This design comes from an exercise in tuning for small area, a short achievable clock period and few clock cycles on the open sky130 flow, not from production work. Where RTL was checked, it was by simulation tests only, not by an equivalence proof against the original. Not every run is shown, and edits may drop behaviour that the tests do not exercise. Only the layout flow was run in runs 5 to 7, 10 and 11; the RTL was not checked for function there.

<file path="design/flow/config.mk">
export PLATFORM = sky130hd
export DESIGN_NAME = Main
export DESIGN_NICKNAME = Main
export VERILOG_FILES = /design/flow/design.v
export SDC_FILE = /design/flow/constraint.sdc
export NUM_CORES = 4
export LEC_CHECK = 0
export CAP_MARGIN = 20
export CORE_MARGIN = 2
export CORE_UTILIZATION = 40
export SLEW_MARGIN = 20
</file>
<file path="design/flow/run.sh">
#!/bin/bash
# synth_recipe.tcl (not shown) runs the flow's synth.tcl, then flattens the netlist and writes it again
# the make line also repeats each setting of config.mk as NAME=value (left out here)
make -C /OpenROAD-flow-scripts/flow DESIGN_CONFIG=/design/flow/config.mk WORK_HOME=/design/flow/orfs CLKGATE_MAP_FILE= SYNTH_SCRIPT=/design/flow/synth_recipe.tcl finish
</file>
<file path="design/flow/constraint.sdc">
create_clock -name core_clock -period 7.0 [get_ports {clk}]
set_input_delay 1.4000 -clock core_clock [delete_from_list [all_inputs] [get_ports {clk}]]
set_output_delay 1.4000 -clock core_clock [all_outputs]
set_load 0.01 [all_outputs]
</file>
<file path="design/flow/design.v">
`timescale 1ns / 1ps
module fsm(
    input clk,
    input rst,
    input [1:0] operacion,
	 input [3:0] pc,
    output reg enmem,
    output reg enir,
    output reg enrop1,
    output reg enrop2,
    output reg enrio,
    output reg enpc,
	 output reg [1:0]seloper,
    output reg [1:0] selmux,
    output halted
    );
	 parameter SUM=2'b00, RES= 2'b01, MOV= 2'b10, OUT=2'b11;
	 parameter F = 4'b0000, D = 4'b0001, OP1 = 4'b0010, OP2 = 4'b0011, WC = 4'b0100, COU = 4'b0101, GA = 4'b0110, WB = 4'b0111, OA = 4'b1000, END= 4'b1111;
	 reg [3:0] actual, futuro;
	 assign halted = (actual == END);
	 always @(posedge clk)
	 begin
		if(rst)
			actual <= F;
		else
			actual <= futuro;
	 end
	 always @(actual, operacion, pc)
	 begin
			case(actual)
				F: futuro = D;
				D:begin
						case(operacion)
							SUM: futuro = OP1;
							RES: futuro = OP1;
							MOV: futuro = GA;
							default: futuro = OA;
						endcase
				  end
				OP1: futuro = OP2;
				OP2: futuro = WC;
				WC: futuro = COU;
				GA: futuro = WB;
				WB: futuro = COU;
				OA: futuro = COU;
				COU: begin
						if(pc == END)
							futuro = END;
						else
							futuro = F;
					  end
				END: futuro = END;
				default futuro = F;
			endcase
	 end
	 always @(actual, operacion)
	 begin
			enmem = 0;
			enir= 0;
			enrop1= 0;
			enrop2= 0;
			enrio= 0;
			enpc= 0;
			seloper = 0;
			selmux= 0;
			case(actual)
				F: begin
					enir= 1;
					end
				OP1: begin
					enrop1= 1;
					selmux= 2'b01;
					end
				OP2: begin
					enrop2= 1;
					selmux= 2'b10;
					seloper = operacion;
					end
				WC: begin
					enmem = 1;
					seloper = operacion;
					selmux= 2'b11;
					end
				GA: begin
					enrop1= 1;
					selmux= 2'b01;
					end
				WB: begin
					enmem = 1;
					seloper = operacion;
					selmux= 2'b10;
					end
				OA: begin
					enrio= 1;
					selmux= 2'b01;
					end
				COU: begin
					enpc= 1;
					end
				default: begin
					end
			endcase
	 end
endmodule
`timescale 1ns / 1ps
module contador(
    input en,
    input clk,
    input rst,
    output reg [3:0] c
    );
	 always  @(posedge clk)
	 begin
		if(rst)
			c <= 4'd0;
		else if(en)
			c <= c +1;
	 end
endmodule
`timescale 1ns / 1ps
module registro(
    input clk,
    input rst,
    input en,
    input [13:0] datain,
    output reg[13:0] dataout
    );
	 always @(posedge clk)
	 begin
		if(rst)
			dataout <= 14'd0;
		else if(en)
			dataout <= datain;
	 end
endmodule
`timescale 1ns / 1ps
module sumador(
    input [13:0] a,
    input [13:0] b,
	 input [1:0]oper,
    output reg [13:0] c
    );
	 parameter SUM=2'b00, RES= 2'b01, NO = 2'b10;
	 always @(a, b, oper)
	 begin
		case(oper)
			SUM: c = a+b;
			RES: c = a-b;
			NO: c = a;
			default: c = a;
		endcase
	 end
endmodule
`timescale 1ns / 1ps
module mux(
    input [1:0] sel,
    input [3:0] d1,
    input [3:0] d2,
    input [3:0] d3,
    input [3:0] d4,
    output reg [4:0] q
    );
	 parameter COM= 2'b00, A= 2'b01, B=2'b10, C=2'b11;
	always @(sel, d1, d2, d3, d4)
	begin
		case(sel)
			COM:begin
					q = {1'b0, d1};
				end
			A:begin
					q = {1'b1, d2};
				end
			B:begin
					q = {1'b1, d3};
				end
			default:begin
					q = {1'b1, d4};
				end
			endcase
	end
endmodule
`timescale 1ns / 1ps
module memoria(
    input clk,
    input en,
    input [4:0] address,
    input [13:0] datain,
    input ld_en,
    input [4:0] ld_addr,
    input [13:0] ld_data,
    output [13:0] dataout
    );
	 reg [13:0] mem [31:0];
	 assign dataout = mem[address];
	 always @( posedge clk)
	 begin
		if(ld_en)
			mem[ld_addr] <= ld_data;
		else if(en)
			mem[address] <= datain;
	 end
endmodule
`timescale 1ns / 1ps
module Main(
    input clk,
    input rst,
    input ld_en,
    input [4:0] ld_addr,
    input [13:0] ld_data,
    output [13:0] Outp,
    output reg out_valid,
    output halted
    );
	 wire wenmem, wenir, wenrop1, wenrop2, wenrio, wenpc;
	 wire [4:0] wadd;
	 wire [3:0] wpc;
	 wire [13:0] wRIo, wdop1, wdop2, wdatain, wmemdo;
	 wire [1:0] wselmux, wseloper;
	 fsm CONTROL(clk, rst, wRIo[13:12], wpc,wenmem, wenir, wenrop1, wenrop2, wenrio, wenpc, wseloper, wselmux, halted);
	 contador PC(wenpc, clk, rst, wpc);
	 registro RI(clk, rst, wenir, wmemdo, wRIo);
	 registro OP1(clk, rst, wenrop1, wmemdo, wdop1);
	 registro OP2(clk, rst, wenrop2, wmemdo, wdop2);
	 registro IO(clk, rst, wenrio, wmemdo, Outp);
	 sumador ALU(wdop1, wdop2, wseloper, wdatain);
	 mux addsel(wselmux, wpc, wRIo[11:8], wRIo[7:4], wRIo[3:0], wadd);
	 memoria mem(clk, wenmem, wadd, wdatain, ld_en, ld_addr, ld_data, wmemdo);
	 always @(posedge clk)
	 begin
		if(rst)
			out_valid <= 1'b0;
		else
			out_valid <= wenrio;
	 end
endmodule
</file>
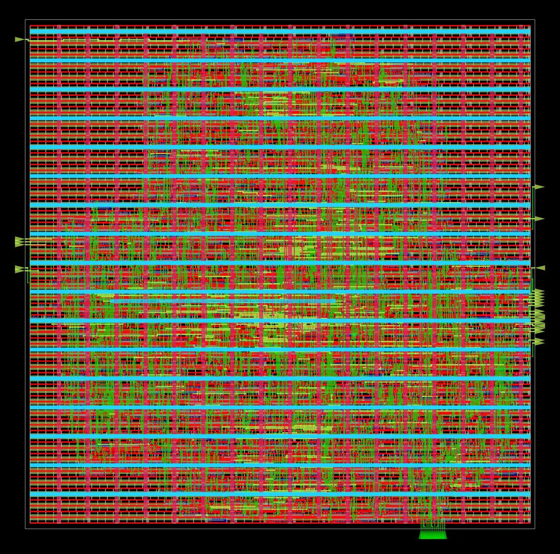
Fig. 1. Top view of the die (run 1).
Final Util: 46.0%
FP Rows: 86

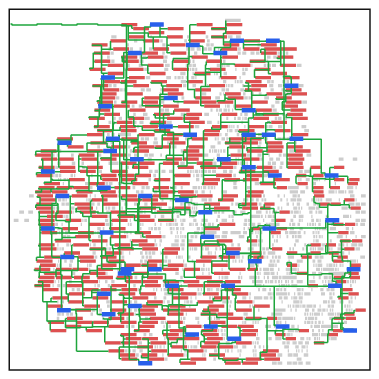
Fig. 2. Clock distribution (run 1).
(1.5 px per um)
- green: clock wires (length 6350 um)
- blue: clock drivers (count 55)
- red: flip-flops (count 513)
- routed clock nets: 56
- flops lie: widely spread
clock latency (worst-skew pair): 0.62 ns
clock skew: 0.0224 ns

==> results.sh, run 1 <==
export IMPL_yosysSeqAreaShare_pct=66.5
export IMPL_drt_pass1_iter_count=6
export IMPL_synth_top_cell_area_share_pct=60.6
export IMPL_post_cts_buffers=0
export IMPL_timing_final_crit_share_pct=75.0
export IMPL_async_flop_share_pct=0
export IMPL_port_buffers=37
export IMPL_synthCells=1765
export IMPL_setup_violations=0
export IMPL_cts_sinks=513
export IMPL_cp_slowest_cell="dfxtp_1"
export IMPL_grt_usage_pct=21.6
export IMPL_syn_area_per_cell_sq_um=12.6
export IMPL_ant_nets=0
export IMPL_num_io_pins=38
export IMPL_syn2layout_area_growth_pct=14.0
export IMPL_start_kind="flop"
export IMPL_num_fill_cells=4842
export IMPL_ys_warn_count=7
export IMPL_die_h_um=240
export IMPL_cp_num_buf_inv=1
export IMPL_first_iter_violations=1630
export IMPL_syn_cell_area_sq_um=22200
export IMPL_slew_limit_headroom_pct=21.9
export IMPL_synth_seq_cells=513
export IMPL_cts_tree="yes"
export IMPL_place_congestion=0.873
export IMPL_drc=0
export IMPL_cts_max_level=2
export IMPL_synth_edf_count=448
export IMPL_die_area_sq_um=57400
export IMPL_setup_tns_ns=0
export IMPL_grt_pass1_wl_mm=92.6
export IMPL_finalWirelength_mm=61.7
export IMPL_cts_clk_slew_worst_paths_ns=0.06
export IMPL_status="complete, no violations"
export IMPL_cp_arrival_ns=5.52
export IMPL_routed_via_density=5.86
export IMPL_start_util_pct=40.4
export IMPL_drive_gt1_share_pct=11.9
export IMPL_synth_fp_nets=1803
export IMPL_path_delay_family="compound AO/OA/AOI/OAI gates"
export IMPL_max_stage_delay_ns=0.82
export IMPL_numCtsBuffers=55
export IMPL_maxCapViolCount=0
export IMPL_cts_buffer_depth=3
export IMPL_cts_resized=0
export IMPL_synth_top_cell_by_area="edfxtp_1"
export IMPL_gr_total_overflow=0
export IMPL_n_antenna_cell=0
export IMPL_cp_max_fo=32
export IMPL_synth_common_cells="edfxtp_1 (448), nand2_1 (247), nor2_1 (110)"
export IMPL_period_needed_ns=5.25
export IMPL_antenna_found_initial=0
export IMPL_hold_viol=0
export IMPL_cp_common_cell="o21ai_0"
export IMPL_crit_chain="nand2_1, a21boi_1, or4b_1, nor2_1, a21o_1, inv_1, ha_1, nor2b_1, o21ai_0, a21boi_0, o21ai_0, a21oi_1, o21ai_0, a21boi_0, mux2_2, a31oi_4"
export IMPL_worstPathRequired_ns=7.28
export IMPL_final_nets=1821
export IMPL_grt_max_degree=107
export IMPL_endpoint_kind="flop"
export IMPL_core_sq_um=55000
export IMPL_crit_type="flop to flop"
export IMPL_root_buffer="clkbuf_16"
export IMPL_grt_pass1_vias=14459
export IMPL_synth_flop_cell="edfxtp_1"
export IMPL_synth_cell_types=70
export IMPL_grt_setup_unrepaired="false"
export IMPL_worst_pin_slew_ns=1.14
export IMPL_die_x_um=240
export IMPL_synthTopCellsByArea="edfxtp_1 (61%), dfxtp_1 (5.9%), nand2_1 (4.2%)"
export IMPL_hold_class="flop to flop"
export IMPL_cts_hold_buffers_added=0
export IMPL_hold_ws_ns=0.451
export IMPL_synth_most_common_cell="edfxtp_1"
export IMPL_fmax_mhz=191
export IMPL_dpl_hpwl_mm=37.7
export IMPL_slew_violations=0
Testbench counts for the RTL of run 1, summed over its fixed seeds: cycles 139,105.
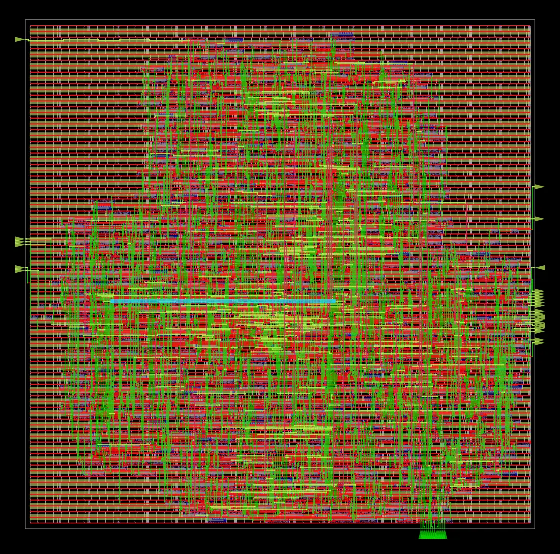
Fig. 3. Wires after detailed routing (run 1).
met3 wire len: 4.05 mm
wire per inst: 24.0 um
Vias: 15052
routed wl met2: 27.8 mm

-- run 1: registers in the layout, summed over array words and instances (netlist names) --
| register | flops |
|---|---|
| mem.mem | 448 |
| IO.dataout | 14 |
| OP1.dataout | 14 |
| OP2.dataout | 14 |
| RI.dataout | 14 |
| CONTROL.actual | 4 |
| PC.c | 4 |
| out_valid | 1 |
-- run 1: final timing paths --
path                           from              to  slack (ns)  cells after the start
setup / recovery  CONTROL.actual[1]  mem.mem[0][11]        1.75                     16
hold / removal       RI.dataout[10]  RI.dataout[10]        0.45                      2
setup reg to reg  CONTROL.actual[1]  mem.mem[0][11]        1.75                     16
hold reg to reg      RI.dataout[10]  RI.dataout[10]        0.45                      2
-- run 1: metrics by stage --
stage / worst slack (ns) / cells / area, sq um / utilization [%]
CTS: 1.62 / 2565 / 25200 / 45.8
floorplan: 1.83 / 1765 / 22200 / -
detailed placement: 1.64 / 2470 / 23500 / 42.8
global placement: 1.82 / 2469 / 23500 / 42.7
finish: 1.75 / 2569 / 25300 / 46.0
global route: 1.38 / 2569 / 25300 / 46.0
-- run 1: kinds of logic (layout without fill, tap and decap cells) --
logic type,count (synthesis),count (layout),share of synthesized area [%]
XOR/XNOR,23,23,0.908
buffers and inverters,139,195,2.68
adder cells (fa/ha/maj),16,16,0.936
AO/OA/AOI/OAI,434,434,14.2
multiplexers,40,40,1.81
AND/OR/NAND/NOR,600,600,13.0
flip-flops,513,513,66.5
-- run 1: layer usage --
layer | share of wire [%] | wire length, um | vias to the layer above | GRT usage [%]
met5 | 0.17 | 103 | - | 1.39
met4 | 3.9 | 2420 | 2 | 8.58
met3 | 6.6 | 4050 | 116 | 3.13
met2 | 45 | 27800 | 570 | 33.1
met1 | 44 | 27300 | 7510 | 30.8
li1 | - | - | 6854 | -
-- run 1: worst reg2reg max path: stages, from the launching register on --
cell and delay (ns):
dfxtp_1 0.82, nand2_1 0.16, a21boi_1 0.20, or4b_1 0.72, nor2_1 0.16, a21o_1 0.13
inv_1 0.06, ha_1 0.26, nor2b_1 0.11, o21ai_0 0.10, a21boi_0 0.25, o21ai_0 0.15
a21oi_1 0.30, o21ai_0 0.11, a21boi_0 0.25, mux2_2 0.39, a31oi_4 0.74
-- run 1: area by class of cell --
class | instances | area [sq um] | area share (%)
sequential | 513 | 14800 | 58.3
multi-input combinational | 1113 | 7070 | 27.9
clock buffer | 68 | 1450 | 5.72
tap | 748 | 936 | 3.70
timing repair buffer | 90 | 836 | 3.30
clock inverter | 27 | 221 | 0.875
inverter | 10 | 37.5 | 0.148
-- run 1: layout by cell type, fill, tap and decap left out, types with 10 or more instances in the layout --
master and instances:
a2111oi_0 38, a211oi_1 96, a211oi_2 26, a21oi_1 52, a22oi_1 41, a31oi_1 62, a32oi_1 14, and3_1 102
and4_4 13, buf_4 48, clkbuf_1 12, clkbuf_16 56, clkdlybuf4s50_1 36, clkinv_2 10, dfxtp_1 65, edfxtp_1 448
ha_1 15, inv_1 10, mux2i_1 39, nand2_1 245, nand3_1 65, nor2_1 98, nor2_2 13, nor3_1 12
o21ai_0 27, o21ai_1 22, xnor2_1 10, xor2_1 13
Fig. 4: run 1, metal layers overlaid
(2 px per um)
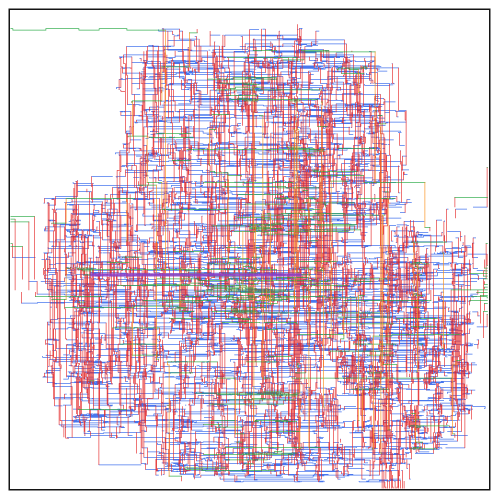

==> inputs of run 2 (changes only) <==
==> design/flow/design.v (replaced) <==
`timescale 1ns / 1ps
module Main(
    input clk,
    input rst,
    input ld_en,
    input [4:0] ld_addr,
    input [13:0] ld_data,
    output reg [13:0] Outp,
    output reg out_valid,
    output reg halted
    );
    reg [13:0] prog [1:15];
    reg [13:0] data [0:15];
    reg [13:0] ir;
    reg [3:0]  pc;
    reg        fin;      
    reg        pend;     
    reg        xv;       
    reg [3:0]  xd;
    reg [13:0] xa, xb;
    reg        xc;
    wire [1:0] op = ir[13:12];
    wire [3:0] fa = ir[11:8];
    wire [3:0] fb = ir[7:4];
    wire [3:0] fc = ir[3:0];
    wire active = !rst && !fin;
    wire is_out = (op == 2'b11);
    wire is_mov = (op == 2'b10);
    wire is_sub = (op == 2'b01);
    wire [13:0] xres = xa + xb + {13'd0, xc};
    wire [13:0] ra = (xv && xd == fa) ? xres : data[fa];
    wire [13:0] rb = (xv && xd == fb) ? xres : data[fb];
    integer i;
    always @(posedge clk) begin
        for (i = 1; i < 16; i = i + 1)
            if (ld_en && ld_addr == i)
                prog[i] <= ld_data;
    end
    wire [13:0] wd = ld_en ? ld_data : xres;
    always @(posedge clk) begin
        for (i = 0; i < 16; i = i + 1)
            if ((ld_en && ld_addr == 16 + i) || (!ld_en && xv && xd == i))
                data[i] <= wd;
    end
    always @(posedge clk) begin
        if (rst) begin
            if (ld_en && ld_addr == 5'd0)
                ir <= ld_data;
        end else if (!fin)
            ir <= prog[pc + 4'd1];
    end
    always @(posedge clk) begin
        if (rst) begin
            pc <= 4'd0;
            fin <= 1'b0;
            pend <= 1'b0;
            halted <= 1'b0;
            xv <= 1'b0;
            out_valid <= 1'b0;
            Outp <= 14'd0;
        end else begin
            xv <= active && !is_out;
            out_valid <= active && is_out;
            pend <= active && pc == 4'd15 && is_out;
            if (pend || (active && pc == 4'd15 && !is_out))
                halted <= 1'b1;
            if (active) begin
                pc <= pc + 4'd1;
                if (pc == 4'd15)
                    fin <= 1'b1;
                if (is_out)
                    Outp <= ra;
            end
        end
    end
    always @(posedge clk) begin
        if (active && !is_out) begin
            xd <= is_mov ? fb : fc;
            xa <= ra;
            xb <= (rb & {14{~is_mov}}) ^ {14{is_sub}};
            xc <= is_sub;
        end
    end
endmodule
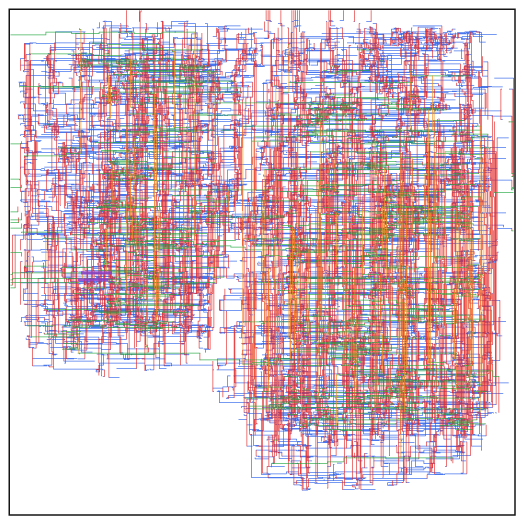
Fig. 5. Metal layers overlaid (run 2).
(2 px per um)
- green: metal 3 (wire length 10000 um)
- orange: metal 4 (wire length 7030 um)
- blue: metal 1 (wire length 35.7 mm)
- red: metal 2 (wire length 42.2 mm)
- purple: metal 5 (wire length 27.6 um)
Vias: 19479
final wirelength: 94.9 mm
wire per inst: 33.1 um

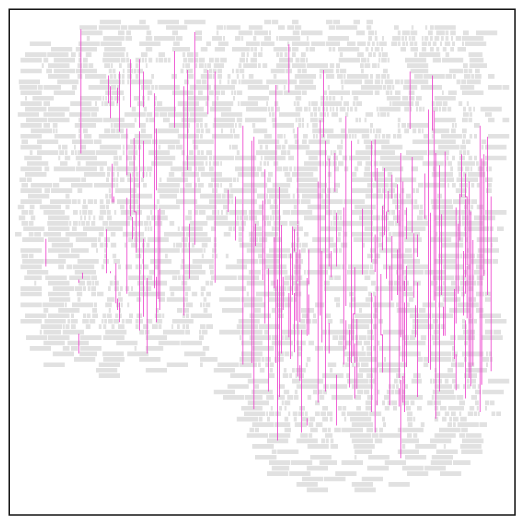
Fig. 6. M4 wires (run 2).
(2 px per um) Cells faint in the background.
- share of all routed wire: 7.4%
- nets with wire on the layer: 115

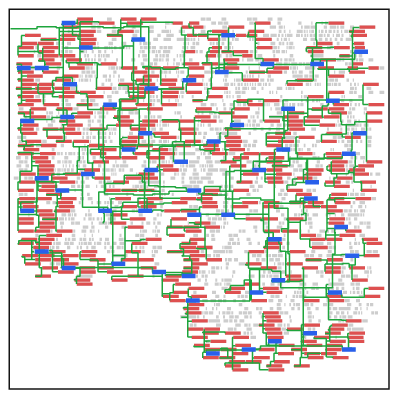
Fig. 7. Clock distribution (run 2).
(1.5 px per um)

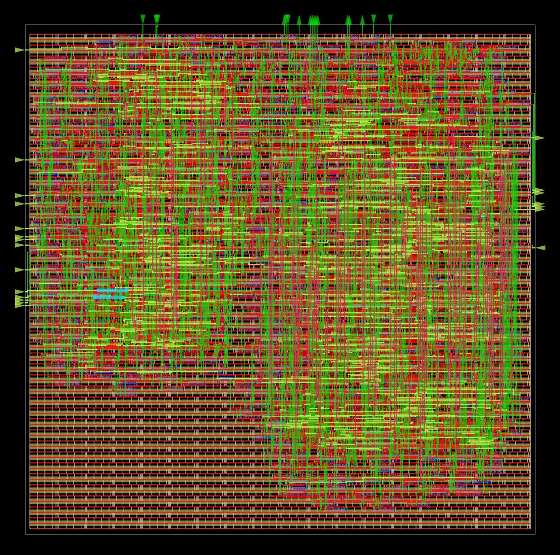
Fig. 8. Wires after detailed routing (run 2).
M1 WL: 35.7 mm
met3 wire len: 10.0 mm
highest metal used: met5
routed wl met2: 42.2 mm

==> results.sh, run 2 <==
export IMPL_cts_hold_buffers_added=0
export IMPL_grt_max_degree=65
export IMPL_cts_resized=0
export IMPL_slew_limit_headroom_pct=20.2
export IMPL_port_buffers=37
export IMPL_cts_tree="yes"
export IMPL_yosysSeqAreaShare_pct=60.5
export IMPL_die_area_sq_um=63600
export IMPL_synth_edf_count=481
export IMPL_timing_final_crit_share_pct=53.7
export IMPL_synth_top_cell_area_share_pct=58.6
export IMPL_path_delay_family="buffers and inverters"
export IMPL_final_nets=2078
export IMPL_crit_type="flop to flop"
export IMPL_cp_slowest_cell="ha_4"
export IMPL_postPlaceCellArea_sq_um=26200
export IMPL_cp_num_buf_inv=2
export IMPL_synth_cell_types=87
export IMPL_fmax_mhz=266
export IMPL_synth_seq_cells=504
export IMPL_slew_violations=0
export IMPL_synth_fp_nets=2047
export IMPL_clock_latency_ns=0.63
export IMPL_die_h_um=252
export IMPL_setup_tns_ns=0
export IMPL_hold_class="flop to flop"
export IMPL_syn2layout_area_growth_pct=14.2
export IMPL_worstPathRequired_ns=7.38
export IMPL_syn_area_per_cell_sq_um=12.3
export IMPL_ys_warn_count=17
export IMPL_r2r_setup_slack_ns=3.24
export IMPL_layout_commonest_cell="edfxtp_1"
export IMPL_syn_cell_area_sq_um=24600
export IMPL_grt_setup_unrepaired="false"
export IMPL_grt_pass1_wl_mm=136
export IMPL_root_buffer="clkbuf_16"
export IMPL_place_congestion=0.976
export IMPL_synth_common_cells="edfxtp_1 (481), nand2_1 (130), nor2_1 (108)"
export IMPL_dpl_hpwl_mm=64.5
export IMPL_largest_register="data"
export IMPL_drc=0
export IMPL_status="complete, no violations"
export IMPL_routed_via_density=6.79
export IMPL_fin_area_sq_um=28100
export IMPL_die_x_um=252
export IMPL_worst_pin_slew_ns=1.19
export IMPL_cp_common_cell="buf_4"
export IMPL_period_needed_ns=3.76
export IMPL_endpoint_kind="flop"
export IMPL_setup_violations=0
export IMPL_cts_max_level=2
export IMPL_antenna_found_initial=3
export IMPL_maxCapViolCount=0
export IMPL_fin_worst_skew_ns=0.0381
export IMPL_start_util_pct=40.7
export IMPL_seqCellArea_sq_um=14900
export IMPL_cts_buffer_depth=3
export IMPL_cp_arrival_ns=4.14
export IMPL_crit_chain="ha_4, buf_4, nor3_1, a21oi_1, a21boi_1, buf_4, nor2_1, o2111ai_1, o211a_1"
export IMPL_layout_cells_non_filler=2870
export IMPL_drt_pass1_iter_count=8
export IMPL_gr_total_overflow=0
export IMPL_cts_sinks=504
export IMPL_num_fill_cells=5443
export IMPL_synthTopCellsByArea="edfxtp_1 (59%), mux2i_1 (2.6%), a22oi_1 (2.6%)"
export IMPL_async_flop_share_pct=0
export IMPL_synth_most_common_cell="edfxtp_1"
export IMPL_first_iter_violations=2990
export IMPL_num_io_pins=38
export IMPL_synthCells=2006
export IMPL_dp_cells=2760
export IMPL_multi_input_comb_area_sq_um=9150
export IMPL_max_stage_delay_ns=0.69
export IMPL_grt_pass1_vias=18852
export IMPL_synth_top_cell_by_area="edfxtp_1"
export IMPL_hold_viol=0
export IMPL_mostFrequentLayoutCells="edfxtp_1 (481), nand2_1 (130), o21ai_0 (107)"
export IMPL_drive_gt1_share_pct=13.3
export IMPL_hold_ws_ns=0.464
export IMPL_core_sq_um=60600
export IMPL_grt_usage_pct=29.6
export IMPL_top_regs="data (224), prog (210)"
export IMPL_post_cts_buffers=0
export IMPL_largest_reg_flops=224
export IMPL_rows=90
export IMPL_synth_flop_cell="edfxtp_1"
export IMPL_cp_max_fo=60
export IMPL_cts_clk_slew_worst_paths_ns=0.06
export IMPL_start_kind="flop"
export IMPL_ant_nets=0
export IMPL_numCtsBuffers=56
Testbench counts for the RTL of run 2, summed over its fixed seeds: cycles 57,899.
-- run 2: changes by cell type in the layout (fill, tap and decap cells not counted), moves of 45 or more --
| cell | delta |
|---|---|
| nand2_1 | -115 |
| a22oi_1 | +45 |
| a221oi_1 | +45 |
| a211oi_1 | -74 |
| o21ai_0 | +80 |
| and3_1 | -77 |
-- run 2: worst paths after layout --
kind,startpoint,depth (start not counted),end
setup / recovery,pc[0],9,ir[8]
hold / removal,Outp[6],2,Outp[6]
setup reg to reg,pc[0],9,ir[8]
hold reg to reg,Outp[6],2,Outp[6]
-- run 2: routing by layer --
layer | global-route usage, % | vias to the layer above
met1 | 37.7 | 9603
met3 | 6.41 | 343
li1 | - | 8141
met5 | 0 | -
met2 | 45.6 | 1388
met4 | 19.5 | 4
-- run 2: layout make-up --
class / count / area share (%)
clock buffer: 73 / 5.62
tap: 782 / 3.48
multi-input combinational: 1310 / 32.5
clock inverter: 33 / 1.19
sequential: 504 / 52.9
timing repair buffer: 122 / 3.65
inverter: 43 / 0.573
antenna: 3 / 0.0267
-- run 2: stage by stage --
step                      setup slack [ns]  utilization, %
after floorplan                       2.54               -
after global placement                2.67            43.1
after detailed placement              2.74            43.2
after CTS                             3.24            46.4
after global routing                  2.93            46.4
final                                 3.24            46.5
-- run 2: worst min-delay path, cell delays in order, from the launching register on --
cell	delay, ns
dfxtp_1	0.31
nand3_1	0.06
o21ai_1	0.05
-- run 2: cells by family after synthesis --
family | count (synthesis) | synth area share [%]
buffers and inverters | 192 | 3.25
multiplexers | 118 | 5.34
AND/OR/NAND/NOR | 498 | 9.89
adder cells (fa/ha/maj) | 19 | 1.03
flip-flops | 504 | 60.5
XOR/XNOR | 20 | 0.711
AO/OA/AOI/OAI | 655 | 19.3
Fig. 9: run 2, top view of the die
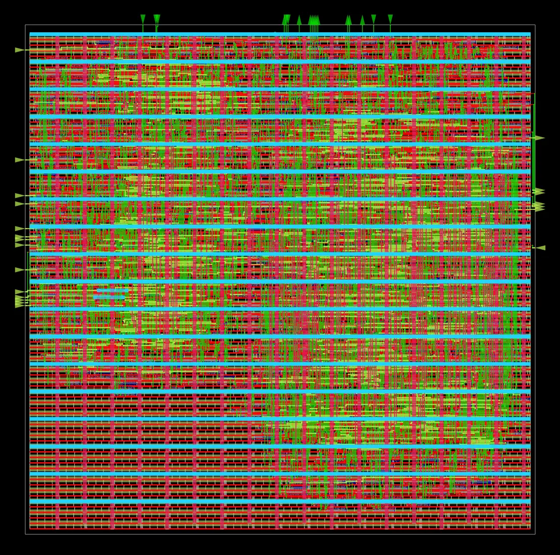

==> inputs of run 3 (changes only) <==
--- a/design/flow/design.v
+++ b/design/flow/design.v
@@ -14,3 +14,4 @@
     reg [13:0] ir;
-    reg [3:0]  pc;
+    reg [3:0]  pc;       
+    reg [3:0]  fidx;     
     reg        fin;      
@@ -29,6 +30,19 @@
     wire is_sub = (op == 2'b01);
+    wire last   = (pc == 4'd15);
     wire [13:0] xres = xa + xb + {13'd0, xc};
-    wire [13:0] ra = (xv && xd == fa) ? xres : data[fa];
-    wire [13:0] rb = (xv && xd == fb) ? xres : data[fb];
     integer i;
+    reg [13:0] ma, mb, mf;
+    always @(*) begin
+        ma = 14'd0;
+        mb = 14'd0;
+        mf = 14'd0;
+        for (i = 0; i < 16; i = i + 1) begin
+            ma = ma | (data[i] & {14{fa == i}});
+            mb = mb | (data[i] & {14{fb == i}});
+        end
+        for (i = 1; i < 16; i = i + 1)
+            mf = mf | (prog[i] & {14{fidx == i}});
+    end
+    wire [13:0] ra = (xv && xd == fa) ? xres : ma;
+    wire [13:0] rb = (xv && xd == fb) ? xres : mb;
     always @(posedge clk) begin
@@ -49,3 +63,3 @@
         end else if (!fin)
-            ir <= prog[pc + 4'd1];
+            ir <= mf;
     end
@@ -54,2 +68,3 @@
             pc <= 4'd0;
+            fidx <= 4'd1;
             fin <= 1'b0;
@@ -63,4 +78,4 @@
             out_valid <= active && is_out;
-            pend <= active && pc == 4'd15 && is_out;
-            if (pend || (active && pc == 4'd15 && !is_out))
+            pend <= active && last && is_out;
+            if (pend || (active && last && !is_out))
                 halted <= 1'b1;
@@ -68,3 +83,4 @@
                 pc <= pc + 4'd1;
-                if (pc == 4'd15)
+                fidx <= fidx + 4'd1;
+                if (last)
                     fin <= 1'b1;
@@ -76,8 +92,6 @@
     always @(posedge clk) begin
-        if (active && !is_out) begin
-            xd <= is_mov ? fb : fc;
-            xa <= ra;
-            xb <= (rb & {14{~is_mov}}) ^ {14{is_sub}};
-            xc <= is_sub;
-        end
+        xd <= is_mov ? fb : fc;
+        xa <= ra;
+        xb <= (rb & {14{~is_mov}}) ^ {14{is_sub}};
+        xc <= is_sub;
     end
--- a/design/flow/config.mk
+++ b/design/flow/config.mk
@@ -10,2 +10,3 @@
 export CORE_UTILIZATION = 40
+export SETUP_SLACK_MARGIN = 3.5
 export SLEW_MARGIN = 20
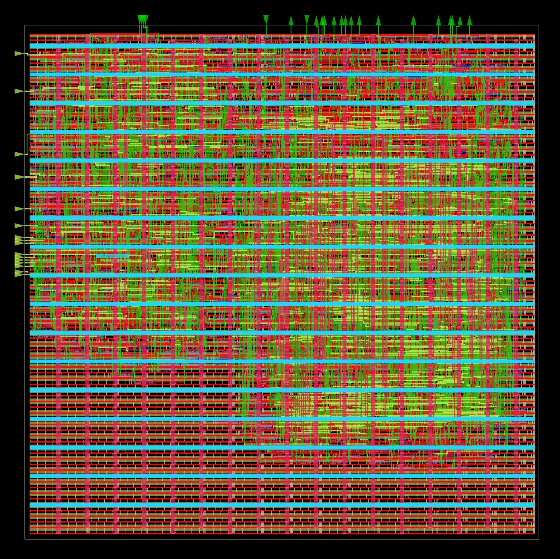
Fig. 10. Top view of the die (run 3).
FP Rows: 87
IO Pins: 38
Die Ht: 244 um
design area: 26100 sq um

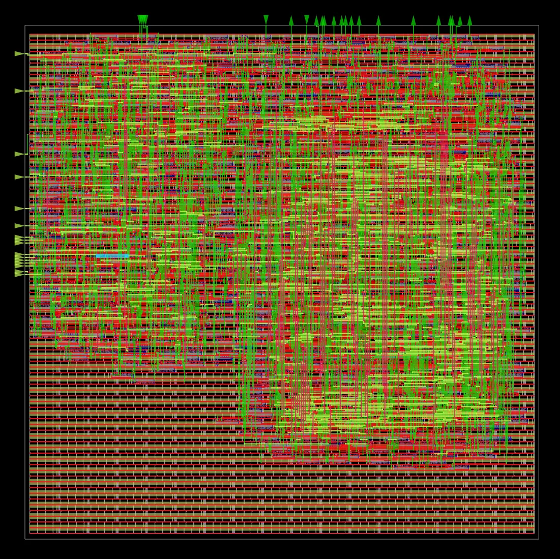
Fig. 11. Wires after detailed routing (run 3).
wire per inst: 32.4 um
Vias: 17141
met3 wire len: 9.70 mm

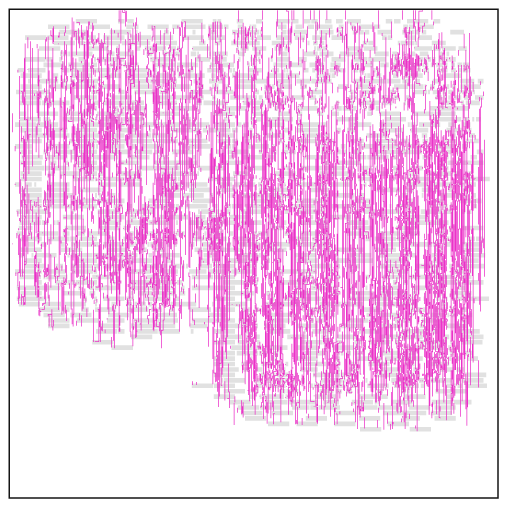
Fig. 12. Metal 2 (run 3).
(2 px per um) Cells faint in the background.
- wire length on this layer: 36.5 mm
- longest straight run: 102 um
- main direction: vertical
- nets with wire on the layer: 1566
grt met2 use: 41.8%
final wirelength: 83.9 mm

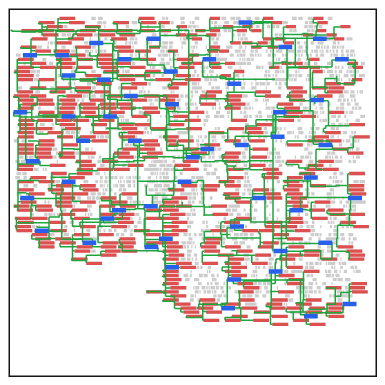
Fig. 13. Clock distribution (run 3).
(1.5 px per um)
clock latency (worst-skew pair): 0.63 ns
clock skew: 0.0244 ns

==> results.sh, run 3 <==
export IMPL_final_nets=1830
export IMPL_synthTopCellsByArea="edfxtp_1 (59%), dfxtp_1 (5.2%), mux2i_1 (2.7%)"
export IMPL_largest_register="data"
export IMPL_grt_busiest_layer="met2"
export IMPL_grt_pass1_vias=16608
export IMPL_synthMuxAreaShare_pct=5.25
export IMPL_slew_violations=0
export IMPL_cp_arrival_ns=3.80
export IMPL_synth_edf_count=448
export IMPL_period_needed_ns=3.57
export IMPL_timing_final_crit_share_pct=51.0
export IMPL_grt_setup_unrepaired="true"
export IMPL_syn_cell_area_sq_um=23000
export IMPL_hold_class="flop to flop"
export IMPL_root_buffer="clkbuf_16"
export IMPL_synth_top_family_by_area="compound AO/OA/AOI/OAI gates"
export IMPL_cp_max_fo=29
export IMPL_cts_clk_slew_worst_paths_ns=0.06
export IMPL_ys_warn_count=3
export IMPL_synth_seq_cells=508
export IMPL_routed_via_density=6.62
export IMPL_max_stage_delay_ns=0.88
export IMPL_cp_slowest_cell="o22ai_2"
export IMPL_maxCapViolCount=0
export IMPL_yosys_area_share_xor_xnor_pct=0.839
export IMPL_use_met1_pct=37.5
export IMPL_path_delay_family="compound AO/OA/AOI/OAI gates"
export IMPL_cts_max_level=2
export IMPL_synthSimpleGateAreaFrac_pct=8.86
export IMPL_synth_adder_area_share_pct=1.10
export IMPL_hold_ws_ns=0.433
export IMPL_setup_tns_ns=0
export IMPL_num_fill_cells=5054
export IMPL_synthCells=1743
export IMPL_synth_top_cell_by_area="edfxtp_1"
export IMPL_drt_pass1_iter_count=8
export IMPL_ant_nets=0
export IMPL_worstPathRequired_ns=7.23
export IMPL_grt_max_degree=58
export IMPL_cts_tree="yes"
export IMPL_postPlaceCellArea_sq_um=24300
export IMPL_die_x_um=244
export IMPL_synth_cell_types=80
export IMPL_synth_common_cells="edfxtp_1 (448), nand2_1 (112), nor2_1 (92)"
export IMPL_syn2layout_area_growth_pct=13.7
export IMPL_antenna_found_initial=1
export IMPL_status="complete, no violations"
export IMPL_cts_sinks=508
export IMPL_crit_type="primary input to flop"
export IMPL_top_regs="data (224), prog (210)"
export IMPL_place_congestion=0.973
export IMPL_setup_violations=0
export IMPL_gr_total_overflow=0
export IMPL_die_area_sq_um=59400
export IMPL_mostFrequentLayoutCells="edfxtp_1 (448), nand2_1 (112), nor2_1 (87)"
export IMPL_cp_num_buf_inv=2
export IMPL_synth_fp_nets=1784
export IMPL_synth_most_common_cell="edfxtp_1"
export IMPL_grt_usage_pct=28.0
export IMPL_port_buffers=37
export IMPL_crit_chain="clkdlybuf4s50_1, buf_4, nor2b_1, nand3_1, o22ai_2"
export IMPL_start_util_pct=40.6
export IMPL_synth_top_cell_area_share_pct=58.6
export IMPL_numCtsBuffers=52
export IMPL_seqCellArea_sq_um=14700
export IMPL_synth_flop_cell="edfxtp_1"
export IMPL_dpl_hpwl_mm=54.7
export IMPL_first_iter_violations=2498
Testbench counts for the RTL of run 3, summed over its fixed seeds: cycles 57,899.
[run 3: cell types whose count changed after synthesis, moves of 14 or more]
| cell | before | now |
|---|---|---|
| dfxtp_1 | 23 | 60 |
| nand3_1 | 83 | 46 |
| o21ai_0 | 107 | 72 |
| edfxtp_1 | 481 | 448 |
| clkbuf_1 | 82 | 53 |
| a221oi_1 | 46 | 27 |
| nand2_1 | 130 | 112 |
| nor2_1 | 108 | 92 |
| buf_6 | 1 | 16 |
| a22oi_1 | 86 | 72 |
| o21ai_1 | 16 | 2 |
[run 3: cell type report]
cell class                      count  area share (%)
Antenna cell                        1         0.00958
Clock buffer                       65            5.25
Clock inverter                     31            1.31
Inverter                           33           0.474
Multi-Input combinational cell   1076            29.4
Sequential cell                   508            56.1
Tap cell                          756            3.62
Timing Repair Buffer              118            3.78
[run 3: worst paths after layout]
check	slack, ns	depth (start not counted)	start	end
worst max-delay path	3.43	5	ld_en	data[9][0]
worst min-delay path	0.43	2	ir[0]	xd[0]
worst max register to register	3.44	8	ir[10]	Outp[5]
worst min register to register	0.43	2	ir[0]	xd[0]
[run 3: what timing repair did]
item | 4_1_cts | 5_1_grt
gates cloned | 0 | 0
pin swaps | 0 | 0
setup endpoints to repair | 28 | 55
resized for setup | 1 | 5
buffers inserted | 0 | 4
[run 3: routing by layer]
layer	share of wire [%]	routed length [um]
met1	38	32200
met2	44	36500
met3	12	9700
met4	6.5	5470
met5	0.015	13
[run 3: per-stage QoR]
step | setup slack, ns | utilization [%]
4_1_cts | 3.49 | 46.0
2_1_floorplan | 3.62 | -
3_5_place_dp | 2.79 | 43.0
6_report | 3.43 | 46.1
5_1_grt | 3.32 | 46.1
3_3_place_gp | 2.86 | 43.0
[run 3: kinds of logic after synthesis]
kind of cell | count (synthesis)
fa+ha+maj | 19
buf+inv | 159
mux | 107
xor+xnor | 22
compound gates | 515
simple gates | 413
flops | 508
[run 3: worst reg2reg max path: stages, from the launching register on]
cell and delay (ns):
edfxtp_1 0.33, buf_4 0.46, buf_4 0.55, nor2_1 0.35, a32oi_1 0.27, o221ai_1 0.14
a221oi_1 0.88, mux2i_1 0.26, a21o_1 0.22
Fig. 14: run 3, M4 wires
(2 px per um) Cells faint in the background.
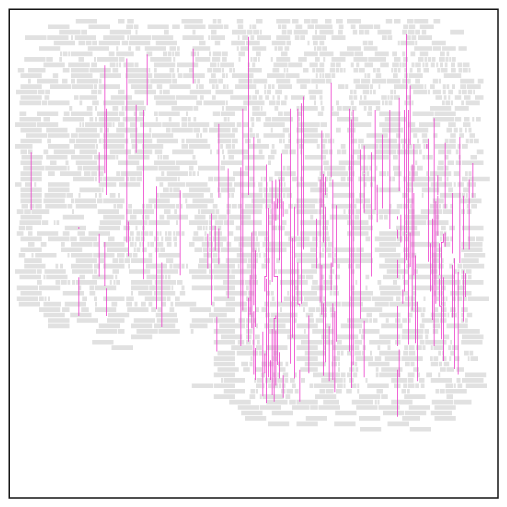

==> inputs of run 4 (changes only) <==
--- a/design/flow/config.mk
+++ b/design/flow/config.mk
@@ -10,3 +10,2 @@
 export CORE_UTILIZATION = 40
-export SETUP_SLACK_MARGIN = 3.5
 export SLEW_MARGIN = 20
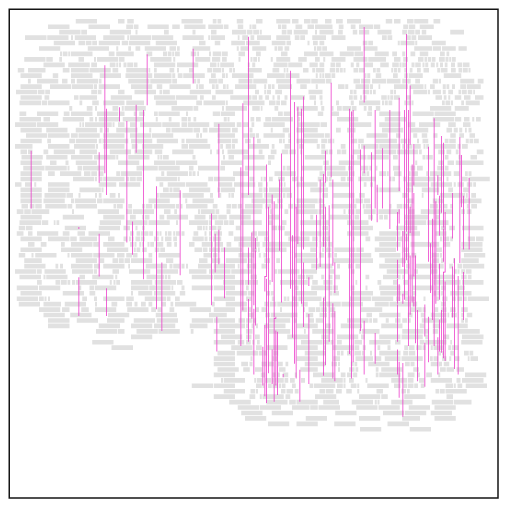
Fig. 15. M4 wires (run 4).
(2 px per um) Cells faint in the background.
- main direction: vertical
- longest straight run: 133 um
- share of all routed wire: 6.7%

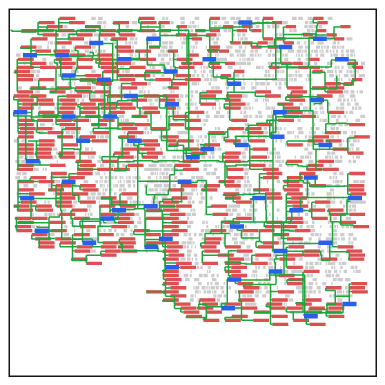
Fig. 16. Clock distribution (run 4).
(1.5 px per um)
- red: flip-flops (count 508)
- blue: clock drivers (count 52)
- green: clock wires (length 6230 um)
- routed clock nets: 53
- flops lie: widely spread

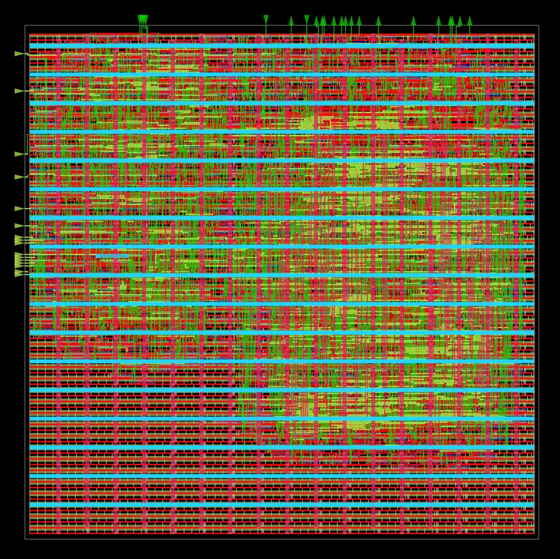
Fig. 17. Top view of the die (run 4).
design area: 26000 sq um
die area: 59400 sq um
Die W: 244 um
non-filler cells, final: 2583
Final Util: 46.0%

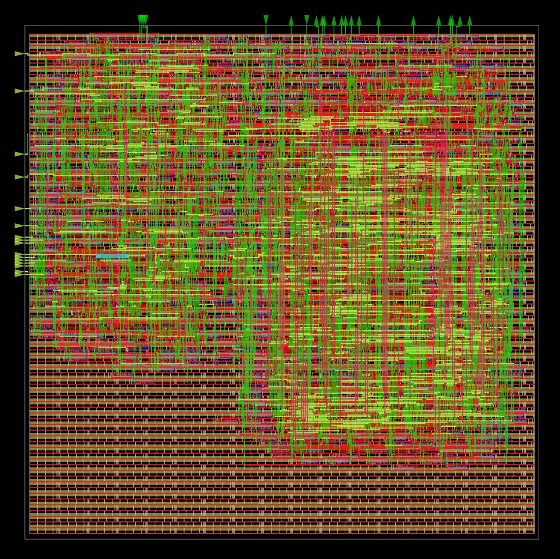
Fig. 18. Wires after detailed routing (run 4).
routed wl met2: 36.5 mm
final wirelength: 83.7 mm

==> results.sh, run 4 <==
export IMPL_status="complete, no violations"
export IMPL_yosysSeqAreaShare_pct=63.8
export IMPL_grt_pass1_vias=16608
export IMPL_port_buffers=37
export IMPL_grt_pass1_wl_mm=120
export IMPL_synth_flop_cell="edfxtp_1"
export IMPL_hold_ws_ns=0.437
export IMPL_first_iter_violations=2629
export IMPL_largest_register="data"
export IMPL_setup_tns_ns=0
export IMPL_core_sq_um=56600
export IMPL_drive_gt1_share_pct=13.1
export IMPL_cts_buffer_depth=3
export IMPL_numCtsBuffers=52
export IMPL_synth_top_cell_by_area="edfxtp_1"
export IMPL_cp_max_fo=37
export IMPL_hold_viol=0
export IMPL_layout_commonest_cell="edfxtp_1"
export IMPL_final_nets=1826
export IMPL_ant_nets=0
export IMPL_wl_per_cell_um=32.4
export IMPL_async_flop_share_pct=0
export IMPL_cts_hold_buffers_added=0
export IMPL_largest_reg_flops=224
export IMPL_start_util_pct=40.6
export IMPL_worstPathRequired_ns=7.51
export IMPL_grt_max_degree=58
export IMPL_synth_seq_cells=508
export IMPL_fin_worst_skew_ns=0.0233
export IMPL_routed_via_density=6.64
export IMPL_clock_latency_ns=0.63
export IMPL_worst_pin_slew_ns=1.20
export IMPL_setup_violations=0
export IMPL_hold_class="flop to flop"
export IMPL_synthCells=1743
export IMPL_cts_clk_slew_worst_paths_ns=0.06
export IMPL_mostFrequentLayoutCells="edfxtp_1 (448), nand2_1 (112), nor2_1 (87)"
export IMPL_cts_tree="yes"
export IMPL_post_cts_buffers=0
export IMPL_n_antenna_cell=0
export IMPL_num_fill_cells=5060
export IMPL_num_io_pins=38
export IMPL_top_regs="data (224), prog (210)"
export IMPL_cts_max_level=2
export IMPL_cts_sinks=508
export IMPL_period_needed_ns=3.73
export IMPL_root_buffer="clkbuf_16"
export IMPL_slew_limit_headroom_pct=19.9
export IMPL_maxCapViolCount=0
export IMPL_ys_warn_count=3
export IMPL_syn2layout_area_growth_pct=13.4
export IMPL_dpl_hpwl_mm=54.7
export IMPL_syn_area_per_cell_sq_um=13.2
export IMPL_synthTopCellsByArea="edfxtp_1 (59%), dfxtp_1 (5.2%), mux2i_1 (2.7%)"
export IMPL_dp_cells=2487
export IMPL_drt_pass1_iter_count=6
export IMPL_cp_arrival_ns=4.24
export IMPL_synth_most_common_cell="edfxtp_1"
export IMPL_drc=0
export IMPL_crit_type="flop to flop"
export IMPL_start_kind="flop"
export IMPL_endpoint_kind="flop"
export IMPL_syn_cell_area_sq_um=23000
export IMPL_place_congestion=0.973
export IMPL_grt_setup_unrepaired="false"
export IMPL_fmax_mhz=268
export IMPL_slew_violations=0
export IMPL_rows=87
export IMPL_antenna_found_initial=1
export IMPL_synth_common_cells="edfxtp_1 (448), nand2_1 (112), nor2_1 (92)"
export IMPL_synth_edf_count=448
export IMPL_synth_fp_nets=1784
export IMPL_synth_top_cell_area_share_pct=58.6
export IMPL_cts_resized=0
export IMPL_dr_total_vias=17156
export IMPL_gr_total_overflow=0
export IMPL_timing_final_crit_share_pct=53.3
export IMPL_synth_cell_types=80
export IMPL_grt_usage_pct=28.0
export IMPL_postPlaceCellArea_sq_um=24300
## run 4: cell counts after synthesis
No cell type changed its count.
## run 4: worst paths after layout
path,startpoint,endpoint,slack [ns],cells after the start
hold / removal,ir[0],xd[0],0.44,2
hold reg to reg,ir[0],xd[0],0.44,2
setup / recovery,ir[10],Outp[8],3.27,8
setup reg to reg,ir[10],Outp[8],3.27,8
## run 4: logic make-up after synthesis
logic type      share of synthesized area (%)
compound gates                           16.7
flops                                    63.8
simple gates                             8.86
buf+inv                                  3.51
mux                                      5.25
xor+xnor                                0.839
fa+ha+maj                                1.10
## run 4: critical path, cell delays in order, from the launching register on
cell and delay, ns:
edfxtp_1 0.33, buf_4 0.45, buf_4 0.50, nor3b_1 0.27
a32oi_1 0.23, a21oi_1 0.09, a2111oi_0 0.90, a31oi_1 0.50
a21o_1 0.29
## run 4: layout make-up
type | instances | area, sq um | area share [%]
Multi-Input combinational cell | 1076 | 7670 | 29.4
Clock buffer | 65 | 1370 | 5.26
Sequential cell | 508 | 14700 | 56.3
Clock inverter | 31 | 342 | 1.31
Timing Repair Buffer | 114 | 943 | 3.62
Inverter | 33 | 124 | 0.476
Tap cell | 756 | 946 | 3.63
## run 4: routing by layer
layer  track usage [%]  up-vias  share of wire, %
li1                  -     7022                 -
met1              37.5     8528                38
met2              41.9     1303                44
met3              6.22      301                11
met4              16.4        2               6.7
met5                 0        -             0.016
## run 4: per-stage QoR
step / setup slack, ns / util (%)
after global placement: 2.86 / 43.0
after floorplan: 3.62 / -
after CTS: 3.43 / 46.0
after detailed placement: 2.79 / 43.0
final: 3.27 / 46.0
after global routing: 3.31 / 46.0
Fig. 19: run 4, metal layers overlaid
(2 px per um)
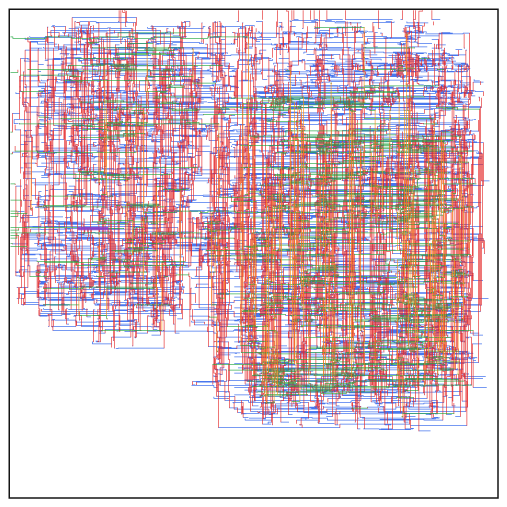

==> inputs of run 5 (changes only) <==
--- a/design/flow/design.v
+++ b/design/flow/design.v
@@ -55,3 +55,3 @@
         for (i = 0; i < 16; i = i + 1)
-            if ((ld_en && ld_addr == 16 + i) || (!ld_en && xv && xd == i))
+            if ((ld_en && ld_addr == 16 + i) || (xv && xd == i))
                 data[i] <= wd;
==> design/flow/flow/run.sh (new file) <==
#!/bin/bash
# The standard layout, with plain buffers on the ports (the platform's default
# picks a delay cell) and sizing not held to each cell's footprint.
set -euo pipefail
bash standard.sh \
  BUFFER_PORTS_ARGS="-buffer_cell sky130_fd_sc_hd__buf_4" \
  MATCH_CELL_FOOTPRINT=0 \
  finish > standard_flow.log 2>&1
==> design/flow/standard.sh (new file) <==
#!/bin/bash
# synth_recipe.tcl (not shown) runs the flow's synth.tcl, then flattens the netlist and writes it again
# the make line also repeats each setting of config.mk as NAME=value (left out here)
make -C /OpenROAD-flow-scripts/flow DESIGN_CONFIG=/design/flow/config.mk WORK_HOME=/design/flow/orfs CLKGATE_MAP_FILE= SYNTH_SCRIPT=/design/flow/synth_recipe.tcl "${@:-finish}"
--- a/design/flow/config.mk
+++ b/design/flow/config.mk
@@ -10,2 +10,3 @@
 export CORE_UTILIZATION = 40
+export SETUP_SLACK_MARGIN = 4.5
 export SLEW_MARGIN = 20
removed: design/flow/run.sh
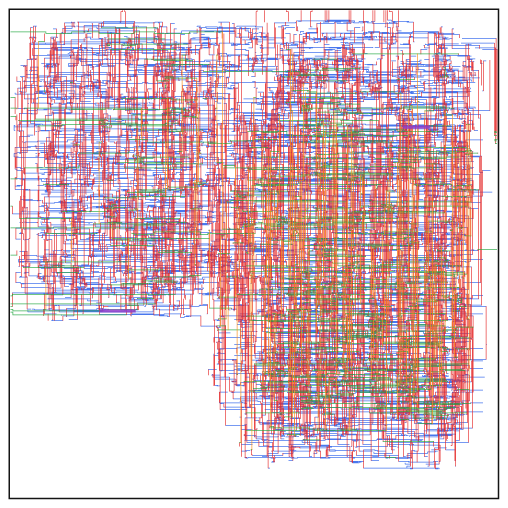
Fig. 20. Metal layers overlaid (run 5).
(2 px per um)
- blue: metal 1 (wire length 32.8 mm)
- orange: metal 4 (wire length 6930 um)
- green: metal 3 (wire length 9030 um)
- red: metal 2 (wire length 39.9 mm)
- purple: metal 5 (wire length 28.5 um)
wire per inst: 33.0 um
GRT Util Overall: 28.9%
Vias: 17840

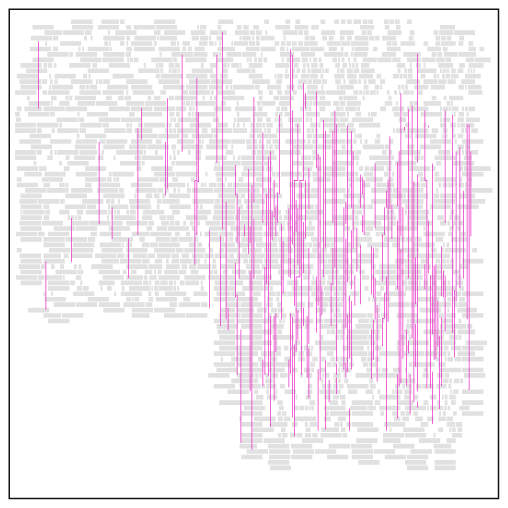
Fig. 21. M4 wires (run 5).
(2 px per um) Cells faint in the background.
- main direction: vertical
- share of all routed wire: 7.8%
- longest straight run: 133 um
- nets with wire on the layer: 120
final wirelength: 88.6 mm

==> results.sh, run 5 <==
export IMPL_status="complete, no violations"
export IMPL_maxCapViolCount=0
export IMPL_synth_cell_types=82
export IMPL_cts_max_level=2
export IMPL_grt_max_degree=53
export IMPL_worstReg2RegEnd="data[3][12]"
export IMPL_crit_chain="fa_2, inv_2, fa_2, nor2b_2, o31ai_4, a211oi_4, o31ai_2, nand2b_1, xnor2_2, o21ai_4, clkbuf_16"
export IMPL_postPlaceCellArea_sq_um=24500
export IMPL_reg2reg_depth=11
export IMPL_crit_type="flop to flop"
export IMPL_top_regs="data (224), prog (210)"
export IMPL_port_buffers=37
export IMPL_worst_pin_slew_ns=0.978
export IMPL_rows=87
export IMPL_place_congestion=0.955
export IMPL_antenna_found_initial=6
export IMPL_async_flop_share_pct=0
export IMPL_timing_final_crit_share_pct=39.4
export IMPL_synth_flop_cell="edfxtp_1"
export IMPL_cp_max_fo=8
export IMPL_cp_num_buf_inv=2
export IMPL_num_fill_cells=4775
export IMPL_die_x_um=244
export IMPL_final_nets=1920
export IMPL_start_util_pct=40.7
export IMPL_dpl_worst_slack_ns=3.49
export IMPL_syn2layout_area_growth_pct=24.5
export IMPL_synth_seq_cells=508
export IMPL_grt_pass1_wl_mm=124
export IMPL_numCtsBuffers=54
export IMPL_grt_setup_unrepaired="true"
export IMPL_setup_violations=0
export IMPL_die_area_sq_um=59500
export IMPL_setup_tns_ns=0
export IMPL_clock_latency_ns=0.63
export IMPL_cts_clk_slew_worst_paths_ns=0.06
export IMPL_yosysSeqAreaShare_pct=63.7
export IMPL_holdPathStages=2
export IMPL_gr_total_overflow=0
export IMPL_path_depth=11
export IMPL_synth_most_common_cell="edfxtp_1"
export IMPL_cts_hold_buffers_added=0
export IMPL_cts_buffer_depth=3
export IMPL_synth_top_cell_area_share_pct=58.4
export IMPL_synth_top_cell_by_area="edfxtp_1"
export IMPL_first_iter_violations=2588
export IMPL_largest_register="data"
export IMPL_dpl_hpwl_mm=53.7
export IMPL_largest_reg_flops=224
export IMPL_drt_pass1_iter_count=6
export IMPL_fin_ws_ns=4.24
export IMPL_syn_cell_area_sq_um=23000
export IMPL_layout_commonest_cell="edfxtp_1"
export IMPL_grt_pass1_vias=17149
export IMPL_period_needed_ns=2.76
export IMPL_startpoint="xc"
export IMPL_fin_area_sq_um=28700
export IMPL_path_delay_family="compound AO/OA/AOI/OAI gates"
export IMPL_seqCellArea_sq_um=14700
export IMPL_endpoint_kind="flop"
export IMPL_fin_util_pct=50.6
export IMPL_cp_common_cell="fa_2"
export IMPL_cts_sinks=508
export IMPL_routed_via_density=6.65
export IMPL_r2r_setup_slack_ns=4.24
export IMPL_max_stage_delay_ns=0.39
export IMPL_fmax_mhz=363
export IMPL_synthCells=1769
export IMPL_start_kind="flop"
export IMPL_cp_slowest_cell="fa_2"
export IMPL_hold_class="flop to flop"
export IMPL_cts_tree="yes"
export IMPL_num_io_pins=38
export IMPL_reg2reg_from="xc"
export IMPL_slew_violations=0
export IMPL_die_h_um=244
export IMPL_cp_endpoint="data[3][12]"
export IMPL_fin_worst_skew_ns=0.0252
export IMPL_hold_viol=0
export IMPL_synth_edf_count=448
export IMPL_cp_arrival_ns=3.12
export IMPL_core_sq_um=56600
export IMPL_drive_gt1_share_pct=26.8
export IMPL_syn_area_per_cell_sq_um=13.0
export IMPL_slew_limit_headroom_pct=34.8
export IMPL_multi_input_comb_area_sq_um=8750
export IMPL_mostFrequentLayoutCells="edfxtp_1 (448), nand2_1 (104), buf_4 (101)"
export IMPL_drc=0
export IMPL_ys_warn_count=3
export IMPL_ant_nets=0
export IMPL_synth_common_cells="edfxtp_1 (448), nand2_1 (110), nor2_1 (104)"
export IMPL_worstPathRequired_ns=7.37
export IMPL_root_buffer="clkbuf_16"
export IMPL_synth_fp_nets=1810
export IMPL_synthTopCellsByArea="edfxtp_1 (58%), dfxtp_1 (5.2%), mux2_2 (2.5%)"
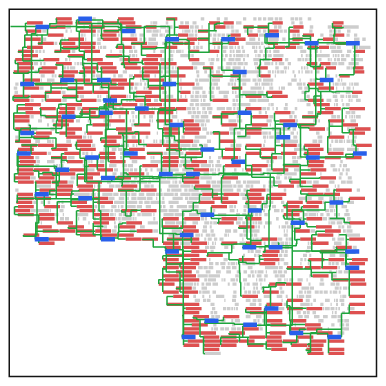
Fig. 22. Clock distribution (run 5).
(1.5 px per um)
- green: clock wires (length 6360 um)
- blue: clock drivers (count 54)
- red: flip-flops (count 508)
- routed clock nets: 55
- flops lie: widely spread

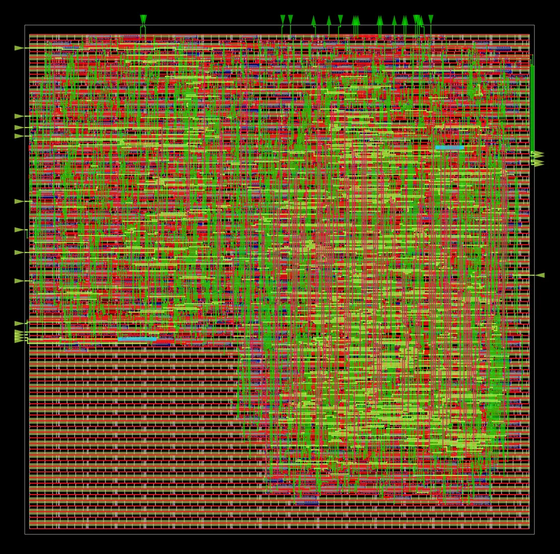
Fig. 23. Wires after detailed routing (run 5).
M1 WL: 32.8 mm
met3 wire len: 9.03 mm
routed wl met2: 39.9 mm

## run 5: changes by cell type in the layout (fill, tap and decap cells not counted), sizes merged, moves of 15 or more
cell / before / now
buf: 78 / 170
clkdlybuf4s50: 36 / 0
a31oi: 13 / 31
clkbuf: 65 / 81
mux2: 38 / 53
## run 5: timing repair
item | CTS | global route
buffers inserted | 57 | 35
cloned | 11 | 4
resized for setup | 138 | 105
pin swaps | 40 | 40
endpoints found under the setup margin | 518 | 288
hold endpoints to repair | 0 | 0
## run 5: worst min-delay path by stage
stage | from | endpoint | slack (ns)
2_1_floorplan | pend | halted | 0.42
3_3_place_gp | pend | halted | 0.43
3_5_place_dp | ir[3] | xd[3] | 0.44
4_1_cts | ir[0] | xd[0] | 0.45
5_1_grt | ir[0] | xd[0] | 0.47
6_report | ir[3] | xd[3] | 0.45
## run 5: tightest hold or removal path, delay by kind of cell, from the launching register on
family          cells  cell delay [ns]
compound gates      1             0.06
flops               1             0.32
simple gates        1             0.04
## run 5: stage by stage
stage	instances	hold WS, ns
floorplan	1769	0.417
CTS	2641	0.453
global route	2680	0.474
global placement	2472	0.427
finish	2684	0.452
detailed placement	2472	0.435
## run 5: final cells by class
class | count | share of cell area (%)
Timing Repair Buffer | 183 | 8.15
Clock inverter | 33 | 1.20
Multi-Input combinational cell | 1102 | 30.5
Sequential cell | 508 | 51.2
Antenna cell | 4 | 0.0349
Timing Repair inverter | 1 | 0.0262
Tap cell | 756 | 3.30
Inverter | 29 | 0.432
Clock buffer | 68 | 5.15
## run 5: kinds of logic (layout without fill, tap and decap cells)
| family | after synthesis | count (layout) | synth area share [%] |
|---|---|---|---|
| compound gates | 525 | 525 | 16.6 |
| xor+xnor | 22 | 22 | 0.837 |
| fa+ha+maj | 19 | 19 | 1.10 |
| buf+inv | 159 | 314 | 2.99 |
| flops | 508 | 508 | 63.7 |
| mux | 112 | 112 | 5.66 |
| other cells | 0 | 4 | 0 |
| simple gates | 424 | 424 | 9.16 |
## run 5: layer usage
layer  wire length, um  vias to the layer above  share of wire [%]  GRT usage [%]
met3              9030                      375                 10           4.98
met2             39900                     1312                 45           44.7
met4              6930                        4                7.8           19.5
met5                28                        -              0.032              0
met1             32800                     8856                 37           37.3
li1                  -                     7293                  -              -
Fig. 24: run 5, top view of the die
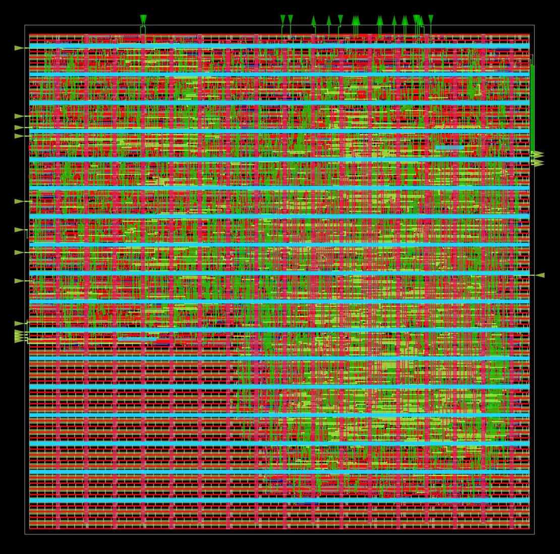

==> inputs of run 6 (changes only) <==
--- a/design/flow/config.mk
+++ b/design/flow/config.mk
@@ -10,3 +10,2 @@
 export CORE_UTILIZATION = 40
-export SETUP_SLACK_MARGIN = 4.5
 export SLEW_MARGIN = 20
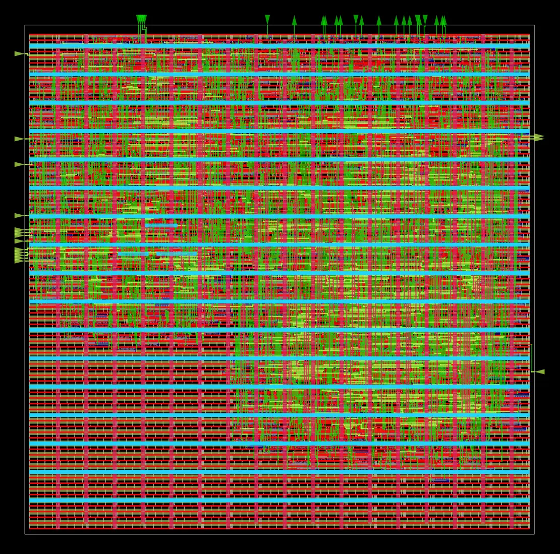
Fig. 25. Top view of the die (run 6).
Die W: 244 um
final wirelength: 80.0 mm
Final Util: 46.1%

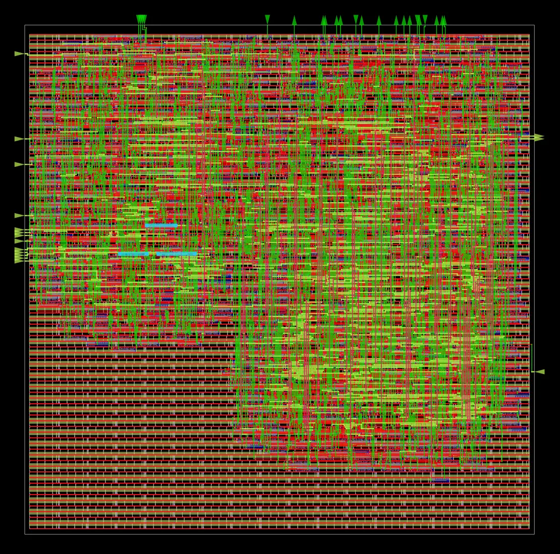
Fig. 26. Wires after detailed routing (run 6).
wire per inst: 30.9 um
GRT Util Overall: 26.5%
routed wl met2: 36.5 mm
Vias: 16780

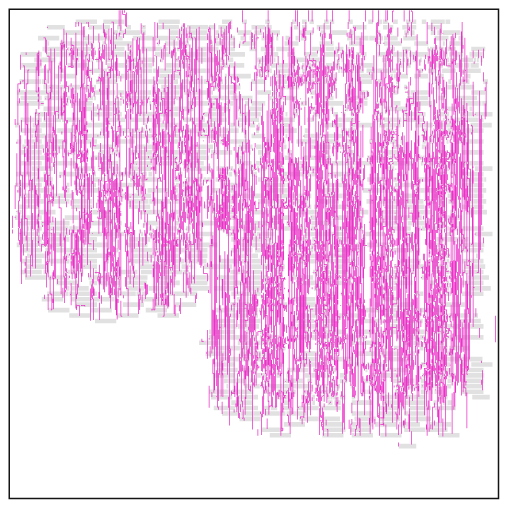
Fig. 27. Metal 2 (run 6).
(2 px per um) Cells faint in the background.
grt met2 use: 41.5%

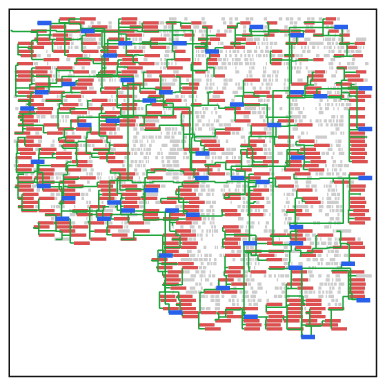
Fig. 28. Clock distribution (run 6).
(1.5 px per um)
- green: clock wires (length 6130 um)
- red: flip-flops (count 508)
- blue: clock drivers (count 50)
- routed clock nets: 51
- flops lie: widely spread

==> results.sh, run 6 <==
export IMPL_worstReg2RegEnd="ir[10]"
export IMPL_synthCells=1769
export IMPL_cts_resized=0
export IMPL_cts_max_level=2
export IMPL_antenna_found_initial=4
export IMPL_core_sq_um=56600
export IMPL_synthTopCellsByArea="edfxtp_1 (58%), dfxtp_1 (5.2%), mux2_2 (2.5%)"
export IMPL_drt_pass1_iter_count=8
export IMPL_endpoint_kind="flop"
export IMPL_fmax_mhz=280
export IMPL_cp_max_fo=52
export IMPL_syn_cell_area_sq_um=23000
export IMPL_slew_violations=0
export IMPL_postPlaceCellArea_sq_um=24300
export IMPL_grt_pass1_vias=16113
export IMPL_numCtsBuffers=50
export IMPL_cp_endpoint="ir[10]"
export IMPL_hold_class="flop to flop"
export IMPL_grt_setup_unrepaired="false"
export IMPL_layout_commonest_cell="edfxtp_1"
export IMPL_crit_chain="buf_4, clkinv_1, buf_4, nor2_2, and2_0, a22oi_1, o211ai_1, a2111oi_0, a21oi_1"
export IMPL_synth_cell_types=82
export IMPL_first_iter_violations=2277
export IMPL_setup_tns_ns=0
export IMPL_synth_most_common_cell="edfxtp_1"
export IMPL_synth_top_cell_area_share_pct=58.4
export IMPL_reg2reg_depth=9
export IMPL_clock_latency_ns=0.63
export IMPL_dpl_hpwl_mm=51.8
export IMPL_mostFrequentLayoutCells="edfxtp_1 (448), nand2_1 (110), buf_4 (102)"
export IMPL_worstPathRequired_ns=7.44
export IMPL_cts_tree="yes"
export IMPL_yosysSeqAreaShare_pct=63.7
export IMPL_synth_common_cells="edfxtp_1 (448), nand2_1 (110), nor2_1 (104)"
export IMPL_final_nets=1836
export IMPL_max_stage_delay_ns=0.61
export IMPL_rows=87
export IMPL_cts_clk_slew_worst_paths_ns=0.07
export IMPL_startpoint="fidx[2]"
export IMPL_synth_seq_cells=508
export IMPL_ant_nets=0
export IMPL_dpl_worst_slack_ns=3.34
export IMPL_synth_fp_nets=1810
export IMPL_root_buffer="clkbuf_16"
export IMPL_async_flop_share_pct=0
export IMPL_fin_area_sq_um=26100
export IMPL_fin_worst_skew_ns=0.0374
export IMPL_timing_final_crit_share_pct=51.0
export IMPL_reg2reg_from="fidx[2]"
export IMPL_maxCapViolCount=0
export IMPL_synth_flop_cell="edfxtp_1"
export IMPL_grt_max_degree=69
export IMPL_cts_buffer_depth=3
export IMPL_cts_hold_buffers_added=0
export IMPL_drc=0
export IMPL_drive_gt1_share_pct=15.4
export IMPL_syn2layout_area_growth_pct=13.4
export IMPL_place_congestion=1.03
export IMPL_r2r_setup_slack_ns=3.43
export IMPL_syn_area_per_cell_sq_um=13.0
export IMPL_status="complete, no violations"
export IMPL_setup_violations=0
export IMPL_gr_total_overflow=0
export IMPL_worst_pin_slew_ns=1.20
export IMPL_period_needed_ns=3.57
export IMPL_cp_slowest_cell="nor2_2"
export IMPL_grt_pass1_wl_mm=115
export IMPL_cp_common_cell="buf_4"
export IMPL_synth_edf_count=448
export IMPL_slew_limit_headroom_pct=19.3
export IMPL_cp_arrival_ns=4.01
export IMPL_start_kind="flop"
export IMPL_start_util_pct=40.7
export IMPL_crit_type="flop to flop"
export IMPL_hold_viol=0
export IMPL_routed_via_density=6.47
export IMPL_top_regs="data (224), prog (210)"
export IMPL_die_area_sq_um=59500
export IMPL_n_antenna_cell=0
export IMPL_largest_reg_flops=224
export IMPL_largest_register="data"
export IMPL_cts_sinks=508
export IMPL_ys_warn_count=3
export IMPL_post_cts_buffers=0
export IMPL_fin_ws_ns=3.43
export IMPL_num_fill_cells=5071
export IMPL_num_io_pins=38
export IMPL_synth_top_cell_by_area="edfxtp_1"
export IMPL_port_buffers=37
## run 6: changes by cell type in the layout (fill, tap and decap cells not counted), sizes merged
cell | previous run | this run
clkinv | 24 | 19
clkbuf | 81 | 60
buf | 170 | 104
clkinvlp | 7 | 3
inv | 26 | 29
bufinv | 6 | 11
diode | 4 | 0
## run 6: routing by layer
metal	part of all wire [%]	up-vias	routed length [um]	global-route usage, %
li1	-	7097	-	-
met5	0.055	-	44	0
met4	5.8	6	4660	14.4
met3	9.6	205	7690	4.80
met1	39	8409	31100	35.1
met2	46	1063	36500	41.5
## run 6: worst min-delay path by stage
| stage | slack [ns] | end | cells past startpoint | from |
|---|---|---|---|---|
| final | 0.45 | halted | 2 | pend |
| after global routing | 0.48 | xd[3] | 2 | ir[3] |
| after CTS | 0.46 | halted | 2 | pend |
| after detailed placement | 0.44 | xd[1] | 2 | ir[1] |
| after global placement | 0.43 | halted | 2 | pend |
| after floorplan | 0.42 | halted | 2 | pend |
## run 6: cell type report
| cell class | count | area, sq um | area share (%) |
|---|---|---|---|
| repair buffers | 104 | 801 | 3.07 |
| flip-flops and latches | 508 | 14700 | 56.1 |
| clock inverters | 33 | 475 | 1.82 |
| multi-input cells | 1102 | 7830 | 30.0 |
| well taps | 756 | 946 | 3.62 |
| inverters | 29 | 109 | 0.417 |
| clock buffers | 60 | 1290 | 4.94 |
## run 6: cell families (layout without fill, tap and decap cells)
kind of cell             count (synthesis)  in the layout  share of synthesized area (%)
flip-flops                             508            508                           63.7
multiplexers                           112            112                           5.66
AO/OA/AOI/OAI                          525            525                           16.6
XOR/XNOR                                22             22                          0.837
AND/OR/NAND/NOR                        424            424                           9.16
buffers and inverters                  159            226                           2.99
adder cells (fa/ha/maj)                 19             19                           1.10
## run 6: worst max-delay path: cells and delay by family (launching register included)
| kind | cells | cell delay [ns] |
|---|---|---|
| AOI/OAI and AO/OA | 4 | 0.54 |
| and+or+nand+nor | 2 | 1.13 |
| DFF | 1 | 0.32 |
| buffers and inverters | 3 | 1.36 |
## run 6: metrics by stage
stage | cells | hold slack [ns]
after floorplan | 1769 | 0.417
after global placement | 2498 | 0.430
after detailed placement | 2499 | 0.443
after CTS | 2592 | 0.464
after global routing | 2592 | 0.480
final | 2592 | 0.454
Fig. 29: run 6, M4 wires
(2 px per um) Cells faint in the background.
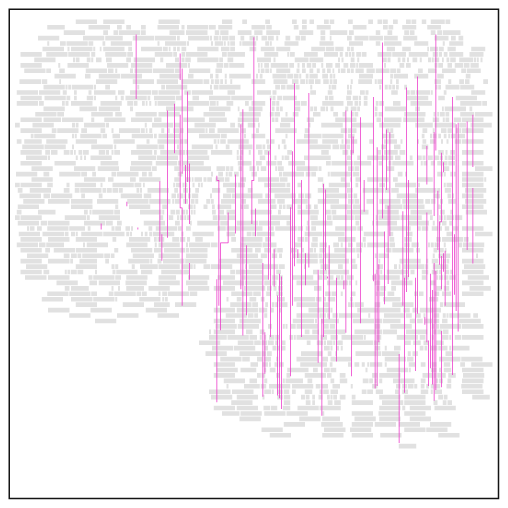

==> inputs of run 7 (changes only) <==
--- a/design/flow/design.v
+++ b/design/flow/design.v
@@ -31,3 +31,19 @@
     wire last   = (pc == 4'd15);
-    wire [13:0] xres = xa + xb + {13'd0, xc};
+    reg [13:0] xres;
+    reg [13:0] pg_g, pg_p, ng, np;
+    integer k, d;
+    always @(*) begin
+        pg_g = xa & xb;
+        pg_p = xa ^ xb;
+        pg_g[0] = pg_g[0] | (pg_p[0] & xc);
+        ng = pg_g;
+        np = pg_p;
+        for (d = 1; d < 14; d = d * 2) begin
+            for (k = 13; k >= d; k = k - 1) begin
+                ng[k] = ng[k] | (np[k] & ng[k - d]);
+                np[k] = np[k] & np[k - d];
+            end
+        end
+        xres = pg_p ^ {ng[12:0], xc};
+    end
     integer i;
--- a/design/flow/config.mk
+++ b/design/flow/config.mk
@@ -10,2 +10,3 @@
 export CORE_UTILIZATION = 40
+export SETUP_SLACK_MARGIN = 4.5
 export SLEW_MARGIN = 20
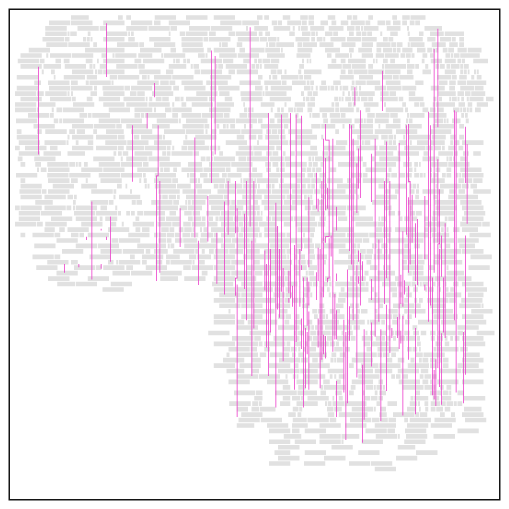
Fig. 30. M4 wires (run 7).
(2 px per um) Cells faint in the background.
- main direction: vertical
- nets with wire on the layer: 117
- wire length on this layer: 5940 um
- longest straight run: 140 um
- share of all routed wire: 6.9%
Vias: 17613
final wirelength: 86.4 mm

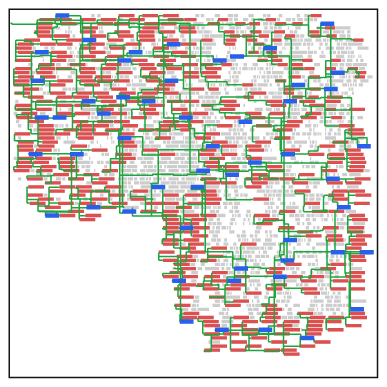
Fig. 31. Clock distribution (run 7).
(1.5 px per um)
- red: flip-flops (count 508)
- blue: clock drivers (count 54)
- green: clock wires (length 6320 um)
- flops lie: widely spread

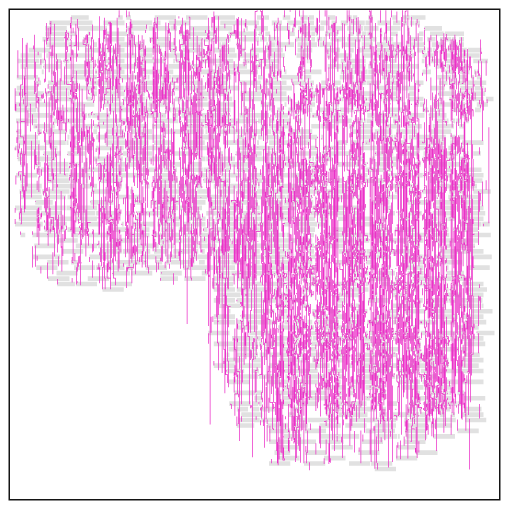
Fig. 32. Metal 2 (run 7).
(2 px per um) Cells faint in the background.
- main direction: vertical
- share of all routed wire: 44%
- longest straight run: 97.7 um
- wire length on this layer: 38.4 mm
- nets with wire on the layer: 1661

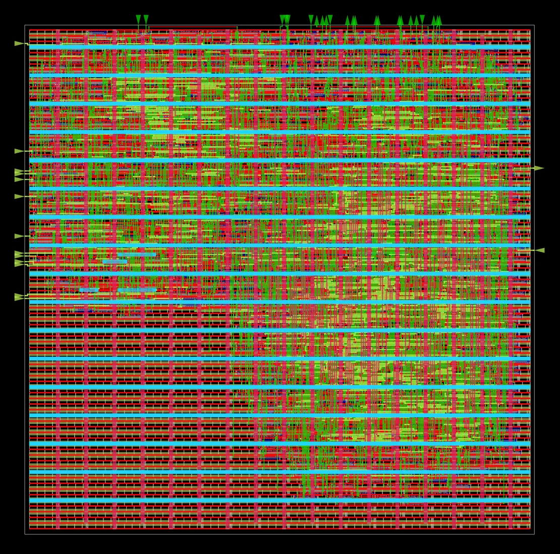
Fig. 33. Top view of the die (run 7).
Die W: 244 um
non-filler cells, final: 2653
Die Ht: 244 um

==> results.sh, run 7 <==
export IMPL_largest_reg_flops=224
export IMPL_drc=0
export IMPL_grt_pass1_vias=16357
export IMPL_first_iter_violations=2943
export IMPL_dpl_worst_slack_ns=3.35
export IMPL_cts_max_level=2
export IMPL_fin_worst_skew_ns=0.0169
export IMPL_ant_nets=0
export IMPL_cts_sinks=508
export IMPL_synthSimpleGateAreaFrac_pct=9.40
export IMPL_place_congestion=0.986
export IMPL_synth_fp_nets=1753
export IMPL_synthCells=1712
export IMPL_worstPathRequired_ns=7.37
export IMPL_setup_tns_ns=0
export IMPL_start_kind="flop"
export IMPL_clock_latency_ns=0.63
export IMPL_ys_warn_count=3
export IMPL_slew_limit_headroom_pct=39.4
export IMPL_wl_per_cell_um=32.6
export IMPL_endpoint_kind="flop"
export IMPL_cts_hold_buffers_added=0
export IMPL_num_fill_cells=4852
export IMPL_grt_usage_pct=27.5
export IMPL_yosys_area_share_xor_xnor_pct=1.06
export IMPL_start_util_pct=40.2
export IMPL_worstReg2RegEnd="data[14][12]"
export IMPL_yosysSeqAreaShare_pct=63.4
export IMPL_numCtsBuffers=54
export IMPL_synth_cell_types=89
export IMPL_fin_ws_ns=4.39
export IMPL_synthTopCellsByArea="edfxtp_1 (58%), dfxtp_1 (5.2%), mux2i_1 (3.2%)"
export IMPL_port_buffers=37
export IMPL_slew_violations=0
export IMPL_cp_arrival_ns=2.98
export IMPL_timing_final_crit_share_pct=37.3
export IMPL_synth_top_cell_area_share_pct=58.2
export IMPL_gr_total_overflow=0
export IMPL_drt_pass1_iter_count=8
export IMPL_syn_area_per_cell_sq_um=13.5
export IMPL_num_io_pins=38
export IMPL_postPlaceCellArea_sq_um=24300
export IMPL_syn2layout_area_growth_pct=25.0
export IMPL_worst_pin_slew_ns=0.909
export IMPL_drive_gt1_share_pct=27.9
export IMPL_dpl_hpwl_mm=51.3
export IMPL_synth_top_cell_by_area="edfxtp_1"
export IMPL_grt_setup_unrepaired="true"
export IMPL_syn_cell_area_sq_um=23100
export IMPL_cts_tree="yes"
export IMPL_routed_via_density=6.64
export IMPL_maxCapViolCount=0
export IMPL_cp_max_fo=16
export IMPL_hold_class="flop to flop"
export IMPL_fmax_mhz=383
export IMPL_synth_seq_cells=508
export IMPL_async_flop_share_pct=0
export IMPL_synth_flop_cell="edfxtp_1"
export IMPL_synth_adder_area_share_pct=1.09
export IMPL_synth_most_common_cell="edfxtp_1"
export IMPL_hold_viol=0
export IMPL_crit_type="flop to flop"
export IMPL_setup_violations=0
export IMPL_grt_pass1_wl_mm=119
export IMPL_core_sq_um=57500
export IMPL_top_regs="data (224), prog (210)"
export IMPL_root_buffer="clkbuf_16"
export IMPL_period_needed_ns=2.61
export IMPL_cts_buffer_depth=3
export IMPL_mostFrequentLayoutCells="edfxtp_1 (448), nand2_1 (113), buf_4 (98)"
export IMPL_cts_clk_slew_worst_paths_ns=0.06
export IMPL_status="complete, no violations"
export IMPL_r2r_setup_slack_ns=4.39
export IMPL_startpoint="xc"
export IMPL_cp_endpoint="data[14][12]"
export IMPL_fin_util_pct=50.3
export IMPL_reg2reg_depth=10
export IMPL_synth_edf_count=448
export IMPL_synth_compound_area_share_pct=14.2
export IMPL_synth_top_family_by_area="compound AO/OA/AOI/OAI gates"
export IMPL_grt_max_degree=66
export IMPL_synth_common_cells="edfxtp_1 (448), nand2_1 (119), nor2_1 (86)"
export IMPL_synthMuxAreaShare_pct=7.30
export IMPL_antenna_found_initial=5
export IMPL_layout_commonest_cell="edfxtp_1"
export IMPL_reg2reg_from="xc"
export IMPL_fin_area_sq_um=28900
export IMPL_die_area_sq_um=59800
export IMPL_final_nets=1883
export IMPL_largest_register="data"
export IMPL_rows=88
==> run 7: changes by cell type after synthesis, sizes merged, moves of 12 or more <==
| cell | change |
|---|---|
| and3 | -12 |
| nand3 | +19 |
| clkbuf | -15 |
| mux2i | +25 |
| a22oi | -18 |
| o21ai | -27 |
| a21oi | -37 |
| nor2 | -16 |
| a22o | +13 |
==> run 7: repair_timing <==
action / CTS / global route
buffers inserted: 58 / 54
gates cloned: 9 / 10
resized for setup: 151 / 110
pin swaps: 30 / 47
endpoints found under the setup margin: 484 / 380
==> run 7: layout make-up <==
type / count / area [sq um] / share of cell area, %
Clock inverter: 33 / 377 / 1.30
Clock buffer: 68 / 1460 / 5.03
Sequential cell: 508 / 14700 / 50.8
Antenna cell: 1 / 2.50 / 0.00865
Tap cell: 765 / 957 / 3.31
Inverter: 27 / 118 / 0.407
Timing Repair Buffer: 194 / 2520 / 8.72
Timing Repair inverter: 1 / 7.51 / 0.0260
Multi-Input combinational cell: 1056 / 8790 / 30.4
==> run 7: worst min-delay path by stage <==
stage | from | to | slack, ns | depth (start not counted)
3_5_place_dp | ir[1] | xd[1] | 0.45 | 2
2_1_floorplan | pend | halted | 0.42 | 2
3_3_place_gp | pend | halted | 0.43 | 2
6_report | ir[1] | xd[1] | 0.46 | 2
5_1_grt | ir[0] | xd[0] | 0.49 | 1
4_1_cts | ir[1] | xd[1] | 0.47 | 2
==> run 7: through the flow <==
step | hold slack [ns] | cells
final | 0.455 | 2653
after global routing | 0.490 | 2652
after CTS | 0.468 | 2588
after detailed placement | 0.450 | 2420
after global placement | 0.434 | 2419
after floorplan | 0.417 | 1712
==> run 7: per-layer routing <==
metal	wire, um	GRT usage (%)
met5	50	0
met2	38400	41.5
met3	9570	5.19
met4	5940	16.5
met1	32400	36.9
==> run 7: cell families after synthesis <==
family,count (synthesis)
AO/OA/AOI/OAI,430
XOR/XNOR,28
adder cells (fa/ha/maj),19
buffers and inverters,150
flip-flops,508
multiplexers,144
AND/OR/NAND/NOR,433
==> run 7: worst max-delay path, stage by stage, from the launching register on <==
cell and delay (ns):
dfxtp_2 0.34, fa_2 0.23, inv_2 0.05, fa_2 0.36, nand2b_4 0.15, a21o_4 0.23, a211o_1 0.27, and3b_2 0.26
xor2_4 0.19, o21ai_4 0.09, buf_12 0.16
Fig. 34: run 7, wires after detailed routing
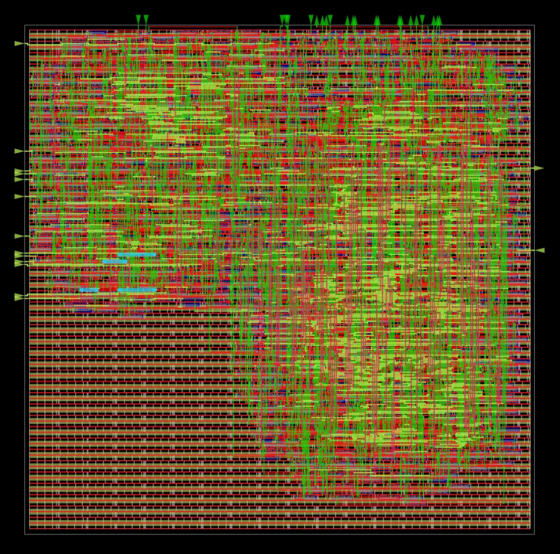

==> inputs of run 8 (changes only) <==
--- a/design/flow/design.v
+++ b/design/flow/design.v
@@ -18,2 +18,3 @@
     reg        pend;     
+    reg        pv;       
     reg        xv;       
@@ -65,10 +66,9 @@
         for (i = 1; i < 16; i = i + 1)
-            if (ld_en && ld_addr == i)
-                prog[i] <= ld_data;
+            if (pv && xd == i)
+                prog[i] <= xa;
     end
-    wire [13:0] wd = ld_en ? ld_data : xres;
     always @(posedge clk) begin
         for (i = 0; i < 16; i = i + 1)
-            if ((ld_en && ld_addr == 16 + i) || (xv && xd == i))
-                data[i] <= wd;
+            if (xv && xd == i)
+                data[i] <= xres;
     end
@@ -79,3 +79,3 @@
         end else if (!fin)
-            ir <= mf;
+            ir <= (pv && xd == 4'd1) ? xa : mf;
     end
@@ -88,3 +88,4 @@
             halted <= 1'b0;
-            xv <= 1'b0;
+            xv <= ld_en && ld_addr[4];
+            pv <= ld_en && !ld_addr[4];
             out_valid <= 1'b0;
@@ -93,2 +94,3 @@
             xv <= active && !is_out;
+            pv <= 1'b0;
             out_valid <= active && is_out;
@@ -107,7 +109,9 @@
     end
+    wire pass = is_mov || rst;
+    wire neg  = is_sub && !rst;
     always @(posedge clk) begin
-        xd <= is_mov ? fb : fc;
-        xa <= ra;
-        xb <= (rb & {14{~is_mov}}) ^ {14{is_sub}};
-        xc <= is_sub;
+        xd <= rst ? ld_addr[3:0] : (is_mov ? fb : fc);
+        xa <= rst ? ld_data : ra;
+        xb <= (rb & {14{~pass}}) ^ {14{neg}};
+        xc <= neg;
     end
--- a/design/flow/config.mk
+++ b/design/flow/config.mk
@@ -10,2 +10,3 @@
 export CORE_UTILIZATION = 40
+export CTS_BUF_LIST = sky130_fd_sc_hd__clkbuf_4 sky130_fd_sc_hd__clkbuf_8
 export SETUP_SLACK_MARGIN = 4.5
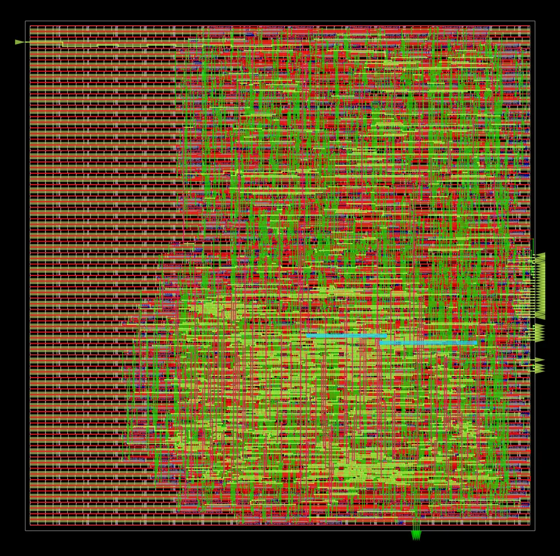
Fig. 35. Wires after detailed routing (run 8).
M1 WL: 33.2 mm
Vias: 17632
met3 wire len: 10.5 mm

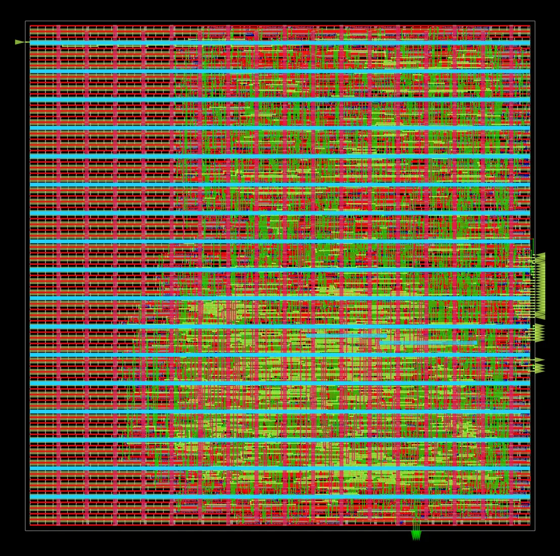
Fig. 36. Top view of the die (run 8).
final wirelength: 83.3 mm
Die Ht: 244 um
design area: 27500 sq um
Final Util: 47.9%

==> results.sh, run 8 <==
export IMPL_largest_reg_flops=224
export IMPL_timing_final_crit_share_pct=38.6
export IMPL_worst_pin_slew_ns=1.15
export IMPL_hold_viol=0
export IMPL_root_buffer="clkbuf_8"
export IMPL_cp_max_fo=17
export IMPL_cts_sinks=509
export IMPL_cts_max_level=3
export IMPL_numCtsBuffers=81
export IMPL_cp_num_buf_inv=1
export IMPL_start_util_pct=40.3
export IMPL_grt_pass1_vias=16633
export IMPL_slew_limit_headroom_pct=23.3
export IMPL_yosysSeqAreaShare_pct=63.5
export IMPL_mostFrequentLayoutCells="edfxtp_1 (448), nand2_1 (99), buf_4 (91)"
export IMPL_worstPathRequired_ns=7.53
export IMPL_worstReg2RegEnd="Outp[13]"
export IMPL_syn2layout_area_growth_pct=18.9
export IMPL_core_sq_um=57400
export IMPL_r2r_setup_slack_ns=4.30
export IMPL_async_flop_share_pct=0
export IMPL_grt_max_degree=82
export IMPL_port_buffers=37
export IMPL_setup_tns_ns=0
export IMPL_n_antenna_cell=0
export IMPL_cts_buffer_depth=3
export IMPL_place_congestion=0.939
export IMPL_endpoint_kind="flop"
export IMPL_reg2reg_depth=8
export IMPL_syn_area_per_cell_sq_um=13.3
export IMPL_wl_per_cell_um=31.1
export IMPL_dp_cells=2465
export IMPL_synth_edf_count=448
export IMPL_synth_top_cell_area_share_pct=58.2
export IMPL_max_stage_delay_ns=0.47
export IMPL_dpl_hpwl_mm=48.4
export IMPL_top_regs="data (224), prog (210)"
export IMPL_fmax_mhz=370
export IMPL_status="complete, no violations"
export IMPL_layout_commonest_cell="edfxtp_1"
export IMPL_layout_cells_non_filler=2675
export IMPL_grt_usage_pct=27.0
export IMPL_synth_top_family_by_area="compound AO/OA/AOI/OAI gates"
export IMPL_cts_tree="yes"
export IMPL_synth_flop_cell="edfxtp_1"
export IMPL_cp_slowest_cell="a2111o_1"
export IMPL_die_x_um=244
export IMPL_grt_setup_unrepaired="true"
export IMPL_maxCapViolCount=0
export IMPL_setup_violations=0
export IMPL_drive_gt1_share_pct=26.6
export IMPL_drt_pass1_iter_count=7
export IMPL_cp_arrival_ns=3.23
export IMPL_gr_total_overflow=0
export IMPL_synth_most_common_cell="edfxtp_1"
export IMPL_grt_pass1_wl_mm=117
export IMPL_holdPathStages=2
export IMPL_dpl_worst_slack_ns=3.38
export IMPL_antenna_found_initial=0
export IMPL_synth_common_cells="edfxtp_1 (448), nor2_1 (105), nand2_1 (100)"
export IMPL_first_iter_violations=2535
export IMPL_period_needed_ns=2.70
export IMPL_final_nets=1888
export IMPL_die_area_sq_um=59700
export IMPL_synth_fp_nets=1778
export IMPL_synthCells=1737
export IMPL_num_fill_cells=5036
export IMPL_synth_top_cell_by_area="edfxtp_1"
export IMPL_num_io_pins=38
export IMPL_synth_compound_area_share_pct=15.5
export IMPL_synthMuxAreaShare_pct=7.03
export IMPL_routed_via_density=6.59
export IMPL_start_kind="flop"
export IMPL_postPlaceCellArea_sq_um=24300
export IMPL_reg2reg_from="xa[5]"
export IMPL_fin_ws_ns=4.30
export IMPL_min_to="halted"
export IMPL_ys_warn_count=3
export IMPL_rows=88
export IMPL_synth_seq_cells=509
export IMPL_synth_cell_types=83
export IMPL_largest_register="data"
export IMPL_syn_cell_area_sq_um=23100
export IMPL_cts_clk_slew_worst_paths_ns=0.06
export IMPL_synth_adder_area_share_pct=1.09
export IMPL_path_delay_family="compound AO/OA/AOI/OAI gates"
export IMPL_synthSimpleGateAreaFrac_pct=9.27
export IMPL_hp_start="pend"
export IMPL_crit_type="flop to flop"
export IMPL_synthTopCellsByArea="edfxtp_1 (58%), dfxtp_1 (5.3%), mux2_2 (2.7%)"
export IMPL_hold_ws_ns=0.474
export IMPL_yosys_area_share_xor_xnor_pct=0.720
export IMPL_crit_chain="ha_2, a2111o_1, or2_1, o211a_4, a311o_2, buf_6, o31ai_4, o21ai_1"
export IMPL_slew_violations=0
export IMPL_ant_nets=0
export IMPL_cts_hold_buffers_added=0
export IMPL_hold_class="flop to flop"
export IMPL_drc=0
Testbench counts for the RTL of run 8, summed over its fixed seeds: cycles 57,899.
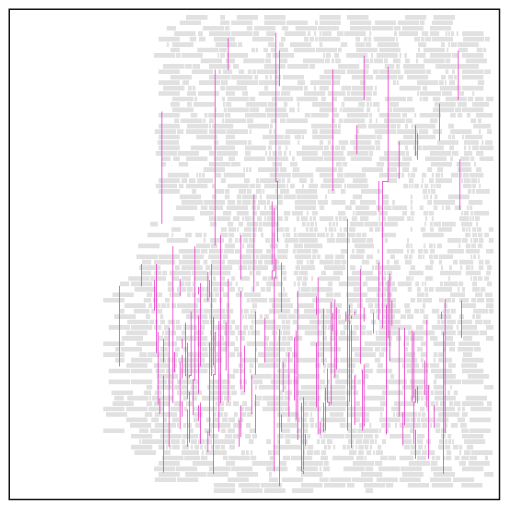
Fig. 37. M4 wires (run 8).
(2 px per um) Cells faint in the background.
- longest straight run: 105 um
- main direction: vertical

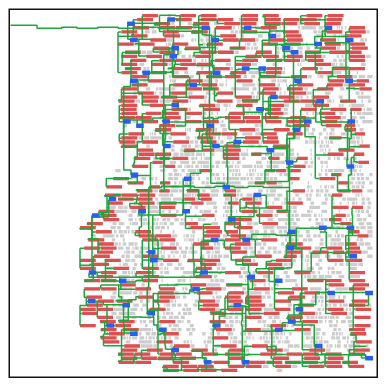
Fig. 38. Clock distribution (run 8).
(1.5 px per um)
- blue: clock drivers (count 81)
- red: flip-flops (count 509)
- green: clock wires (length 6800 um)
- routed clock nets: 82
clock skew: 0.0533 ns
clock latency (worst-skew pair): 0.70 ns

[run 8: cell count changes after synthesis, moves of 15 or more]
cell      previous run  this run
a22o_1              49        34
a22oi_1             41        57
a32oi_1             25        42
buf_2               34        51
nand2_1            119       100
nand3b_1             9        24
nor2_1              86       105
o31ai_1              5        24
[run 8: what timing repair did]
item                       CTS  global route
setup buffers               33            20
pin swaps                   18            15
setup endpoints to repair  230           199
cloned                       6             5
gates resized for setup    190            63
[run 8: worst register-to-register path: cells and delay by family, from the launching register on]
kind                       cells  cell delay, ns
AOI/OAI and AO/OA              5            1.32
DFF                            1            0.44
adders and majority gates      1            0.31
and+or+nand+nor                1            0.30
buffers and inverters          1            0.15
[run 8: final cells by class]
class,instances,area [sq um],share of cell area (%)
well taps,765,957,3.48
multi-input cells,1072,8350,30.4
clock buffers,114,1410,5.14
repair inverters,1,5.00,0.0182
clock inverters,32,173,0.628
repair buffers,155,1700,6.18
flip-flops and latches,509,14800,53.7
inverters,27,120,0.437
[run 8: worst max-delay path by stage]
stage | endpoint | cells past startpoint | slack [ns] | startpoint
final | Outp[13] | 8 | 4.30 | xa[5]
after detailed placement | ir[8] | 8 | 3.38 | xd[1]
after floorplan | data[0][13] | 6 | 4.46 | xa[0]
after CTS | Outp[13] | 8 | 4.24 | xc
after global placement | ir[8] | 8 | 3.36 | xd[1]
after global routing | Outp[10] | 10 | 4.25 | xa[0]
[run 8: layer usage]
metal	vias up	part of all wire, %	track usage, %
li1	7198	-	-
met1	8746	40	37.8
met2	1411	43	39.1
met3	273	13	6.82
met4	4	4.9	12.9
met5	-	0.097	0.490
[run 8: cells by family after synthesis]
group           Yosys count
compound gates          478
fa+ha+maj                19
flops                   509
buf+inv                 158
xor+xnor                 19
simple gates            420
mux                     134
Fig. 39: run 8, metal layers overlaid
(2 px per um)
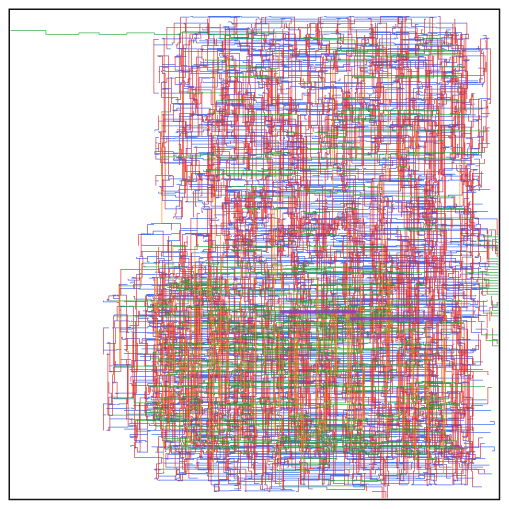

==> inputs of run 9 (changes only) <==
--- a/design/flow/config.mk
+++ b/design/flow/config.mk
@@ -10,3 +10,2 @@
 export CORE_UTILIZATION = 40
-export CTS_BUF_LIST = sky130_fd_sc_hd__clkbuf_4 sky130_fd_sc_hd__clkbuf_8
 export SETUP_SLACK_MARGIN = 4.5
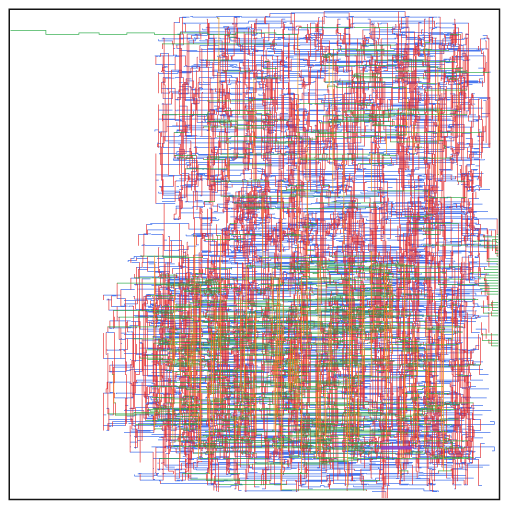
Fig. 40. Metal layers overlaid (run 9).
(2 px per um)
- green: metal 3 (wire length 10700 um)
- blue: metal 1 (wire length 32.6 mm)
- red: metal 2 (wire length 35.2 mm)
- orange: metal 4 (wire length 3810 um)
- purple: metal 5 (wire length 13.8 um)

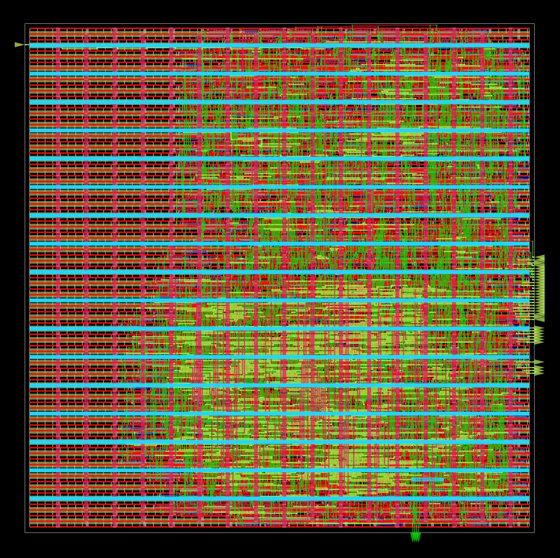
Fig. 41. Top view of the die (run 9).
final wirelength: 82.3 mm
Die W: 244 um

==> results.sh, run 9 <==
export IMPL_top_regs="data (224), prog (210)"
export IMPL_drc=0
export IMPL_cts_max_level=2
export IMPL_grt_max_degree=82
export IMPL_numCtsBuffers=51
export IMPL_synth_common_cells="edfxtp_1 (448), nor2_1 (105), nand2_1 (100)"
export IMPL_synth_fp_nets=1778
export IMPL_root_buffer="clkbuf_16"
export IMPL_dpl_hpwl_mm=48.4
export IMPL_start_kind="flop"
export IMPL_synth_most_common_cell="edfxtp_1"
export IMPL_cp_slowest_cell="fa_2"
export IMPL_syn_cell_area_sq_um=23100
export IMPL_use_met3_pct=6.78
export IMPL_crit_type="flop to flop"
export IMPL_setup_tns_ns=0
export IMPL_cts_tree="yes"
export IMPL_largest_register="data"
export IMPL_syn2layout_area_growth_pct=19.6
export IMPL_hold_ws_ns=0.487
export IMPL_layout_commonest_cell="edfxtp_1"
export IMPL_synth_top_cell_by_area="edfxtp_1"
export IMPL_status="complete, no violations"
export IMPL_cts_sinks=509
export IMPL_use_met1_pct=37.7
export IMPL_final_nets=1855
export IMPL_endpoint_kind="flop"
export IMPL_dp_cells=2465
export IMPL_rows=88
export IMPL_grt_usage_pct=26.6
export IMPL_num_io_pins=38
export IMPL_drive_gt1_share_pct=24.8
export IMPL_timing_final_crit_share_pct=38.5
export IMPL_cp_max_fo=8
export IMPL_hold_viol=0
export IMPL_start_util_pct=40.3
export IMPL_wl_per_cell_um=31.4
export IMPL_fin_ws_ns=4.31
export IMPL_place_congestion=0.939
export IMPL_async_flop_share_pct=0
export IMPL_grt_setup_unrepaired="true"
export IMPL_grt_pass1_wl_mm=116
export IMPL_fmax_mhz=371
export IMPL_largest_reg_flops=224
export IMPL_hold_class="flop to flop"
export IMPL_cts_hold_buffers_added=0
export IMPL_period_needed_ns=2.69
export IMPL_slew_limit_headroom_pct=26.0
export IMPL_slew_violations=0
export IMPL_gr_total_overflow=0
export IMPL_die_area_sq_um=59700
export IMPL_num_fill_cells=4926
export IMPL_cts_buffer_depth=3
export IMPL_port_buffers=37
export IMPL_synth_seq_cells=509
export IMPL_worstPathRequired_ns=7.34
export IMPL_cp_arrival_ns=3.04
export IMPL_drt_pass1_iter_count=6
export IMPL_clock_latency_ns=0.62
export IMPL_core_sq_um=57400
export IMPL_crit_chain="fa_2, a211o_1, a211o_4, o211a_4, a311o_2, or2_4"
export IMPL_fin_worst_skew_ns=0.0420
export IMPL_synth_flop_cell="edfxtp_1"
export IMPL_layout_cells_non_filler=2621
export IMPL_syn_area_per_cell_sq_um=13.3
export IMPL_worst_pin_slew_ns=1.11
export IMPL_synth_edf_count=448
export IMPL_synthCells=1737
export IMPL_max_stage_delay_ns=0.44
export IMPL_setup_violations=0
export IMPL_synth_cell_types=83
export IMPL_grt_busiest_layer="met2"
export IMPL_ant_nets=0
export IMPL_routed_via_density=6.60
export IMPL_synth_top_cell_area_share_pct=58.2
export IMPL_yosysSeqAreaShare_pct=63.5
export IMPL_first_iter_violations=2680
export IMPL_n_antenna_cell=0
export IMPL_grt_pass1_vias=16339
export IMPL_antenna_found_initial=1
export IMPL_cts_clk_slew_worst_paths_ns=0.06
export IMPL_mostFrequentLayoutCells="edfxtp_1 (448), buf_4 (101), nand2_1 (99)"
export IMPL_ys_warn_count=3
export IMPL_dpl_worst_slack_ns=3.38
export IMPL_synthTopCellsByArea="edfxtp_1 (58%), dfxtp_1 (5.3%), mux2_2 (2.7%)"
export IMPL_r2r_setup_slack_ns=4.31
export IMPL_maxCapViolCount=0
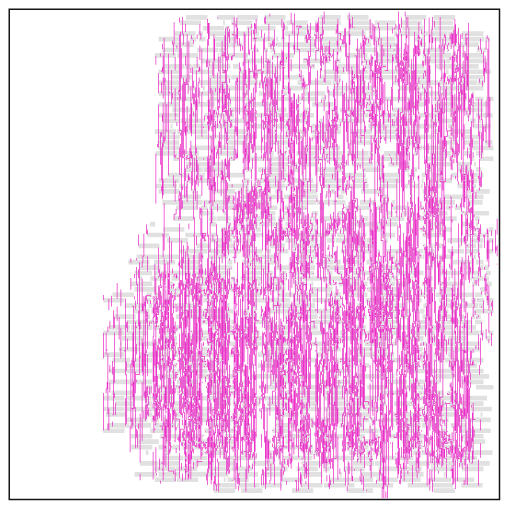
Fig. 42. Metal 2 (run 9).
(2 px per um) Cells faint in the background.
Vias: 17305
grt met2 use: 38.7%

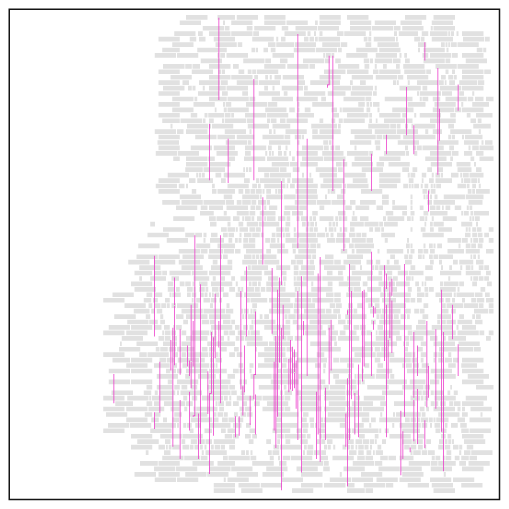
Fig. 43. M4 wires (run 9).
(2 px per um) Cells faint in the background.

run 9: cell counts after synthesis:
No cell type changed its count.
run 9: what timing repair did:
item                                   4_1_cts  5_1_grt
setup buffers                               30       22
gates cloned                                 5        4
setup endpoints to repair                  211      190
endpoints found under the hold margin        0        0
pin swaps                                   27       17
resized for setup                          193       82
run 9: cell families after synthesis:
logic type	Yosys count	share of synthesized area [%]
buffers and inverters	158	2.92
AO/OA/AOI/OAI	478	15.5
XOR/XNOR	19	0.720
adder cells (fa/ha/maj)	19	1.09
AND/OR/NAND/NOR	420	9.27
flip-flops	509	63.5
multiplexers	134	7.03
run 9: critical path: cells and delay by family, from the launching register on:
kind,cells,cell delay [ns]
AND/OR/NAND/NOR,1,0.32
AO/OA/AOI/OAI,4,1.34
adder cells (fa/ha/maj),1,0.44
flip-flops,1,0.32
run 9: per-layer routing:
metal | wire length (um) | share of wire, % | vias to the layer above
met5 | 13 | 0.016 | -
met4 | 3810 | 4.6 | 2
met3 | 10700 | 13 | 252
met2 | 35200 | 43 | 1347
met1 | 32600 | 40 | 8588
li1 | - | - | 7116
run 9: worst paths after layout:
kind,from,endpoint,cells after the start
worst min register to register,pend,halted,2
worst min-delay path,pend,halted,2
worst max-delay path,xc,data[6][13],6
worst max register to register,xc,data[6][13],6
run 9: per-stage QoR:
| step | utilization, % | cell area [sq um] |
|---|---|---|
| 3_3_place_gp | 42.4 | 24300 |
| 6_report | 48.2 | 27700 |
| 2_1_floorplan | - | 23200 |
| 5_1_grt | 48.2 | 27700 |
| 3_5_place_dp | 42.4 | 24300 |
| 4_1_cts | 47.2 | 27000 |
run 9: area by class of cell:
class                           instances  area, sq um  area share, %
Sequential cell                       509        14800           53.4
Multi-Input combinational cell       1072         8450           30.6
Timing Repair Buffer                  152         1620           5.84
Clock buffer                           63         1340           4.86
Tap cell                              765          957           3.46
Clock inverter                         32          389           1.41
Inverter                               27          124          0.448
Timing Repair inverter                  1         5.00         0.0181
Fig. 44: run 9, wires after detailed routing
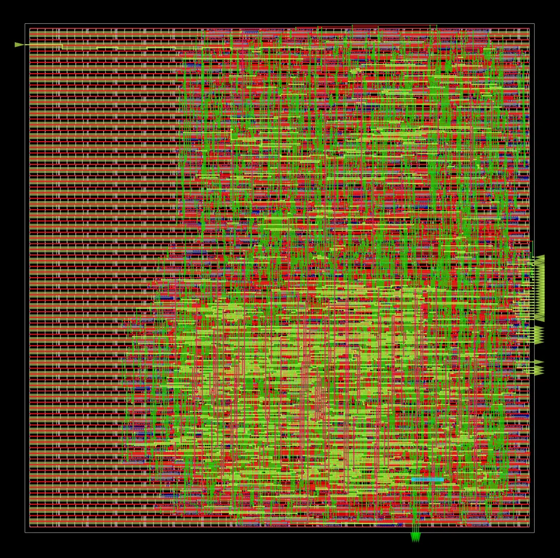

==> inputs of run 10 (changes only) <==
--- a/design/flow/design.v
+++ b/design/flow/design.v
@@ -21,4 +21,3 @@
     reg [3:0]  xd;
-    reg [13:0] xa, xb;
-    reg        xc;
+    reg [13:0] xg, xt, xq;   
     wire [1:0] op = ir[13:12];
@@ -33,17 +32,14 @@
     reg [13:0] xres;
-    reg [13:0] pg_g, pg_p, ng, np;
+    reg [13:0] ng, nt;
     integer k, d;
     always @(*) begin
-        pg_g = xa & xb;
-        pg_p = xa ^ xb;
-        pg_g[0] = pg_g[0] | (pg_p[0] & xc);
-        ng = pg_g;
-        np = pg_p;
+        ng = xg;
+        nt = xt;
         for (d = 1; d < 14; d = d * 2) begin
             for (k = 13; k >= d; k = k - 1) begin
-                ng[k] = ng[k] | (np[k] & ng[k - d]);
-                np[k] = np[k] & np[k - d];
+                ng[k] = ng[k] | (nt[k] & ng[k - d]);
+                nt[k] = nt[k] & nt[k - d];
             end
         end
-        xres = pg_p ^ {ng[12:0], xc};
+        xres = xq ^ {ng[12:0], 1'b0};
     end
@@ -67,3 +63,3 @@
             if (pv && xd == i)
-                prog[i] <= xa;
+                prog[i] <= xq;
     end
@@ -79,3 +75,3 @@
         end else if (!fin)
-            ir <= (pv && xd == 4'd1) ? xa : mf;
+            ir <= (pv && xd == 4'd1) ? xq : mf;
     end
@@ -111,7 +107,10 @@
     wire neg  = is_sub && !rst;
+    wire [13:0] sa = rst ? ld_data : ra;
+    wire [13:0] oa = sa ^ {14{neg}};
+    wire [13:0] ob = rb & {14{~pass}};
     always @(posedge clk) begin
         xd <= rst ? ld_addr[3:0] : (is_mov ? fb : fc);
-        xa <= rst ? ld_data : ra;
-        xb <= (rb & {14{~pass}}) ^ {14{neg}};
-        xc <= neg;
+        xg <= oa & ob;
+        xt <= oa | ob;
+        xq <= sa ^ ob;
     end
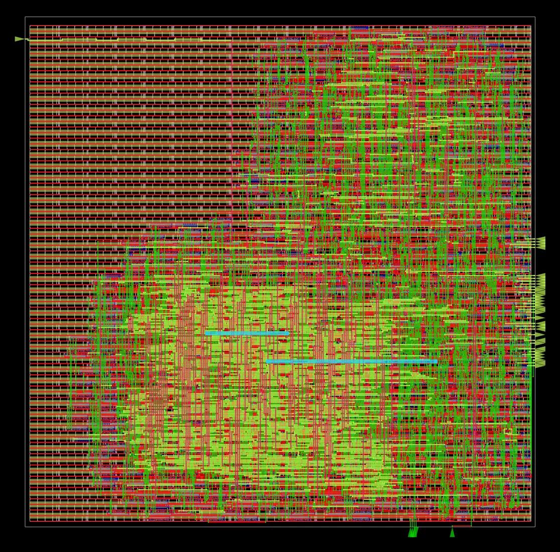
Fig. 45. Wires after detailed routing (run 10).
GRT Util Overall: 29.2%
M1 WL: 34.7 mm
final wirelength: 93.4 mm
routed wl met2: 38.7 mm
wire per inst: 33.6 um

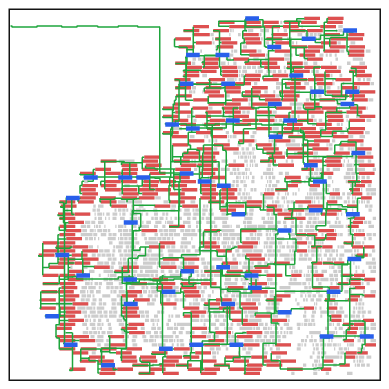
Fig. 46. Clock distribution (run 10).
(1.5 px per um)
- red: flip-flops (count 519)
- green: clock wires (length 6380 um)
- blue: clock drivers (count 54)
- routed clock nets: 55
clock latency (worst-skew pair): 0.65 ns
clock skew: 0.0456 ns

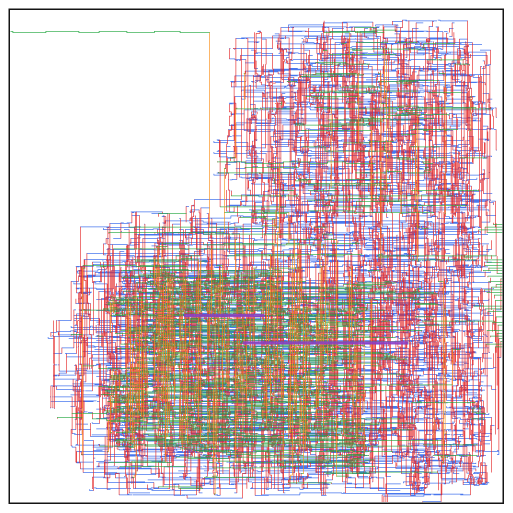
Fig. 47. Metal layers overlaid (run 10).
(2 px per um)
- purple: metal 5 (wire length 120 um)
- red: metal 2 (wire length 38.7 mm)
- blue: metal 1 (wire length 34.7 mm)
- green: metal 3 (wire length 14300 um)
- orange: metal 4 (wire length 5610 um)

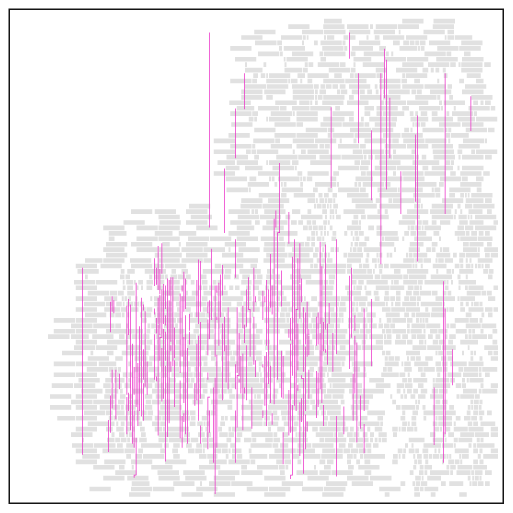
Fig. 48. M4 wires (run 10).
(2 px per um) Cells faint in the background.
- wire length on this layer: 5610 um
- main direction: vertical
- nets with wire on the layer: 141
- share of all routed wire: 6.0%
- longest straight run: 97.2 um

==> results.sh, run 10 <==
export IMPL_grt_pass1_wl_mm=127
export IMPL_synthTopCellsByArea="edfxtp_1 (57%), dfxtp_1 (6.1%), a22oi_1 (2.4%)"
export IMPL_setup_tns_ns=0
export IMPL_cts_sinks=519
export IMPL_syn_area_per_cell_sq_um=13.0
export IMPL_drt_pass1_iter_count=10
export IMPL_r2r_setup_slack_ns=4.23
export IMPL_slew_violations=0
export IMPL_layout_commonest_cell="edfxtp_1"
export IMPL_reg2reg_from="ir[10]"
export IMPL_syn_cell_area_sq_um=23500
export IMPL_async_flop_share_pct=0
export IMPL_fmax_mhz=361
export IMPL_start_util_pct=40.6
export IMPL_timing_final_crit_share_pct=39.5
export IMPL_first_iter_violations=3557
export IMPL_status="complete, no violations"
export IMPL_root_buffer="clkbuf_16"
export IMPL_crit_type="flop to flop"
export IMPL_synth_most_common_cell="edfxtp_1"
export IMPL_yosysSeqAreaShare_pct=63.3
export IMPL_antenna_found_initial=0
export IMPL_place_congestion=1.01
export IMPL_top_regs="data (224), prog (210)"
export IMPL_final_nets=1992
export IMPL_hold_class="flop to flop"
export IMPL_worstPathRequired_ns=7.52
export IMPL_syn2layout_area_growth_pct=24.4
export IMPL_grt_pass1_vias=17354
export IMPL_endpoint_kind="flop"
export IMPL_synth_top_cell_by_area="edfxtp_1"
export IMPL_synth_edf_count=448
export IMPL_hold_viol=0
export IMPL_die_h_um=246
export IMPL_cts_buffer_depth=3
export IMPL_gr_total_overflow=0
export IMPL_synth_common_cells="edfxtp_1 (448), nor2_1 (106), nand2_1 (100)"
export IMPL_die_x_um=246
export IMPL_rows=88
export IMPL_worstReg2RegEnd="xg[1]"
export IMPL_grt_setup_unrepaired="true"
export IMPL_die_area_sq_um=60700
export IMPL_slew_limit_headroom_pct=27.2
export IMPL_mostFrequentLayoutCells="edfxtp_1 (448), buf_4 (167), nand2_1 (97)"
export IMPL_synth_top_cell_area_share_pct=57.3
export IMPL_min_to="Outp[5]"
export IMPL_synth_flop_cell="edfxtp_1"
export IMPL_core_sq_um=57900
export IMPL_synthCells=1803
export IMPL_cts_tree="yes"
export IMPL_synth_seq_cells=519
export IMPL_holdPathStages=2
export IMPL_maxCapViolCount=0
export IMPL_largest_register="data"
export IMPL_numCtsBuffers=54
export IMPL_cp_max_fo=11
export IMPL_dpl_hpwl_mm=54.7
export IMPL_dr_total_vias=19071
export IMPL_cp_arrival_ns=3.29
export IMPL_grt_max_degree=66
export IMPL_ant_nets=0
export IMPL_synth_fp_nets=1830
export IMPL_drive_gt1_share_pct=28.6
export IMPL_port_buffers=37
export IMPL_synth_cell_types=90
export IMPL_num_io_pins=38
export IMPL_period_needed_ns=2.77
export IMPL_cts_clk_slew_worst_paths_ns=0.07
export IMPL_cts_hold_buffers_added=0
export IMPL_setup_violations=0
export IMPL_routed_via_density=6.87
export IMPL_hp_start="Outp[5]"
export IMPL_reg2reg_depth=10
export IMPL_worst_pin_slew_ns=1.09
export IMPL_largest_reg_flops=224
export IMPL_ys_warn_count=3
export IMPL_cts_max_level=2
export IMPL_start_kind="flop"
export IMPL_drc=0
## run 10: changes by cell type after synthesis, sizes merged, moves of 11 or more
cell    previous run  this run
o31ai             25        14
and2              12        23
mux4              17         2
a21oi             47        66
mux2              56        39
xnor2              8        28
ha                17         5
o211ai            10        21
a32o              11        25
nand3             42        57
mux2i             61        45
nand3b            24         4
a22oi             57        75
## run 10: layer usage
layer	GRT usage, %	share of wire [%]	wire length, um	up-vias
li1	-	-	-	7557
met1	38.2	37	34700	9350
met2	42.8	41	38700	1692
met3	11.8	15	14300	468
met4	12.0	6.0	5610	4
met5	0.490	0.13	119	-
## run 10: worst max-delay path, stage by stage, from the launching register on
cell       delay, ns
edfxtp_1        0.44
buf_12          0.19
buf_12          0.13
clkbuf_16       0.18
and4b_1         0.18
o21ai_0         0.34
o221ai_2        0.21
nor3_4          0.39
a21oi_4         0.12
xnor2_2         0.17
a211oi_1        0.30
## run 10: kinds of logic after synthesis
group / Yosys count / share of synthesized area (%)
and+or+nand+nor: 450 / 9.85
muxes: 86 / 4.04
AOI/OAI and AO/OA: 537 / 17.3
xor gates and xnor gates: 46 / 1.72
buffers and inverters: 160 / 3.48
adders and majority gates: 5 / 0.266
DFF: 519 / 63.3
## run 10: cell type report
class	instances	area, sq um
fillers	4916	28700
flip-flops and latches	519	14900
multi-input cells	1127	8870
repair buffers	239	2580
clock buffers	82	1520
well taps	765	957
clock inverters	20	238
inverters	23	121
repair inverters	1	5.00
diodes	1	2.50
## run 10: how the worst max path moves through the flow
stage / end / cells after the start / startpoint
floorplan: ir[0] / 5 / rst
global placement: xq[10] / 8 / rst
detailed placement: xq[10] / 8 / rst
CTS: xt[11] / 9 / ir[9]
global route: xg[1] / 10 / ir[10]
finish: xg[1] / 10 / ir[10]
## run 10: through the flow
step	area, sq um	util [%]	hold slack, ns	cells	setup slack [ns]
floorplan	23600	-	0.446	1803	4.43
global placement	24600	42.5	0.447	2539	3.22
detailed placement	24600	42.6	0.457	2539	3.18
CTS	28100	48.5	0.464	2717	4.44
global route	29200	50.4	0.479	2776	4.27
finish	29200	50.4	0.463	2777	4.23
## run 10: repair_timing
item,4_1_cts,5_1_grt
buffers inserted,61,51
pin swaps,25,64
setup endpoints to repair,115,69
cloned,15,8
gates resized for setup,220,138
Fig. 49: run 10, top view of the die
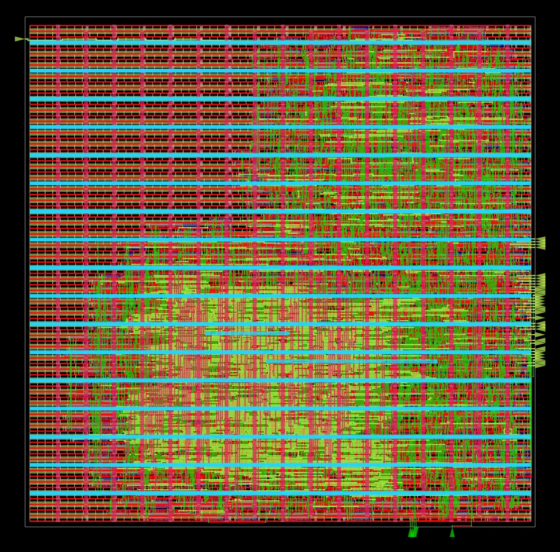

==> inputs of run 11 (changes only) <==
--- a/design/flow/config.mk
+++ b/design/flow/config.mk
@@ -10,3 +10,3 @@
 export CORE_UTILIZATION = 40
-export SETUP_SLACK_MARGIN = 4.5
+export SETUP_SLACK_MARGIN = 4.8
 export SLEW_MARGIN = 20
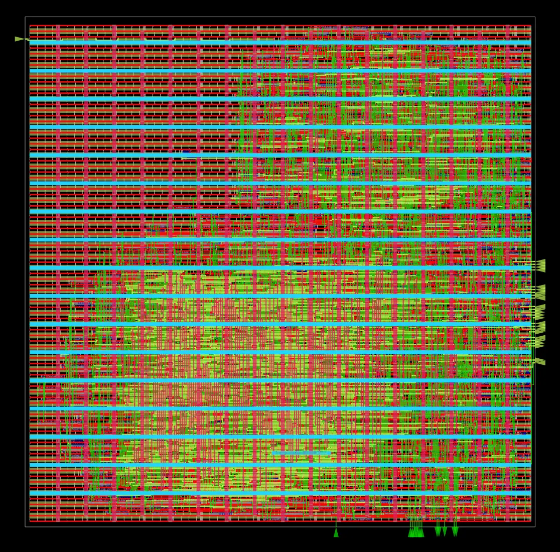
Fig. 50. Top view of the die (run 11).
non-filler cells, final: 2891
design area: 31500 sq um
Final Util: 54.5%
Die W: 246 um
final wirelength: 101 mm

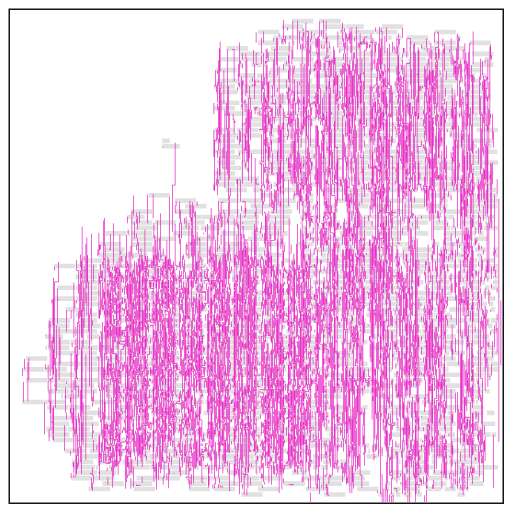
Fig. 51. Metal 2 (run 11).
(2 px per um) Cells faint in the background.
- wire length on this layer: 41.0 mm
- nets with wire on the layer: 1858
- longest straight run: 121 um

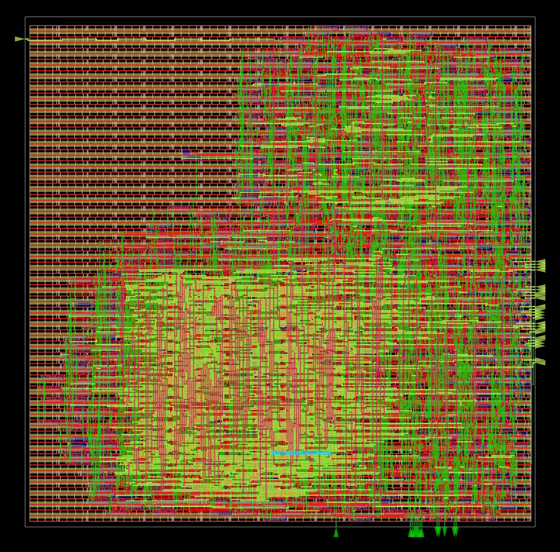
Fig. 52. Wires after detailed routing (run 11).
routed wl met2: 41.0 mm
GRT Util Overall: 31.0%
M1 WL: 36.4 mm
Vias: 19836
met3 wire len: 16.4 mm

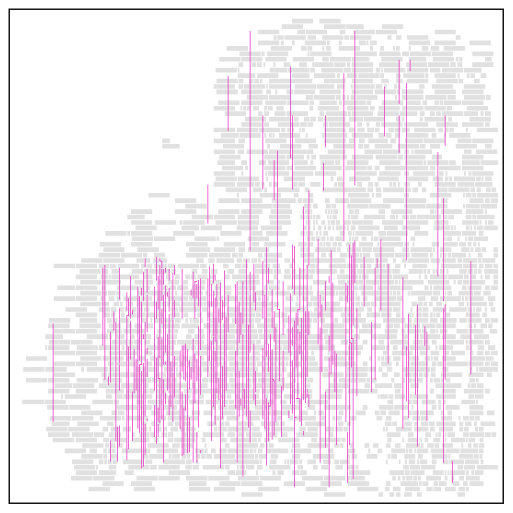
Fig. 53. M4 wires (run 11).
(2 px per um) Cells faint in the background.

==> results.sh, run 11 <==
export IMPL_status="complete, no violations"
export IMPL_gr_total_overflow=0
export IMPL_first_iter_violations=3400
export IMPL_grt_pass1_wl_mm=133
export IMPL_grt_setup_unrepaired="true"
export IMPL_cp_max_fo=6
export IMPL_cts_max_level=2
export IMPL_crit_type="flop to flop"
export IMPL_cts_tree="yes"
export IMPL_syn2layout_area_growth_pct=34.3
export IMPL_async_flop_share_pct=0
export IMPL_synth_top_cell_by_area="edfxtp_1"
export IMPL_worstPathRequired_ns=7.50
export IMPL_hold_viol=0
export IMPL_fin_ws_ns=4.33
export IMPL_slew_limit_headroom_pct=26.0
export IMPL_start_kind="flop"
export IMPL_worst_pin_slew_ns=1.11
export IMPL_synth_common_cells="edfxtp_1 (448), nor2_1 (106), nand2_1 (100)"
export IMPL_cts_clk_slew_worst_paths_ns=0.06
export IMPL_synthCells=1803
export IMPL_syn_cell_area_sq_um=23500
export IMPL_ys_warn_count=3
export IMPL_synth_top_cell_area_share_pct=57.3
export IMPL_maxCapViolCount=0
export IMPL_drc=0
export IMPL_ant_nets=0
export IMPL_start_util_pct=40.6
export IMPL_endpoint_kind="flop"
export IMPL_hold_ws_ns=0.476
export IMPL_antenna_found_initial=0
export IMPL_num_io_pins=38
export IMPL_largest_register="data"
export IMPL_fin_worst_skew_ns=0.0353
export IMPL_cts_buffer_depth=3
export IMPL_numCtsBuffers=55
export IMPL_grt_max_degree=47
export IMPL_cts_sinks=519
export IMPL_slew_violations=0
export IMPL_final_nets=2106
export IMPL_drt_pass1_iter_count=10
export IMPL_top_regs="data (224), prog (210)"
export IMPL_rows=88
export IMPL_core_sq_um=57900
export IMPL_fmax_mhz=375
export IMPL_synth_flop_cell="edfxtp_1"
export IMPL_setup_violations=0
export IMPL_largest_reg_flops=224
export IMPL_cts_hold_buffers_added=0
export IMPL_period_needed_ns=2.67
export IMPL_dpl_hpwl_mm=55.7
export IMPL_timing_final_crit_share_pct=38.1
export IMPL_dpl_worst_slack_ns=3.35
export IMPL_clock_latency_ns=0.64
export IMPL_syn_area_per_cell_sq_um=13.0
export IMPL_n_antenna_cell=0
export IMPL_setup_tns_ns=0
export IMPL_synth_seq_cells=519
export IMPL_synth_edf_count=448
export IMPL_place_congestion=1.02
export IMPL_yosysSeqAreaShare_pct=63.3
export IMPL_mostFrequentLayoutCells="edfxtp_1 (448), buf_4 (207), nand2_1 (90)"
export IMPL_synthTopCellsByArea="edfxtp_1 (57%), dfxtp_1 (6.1%), a22oi_1 (2.4%)"
export IMPL_cp_arrival_ns=3.16
export IMPL_routed_via_density=6.86
export IMPL_drive_gt1_share_pct=37.7
export IMPL_dp_cells=2537
export IMPL_die_area_sq_um=60700
export IMPL_layout_commonest_cell="edfxtp_1"
export IMPL_root_buffer="clkbuf_16"
export IMPL_postPlaceCellArea_sq_um=24800
export IMPL_grt_pass1_vias=17991
run 11: cell counts after synthesis:
No cell type changed its count.
run 11: final cells by class:
class                           instances  area [sq um]
Inverter                               23           134
Tap cell                              765           957
Fill cell                            4637         26400
Timing Repair Buffer                  350          3920
Multi-Input combinational cell       1130          9660
Clock buffer                           64          1410
Sequential cell                       519         14900
Clock inverter                         40           537
run 11: worst paths after layout:
path	startpoint	end	slack [ns]	cells past startpoint
worst max-delay path	ir[5]	xt[1]	4.33	9
worst min-delay path	Outp[3]	Outp[3]	0.48	2
worst max register to register	ir[5]	xt[1]	4.33	9
worst min register to register	Outp[3]	Outp[3]	0.48	2
run 11: kinds of logic (layout without fill, tap and decap cells):
kind of cell | after synthesis | in the layout | share of synthesized area (%)
AO/OA/AOI/OAI | 537 | 538 | 17.3
flip-flops | 519 | 519 | 63.3
AND/OR/NAND/NOR | 450 | 452 | 9.85
buffers and inverters | 160 | 477 | 3.48
multiplexers | 86 | 86 | 4.04
XOR/XNOR | 46 | 49 | 1.72
adder cells (fa/ha/maj) | 5 | 5 | 0.266
run 11: metal layers:
| layer | track usage (%) | up-vias | wire, um |
|---|---|---|---|
| met5 | 0 | - | 26 |
| li1 | - | 7770 | - |
| met4 | 14.8 | 2 | 7000 |
| met2 | 44.5 | 1804 | 41000 |
| met1 | 40.8 | 9733 | 36400 |
| met3 | 12.3 | 527 | 16400 |
run 11: repair_timing:
item,CTS,global route
setup buffers,92,119
endpoints found under the setup margin,195,130
cloned,23,16
pin swaps,62,131
resized for setup,334,222
run 11: critical path, stage by stage, from the launching register on:
cell and delay (ns):
edfxtp_1 0.47, buf_12 0.20, nor2b_4 0.15, buf_6 0.13, a22oi_2 0.18, o21ai_1 0.09, a222oi_1 0.49, nand3_1 0.31
o211ai_1 0.32, o211ai_1 0.16
run 11: per-stage QoR:
stage	util, %
6_report	54.5
5_1_grt	54.5
4_1_cts	50.5
3_5_place_dp	42.7
3_3_place_gp	42.7
2_1_floorplan	-

port drivers added, routing unchanged:
No port has a modelled driver above. Below, the same layouts with a new extraction and two added sets of constraints.
Step 1: set_driving_cell puts a clkbuf_16 on clk and a buf_2 on each other input, an assumption about the parent block.
Step 2, shift: input delay + t, output delay - t, t = (earliest + latest rising clock arrival at the registers) / 2. This alone moves slack from input paths to output paths.
a / b / c = no drivers / after step 1 / after step 2; a / b = the first two.
run	t (ns)	slack for setup (ns)	hold WS [ns]
run 1	0.667	1.753 / 1.753 / 1.753	0.451 / 0.451 / 0.451
run 2	0.677	3.240 / 3.240 / 2.625	0.464 / 0.464 / 0.464
run 3	0.680	3.432 / 3.441 / 2.778	0.433 / 0.433 / 0.433
run 4	0.679	3.271 / 3.271 / 2.763	0.437 / 0.437 / 0.437
run 5	0.678	4.244 / 4.244 / 3.826	0.452 / 0.452 / 0.452
run 6	0.671	3.427 / 3.427 / 3.172	0.454 / 0.454 / 0.454
run 7	0.682	4.390 / 4.390 / 3.877	0.455 / 0.455 / 0.455
run 8	0.733	4.300 / 4.300 / 3.856	0.474 / 0.474 / 0.474
run 9	0.666	4.305 / 4.305 / 3.987	0.487 / 0.487 / 0.487
run 10	0.679	4.232 / 4.232 / 3.826	0.463 / 0.463 / 0.463
run 11	0.685	4.335 / 4.335 / 3.873	0.476 / 0.476 / 0.476
After both steps every run listed still meets setup and hold. For run 3, which loses most, drivers alone change the setup slack by +0.009 ns; drivers and shift together by -0.654 ns.
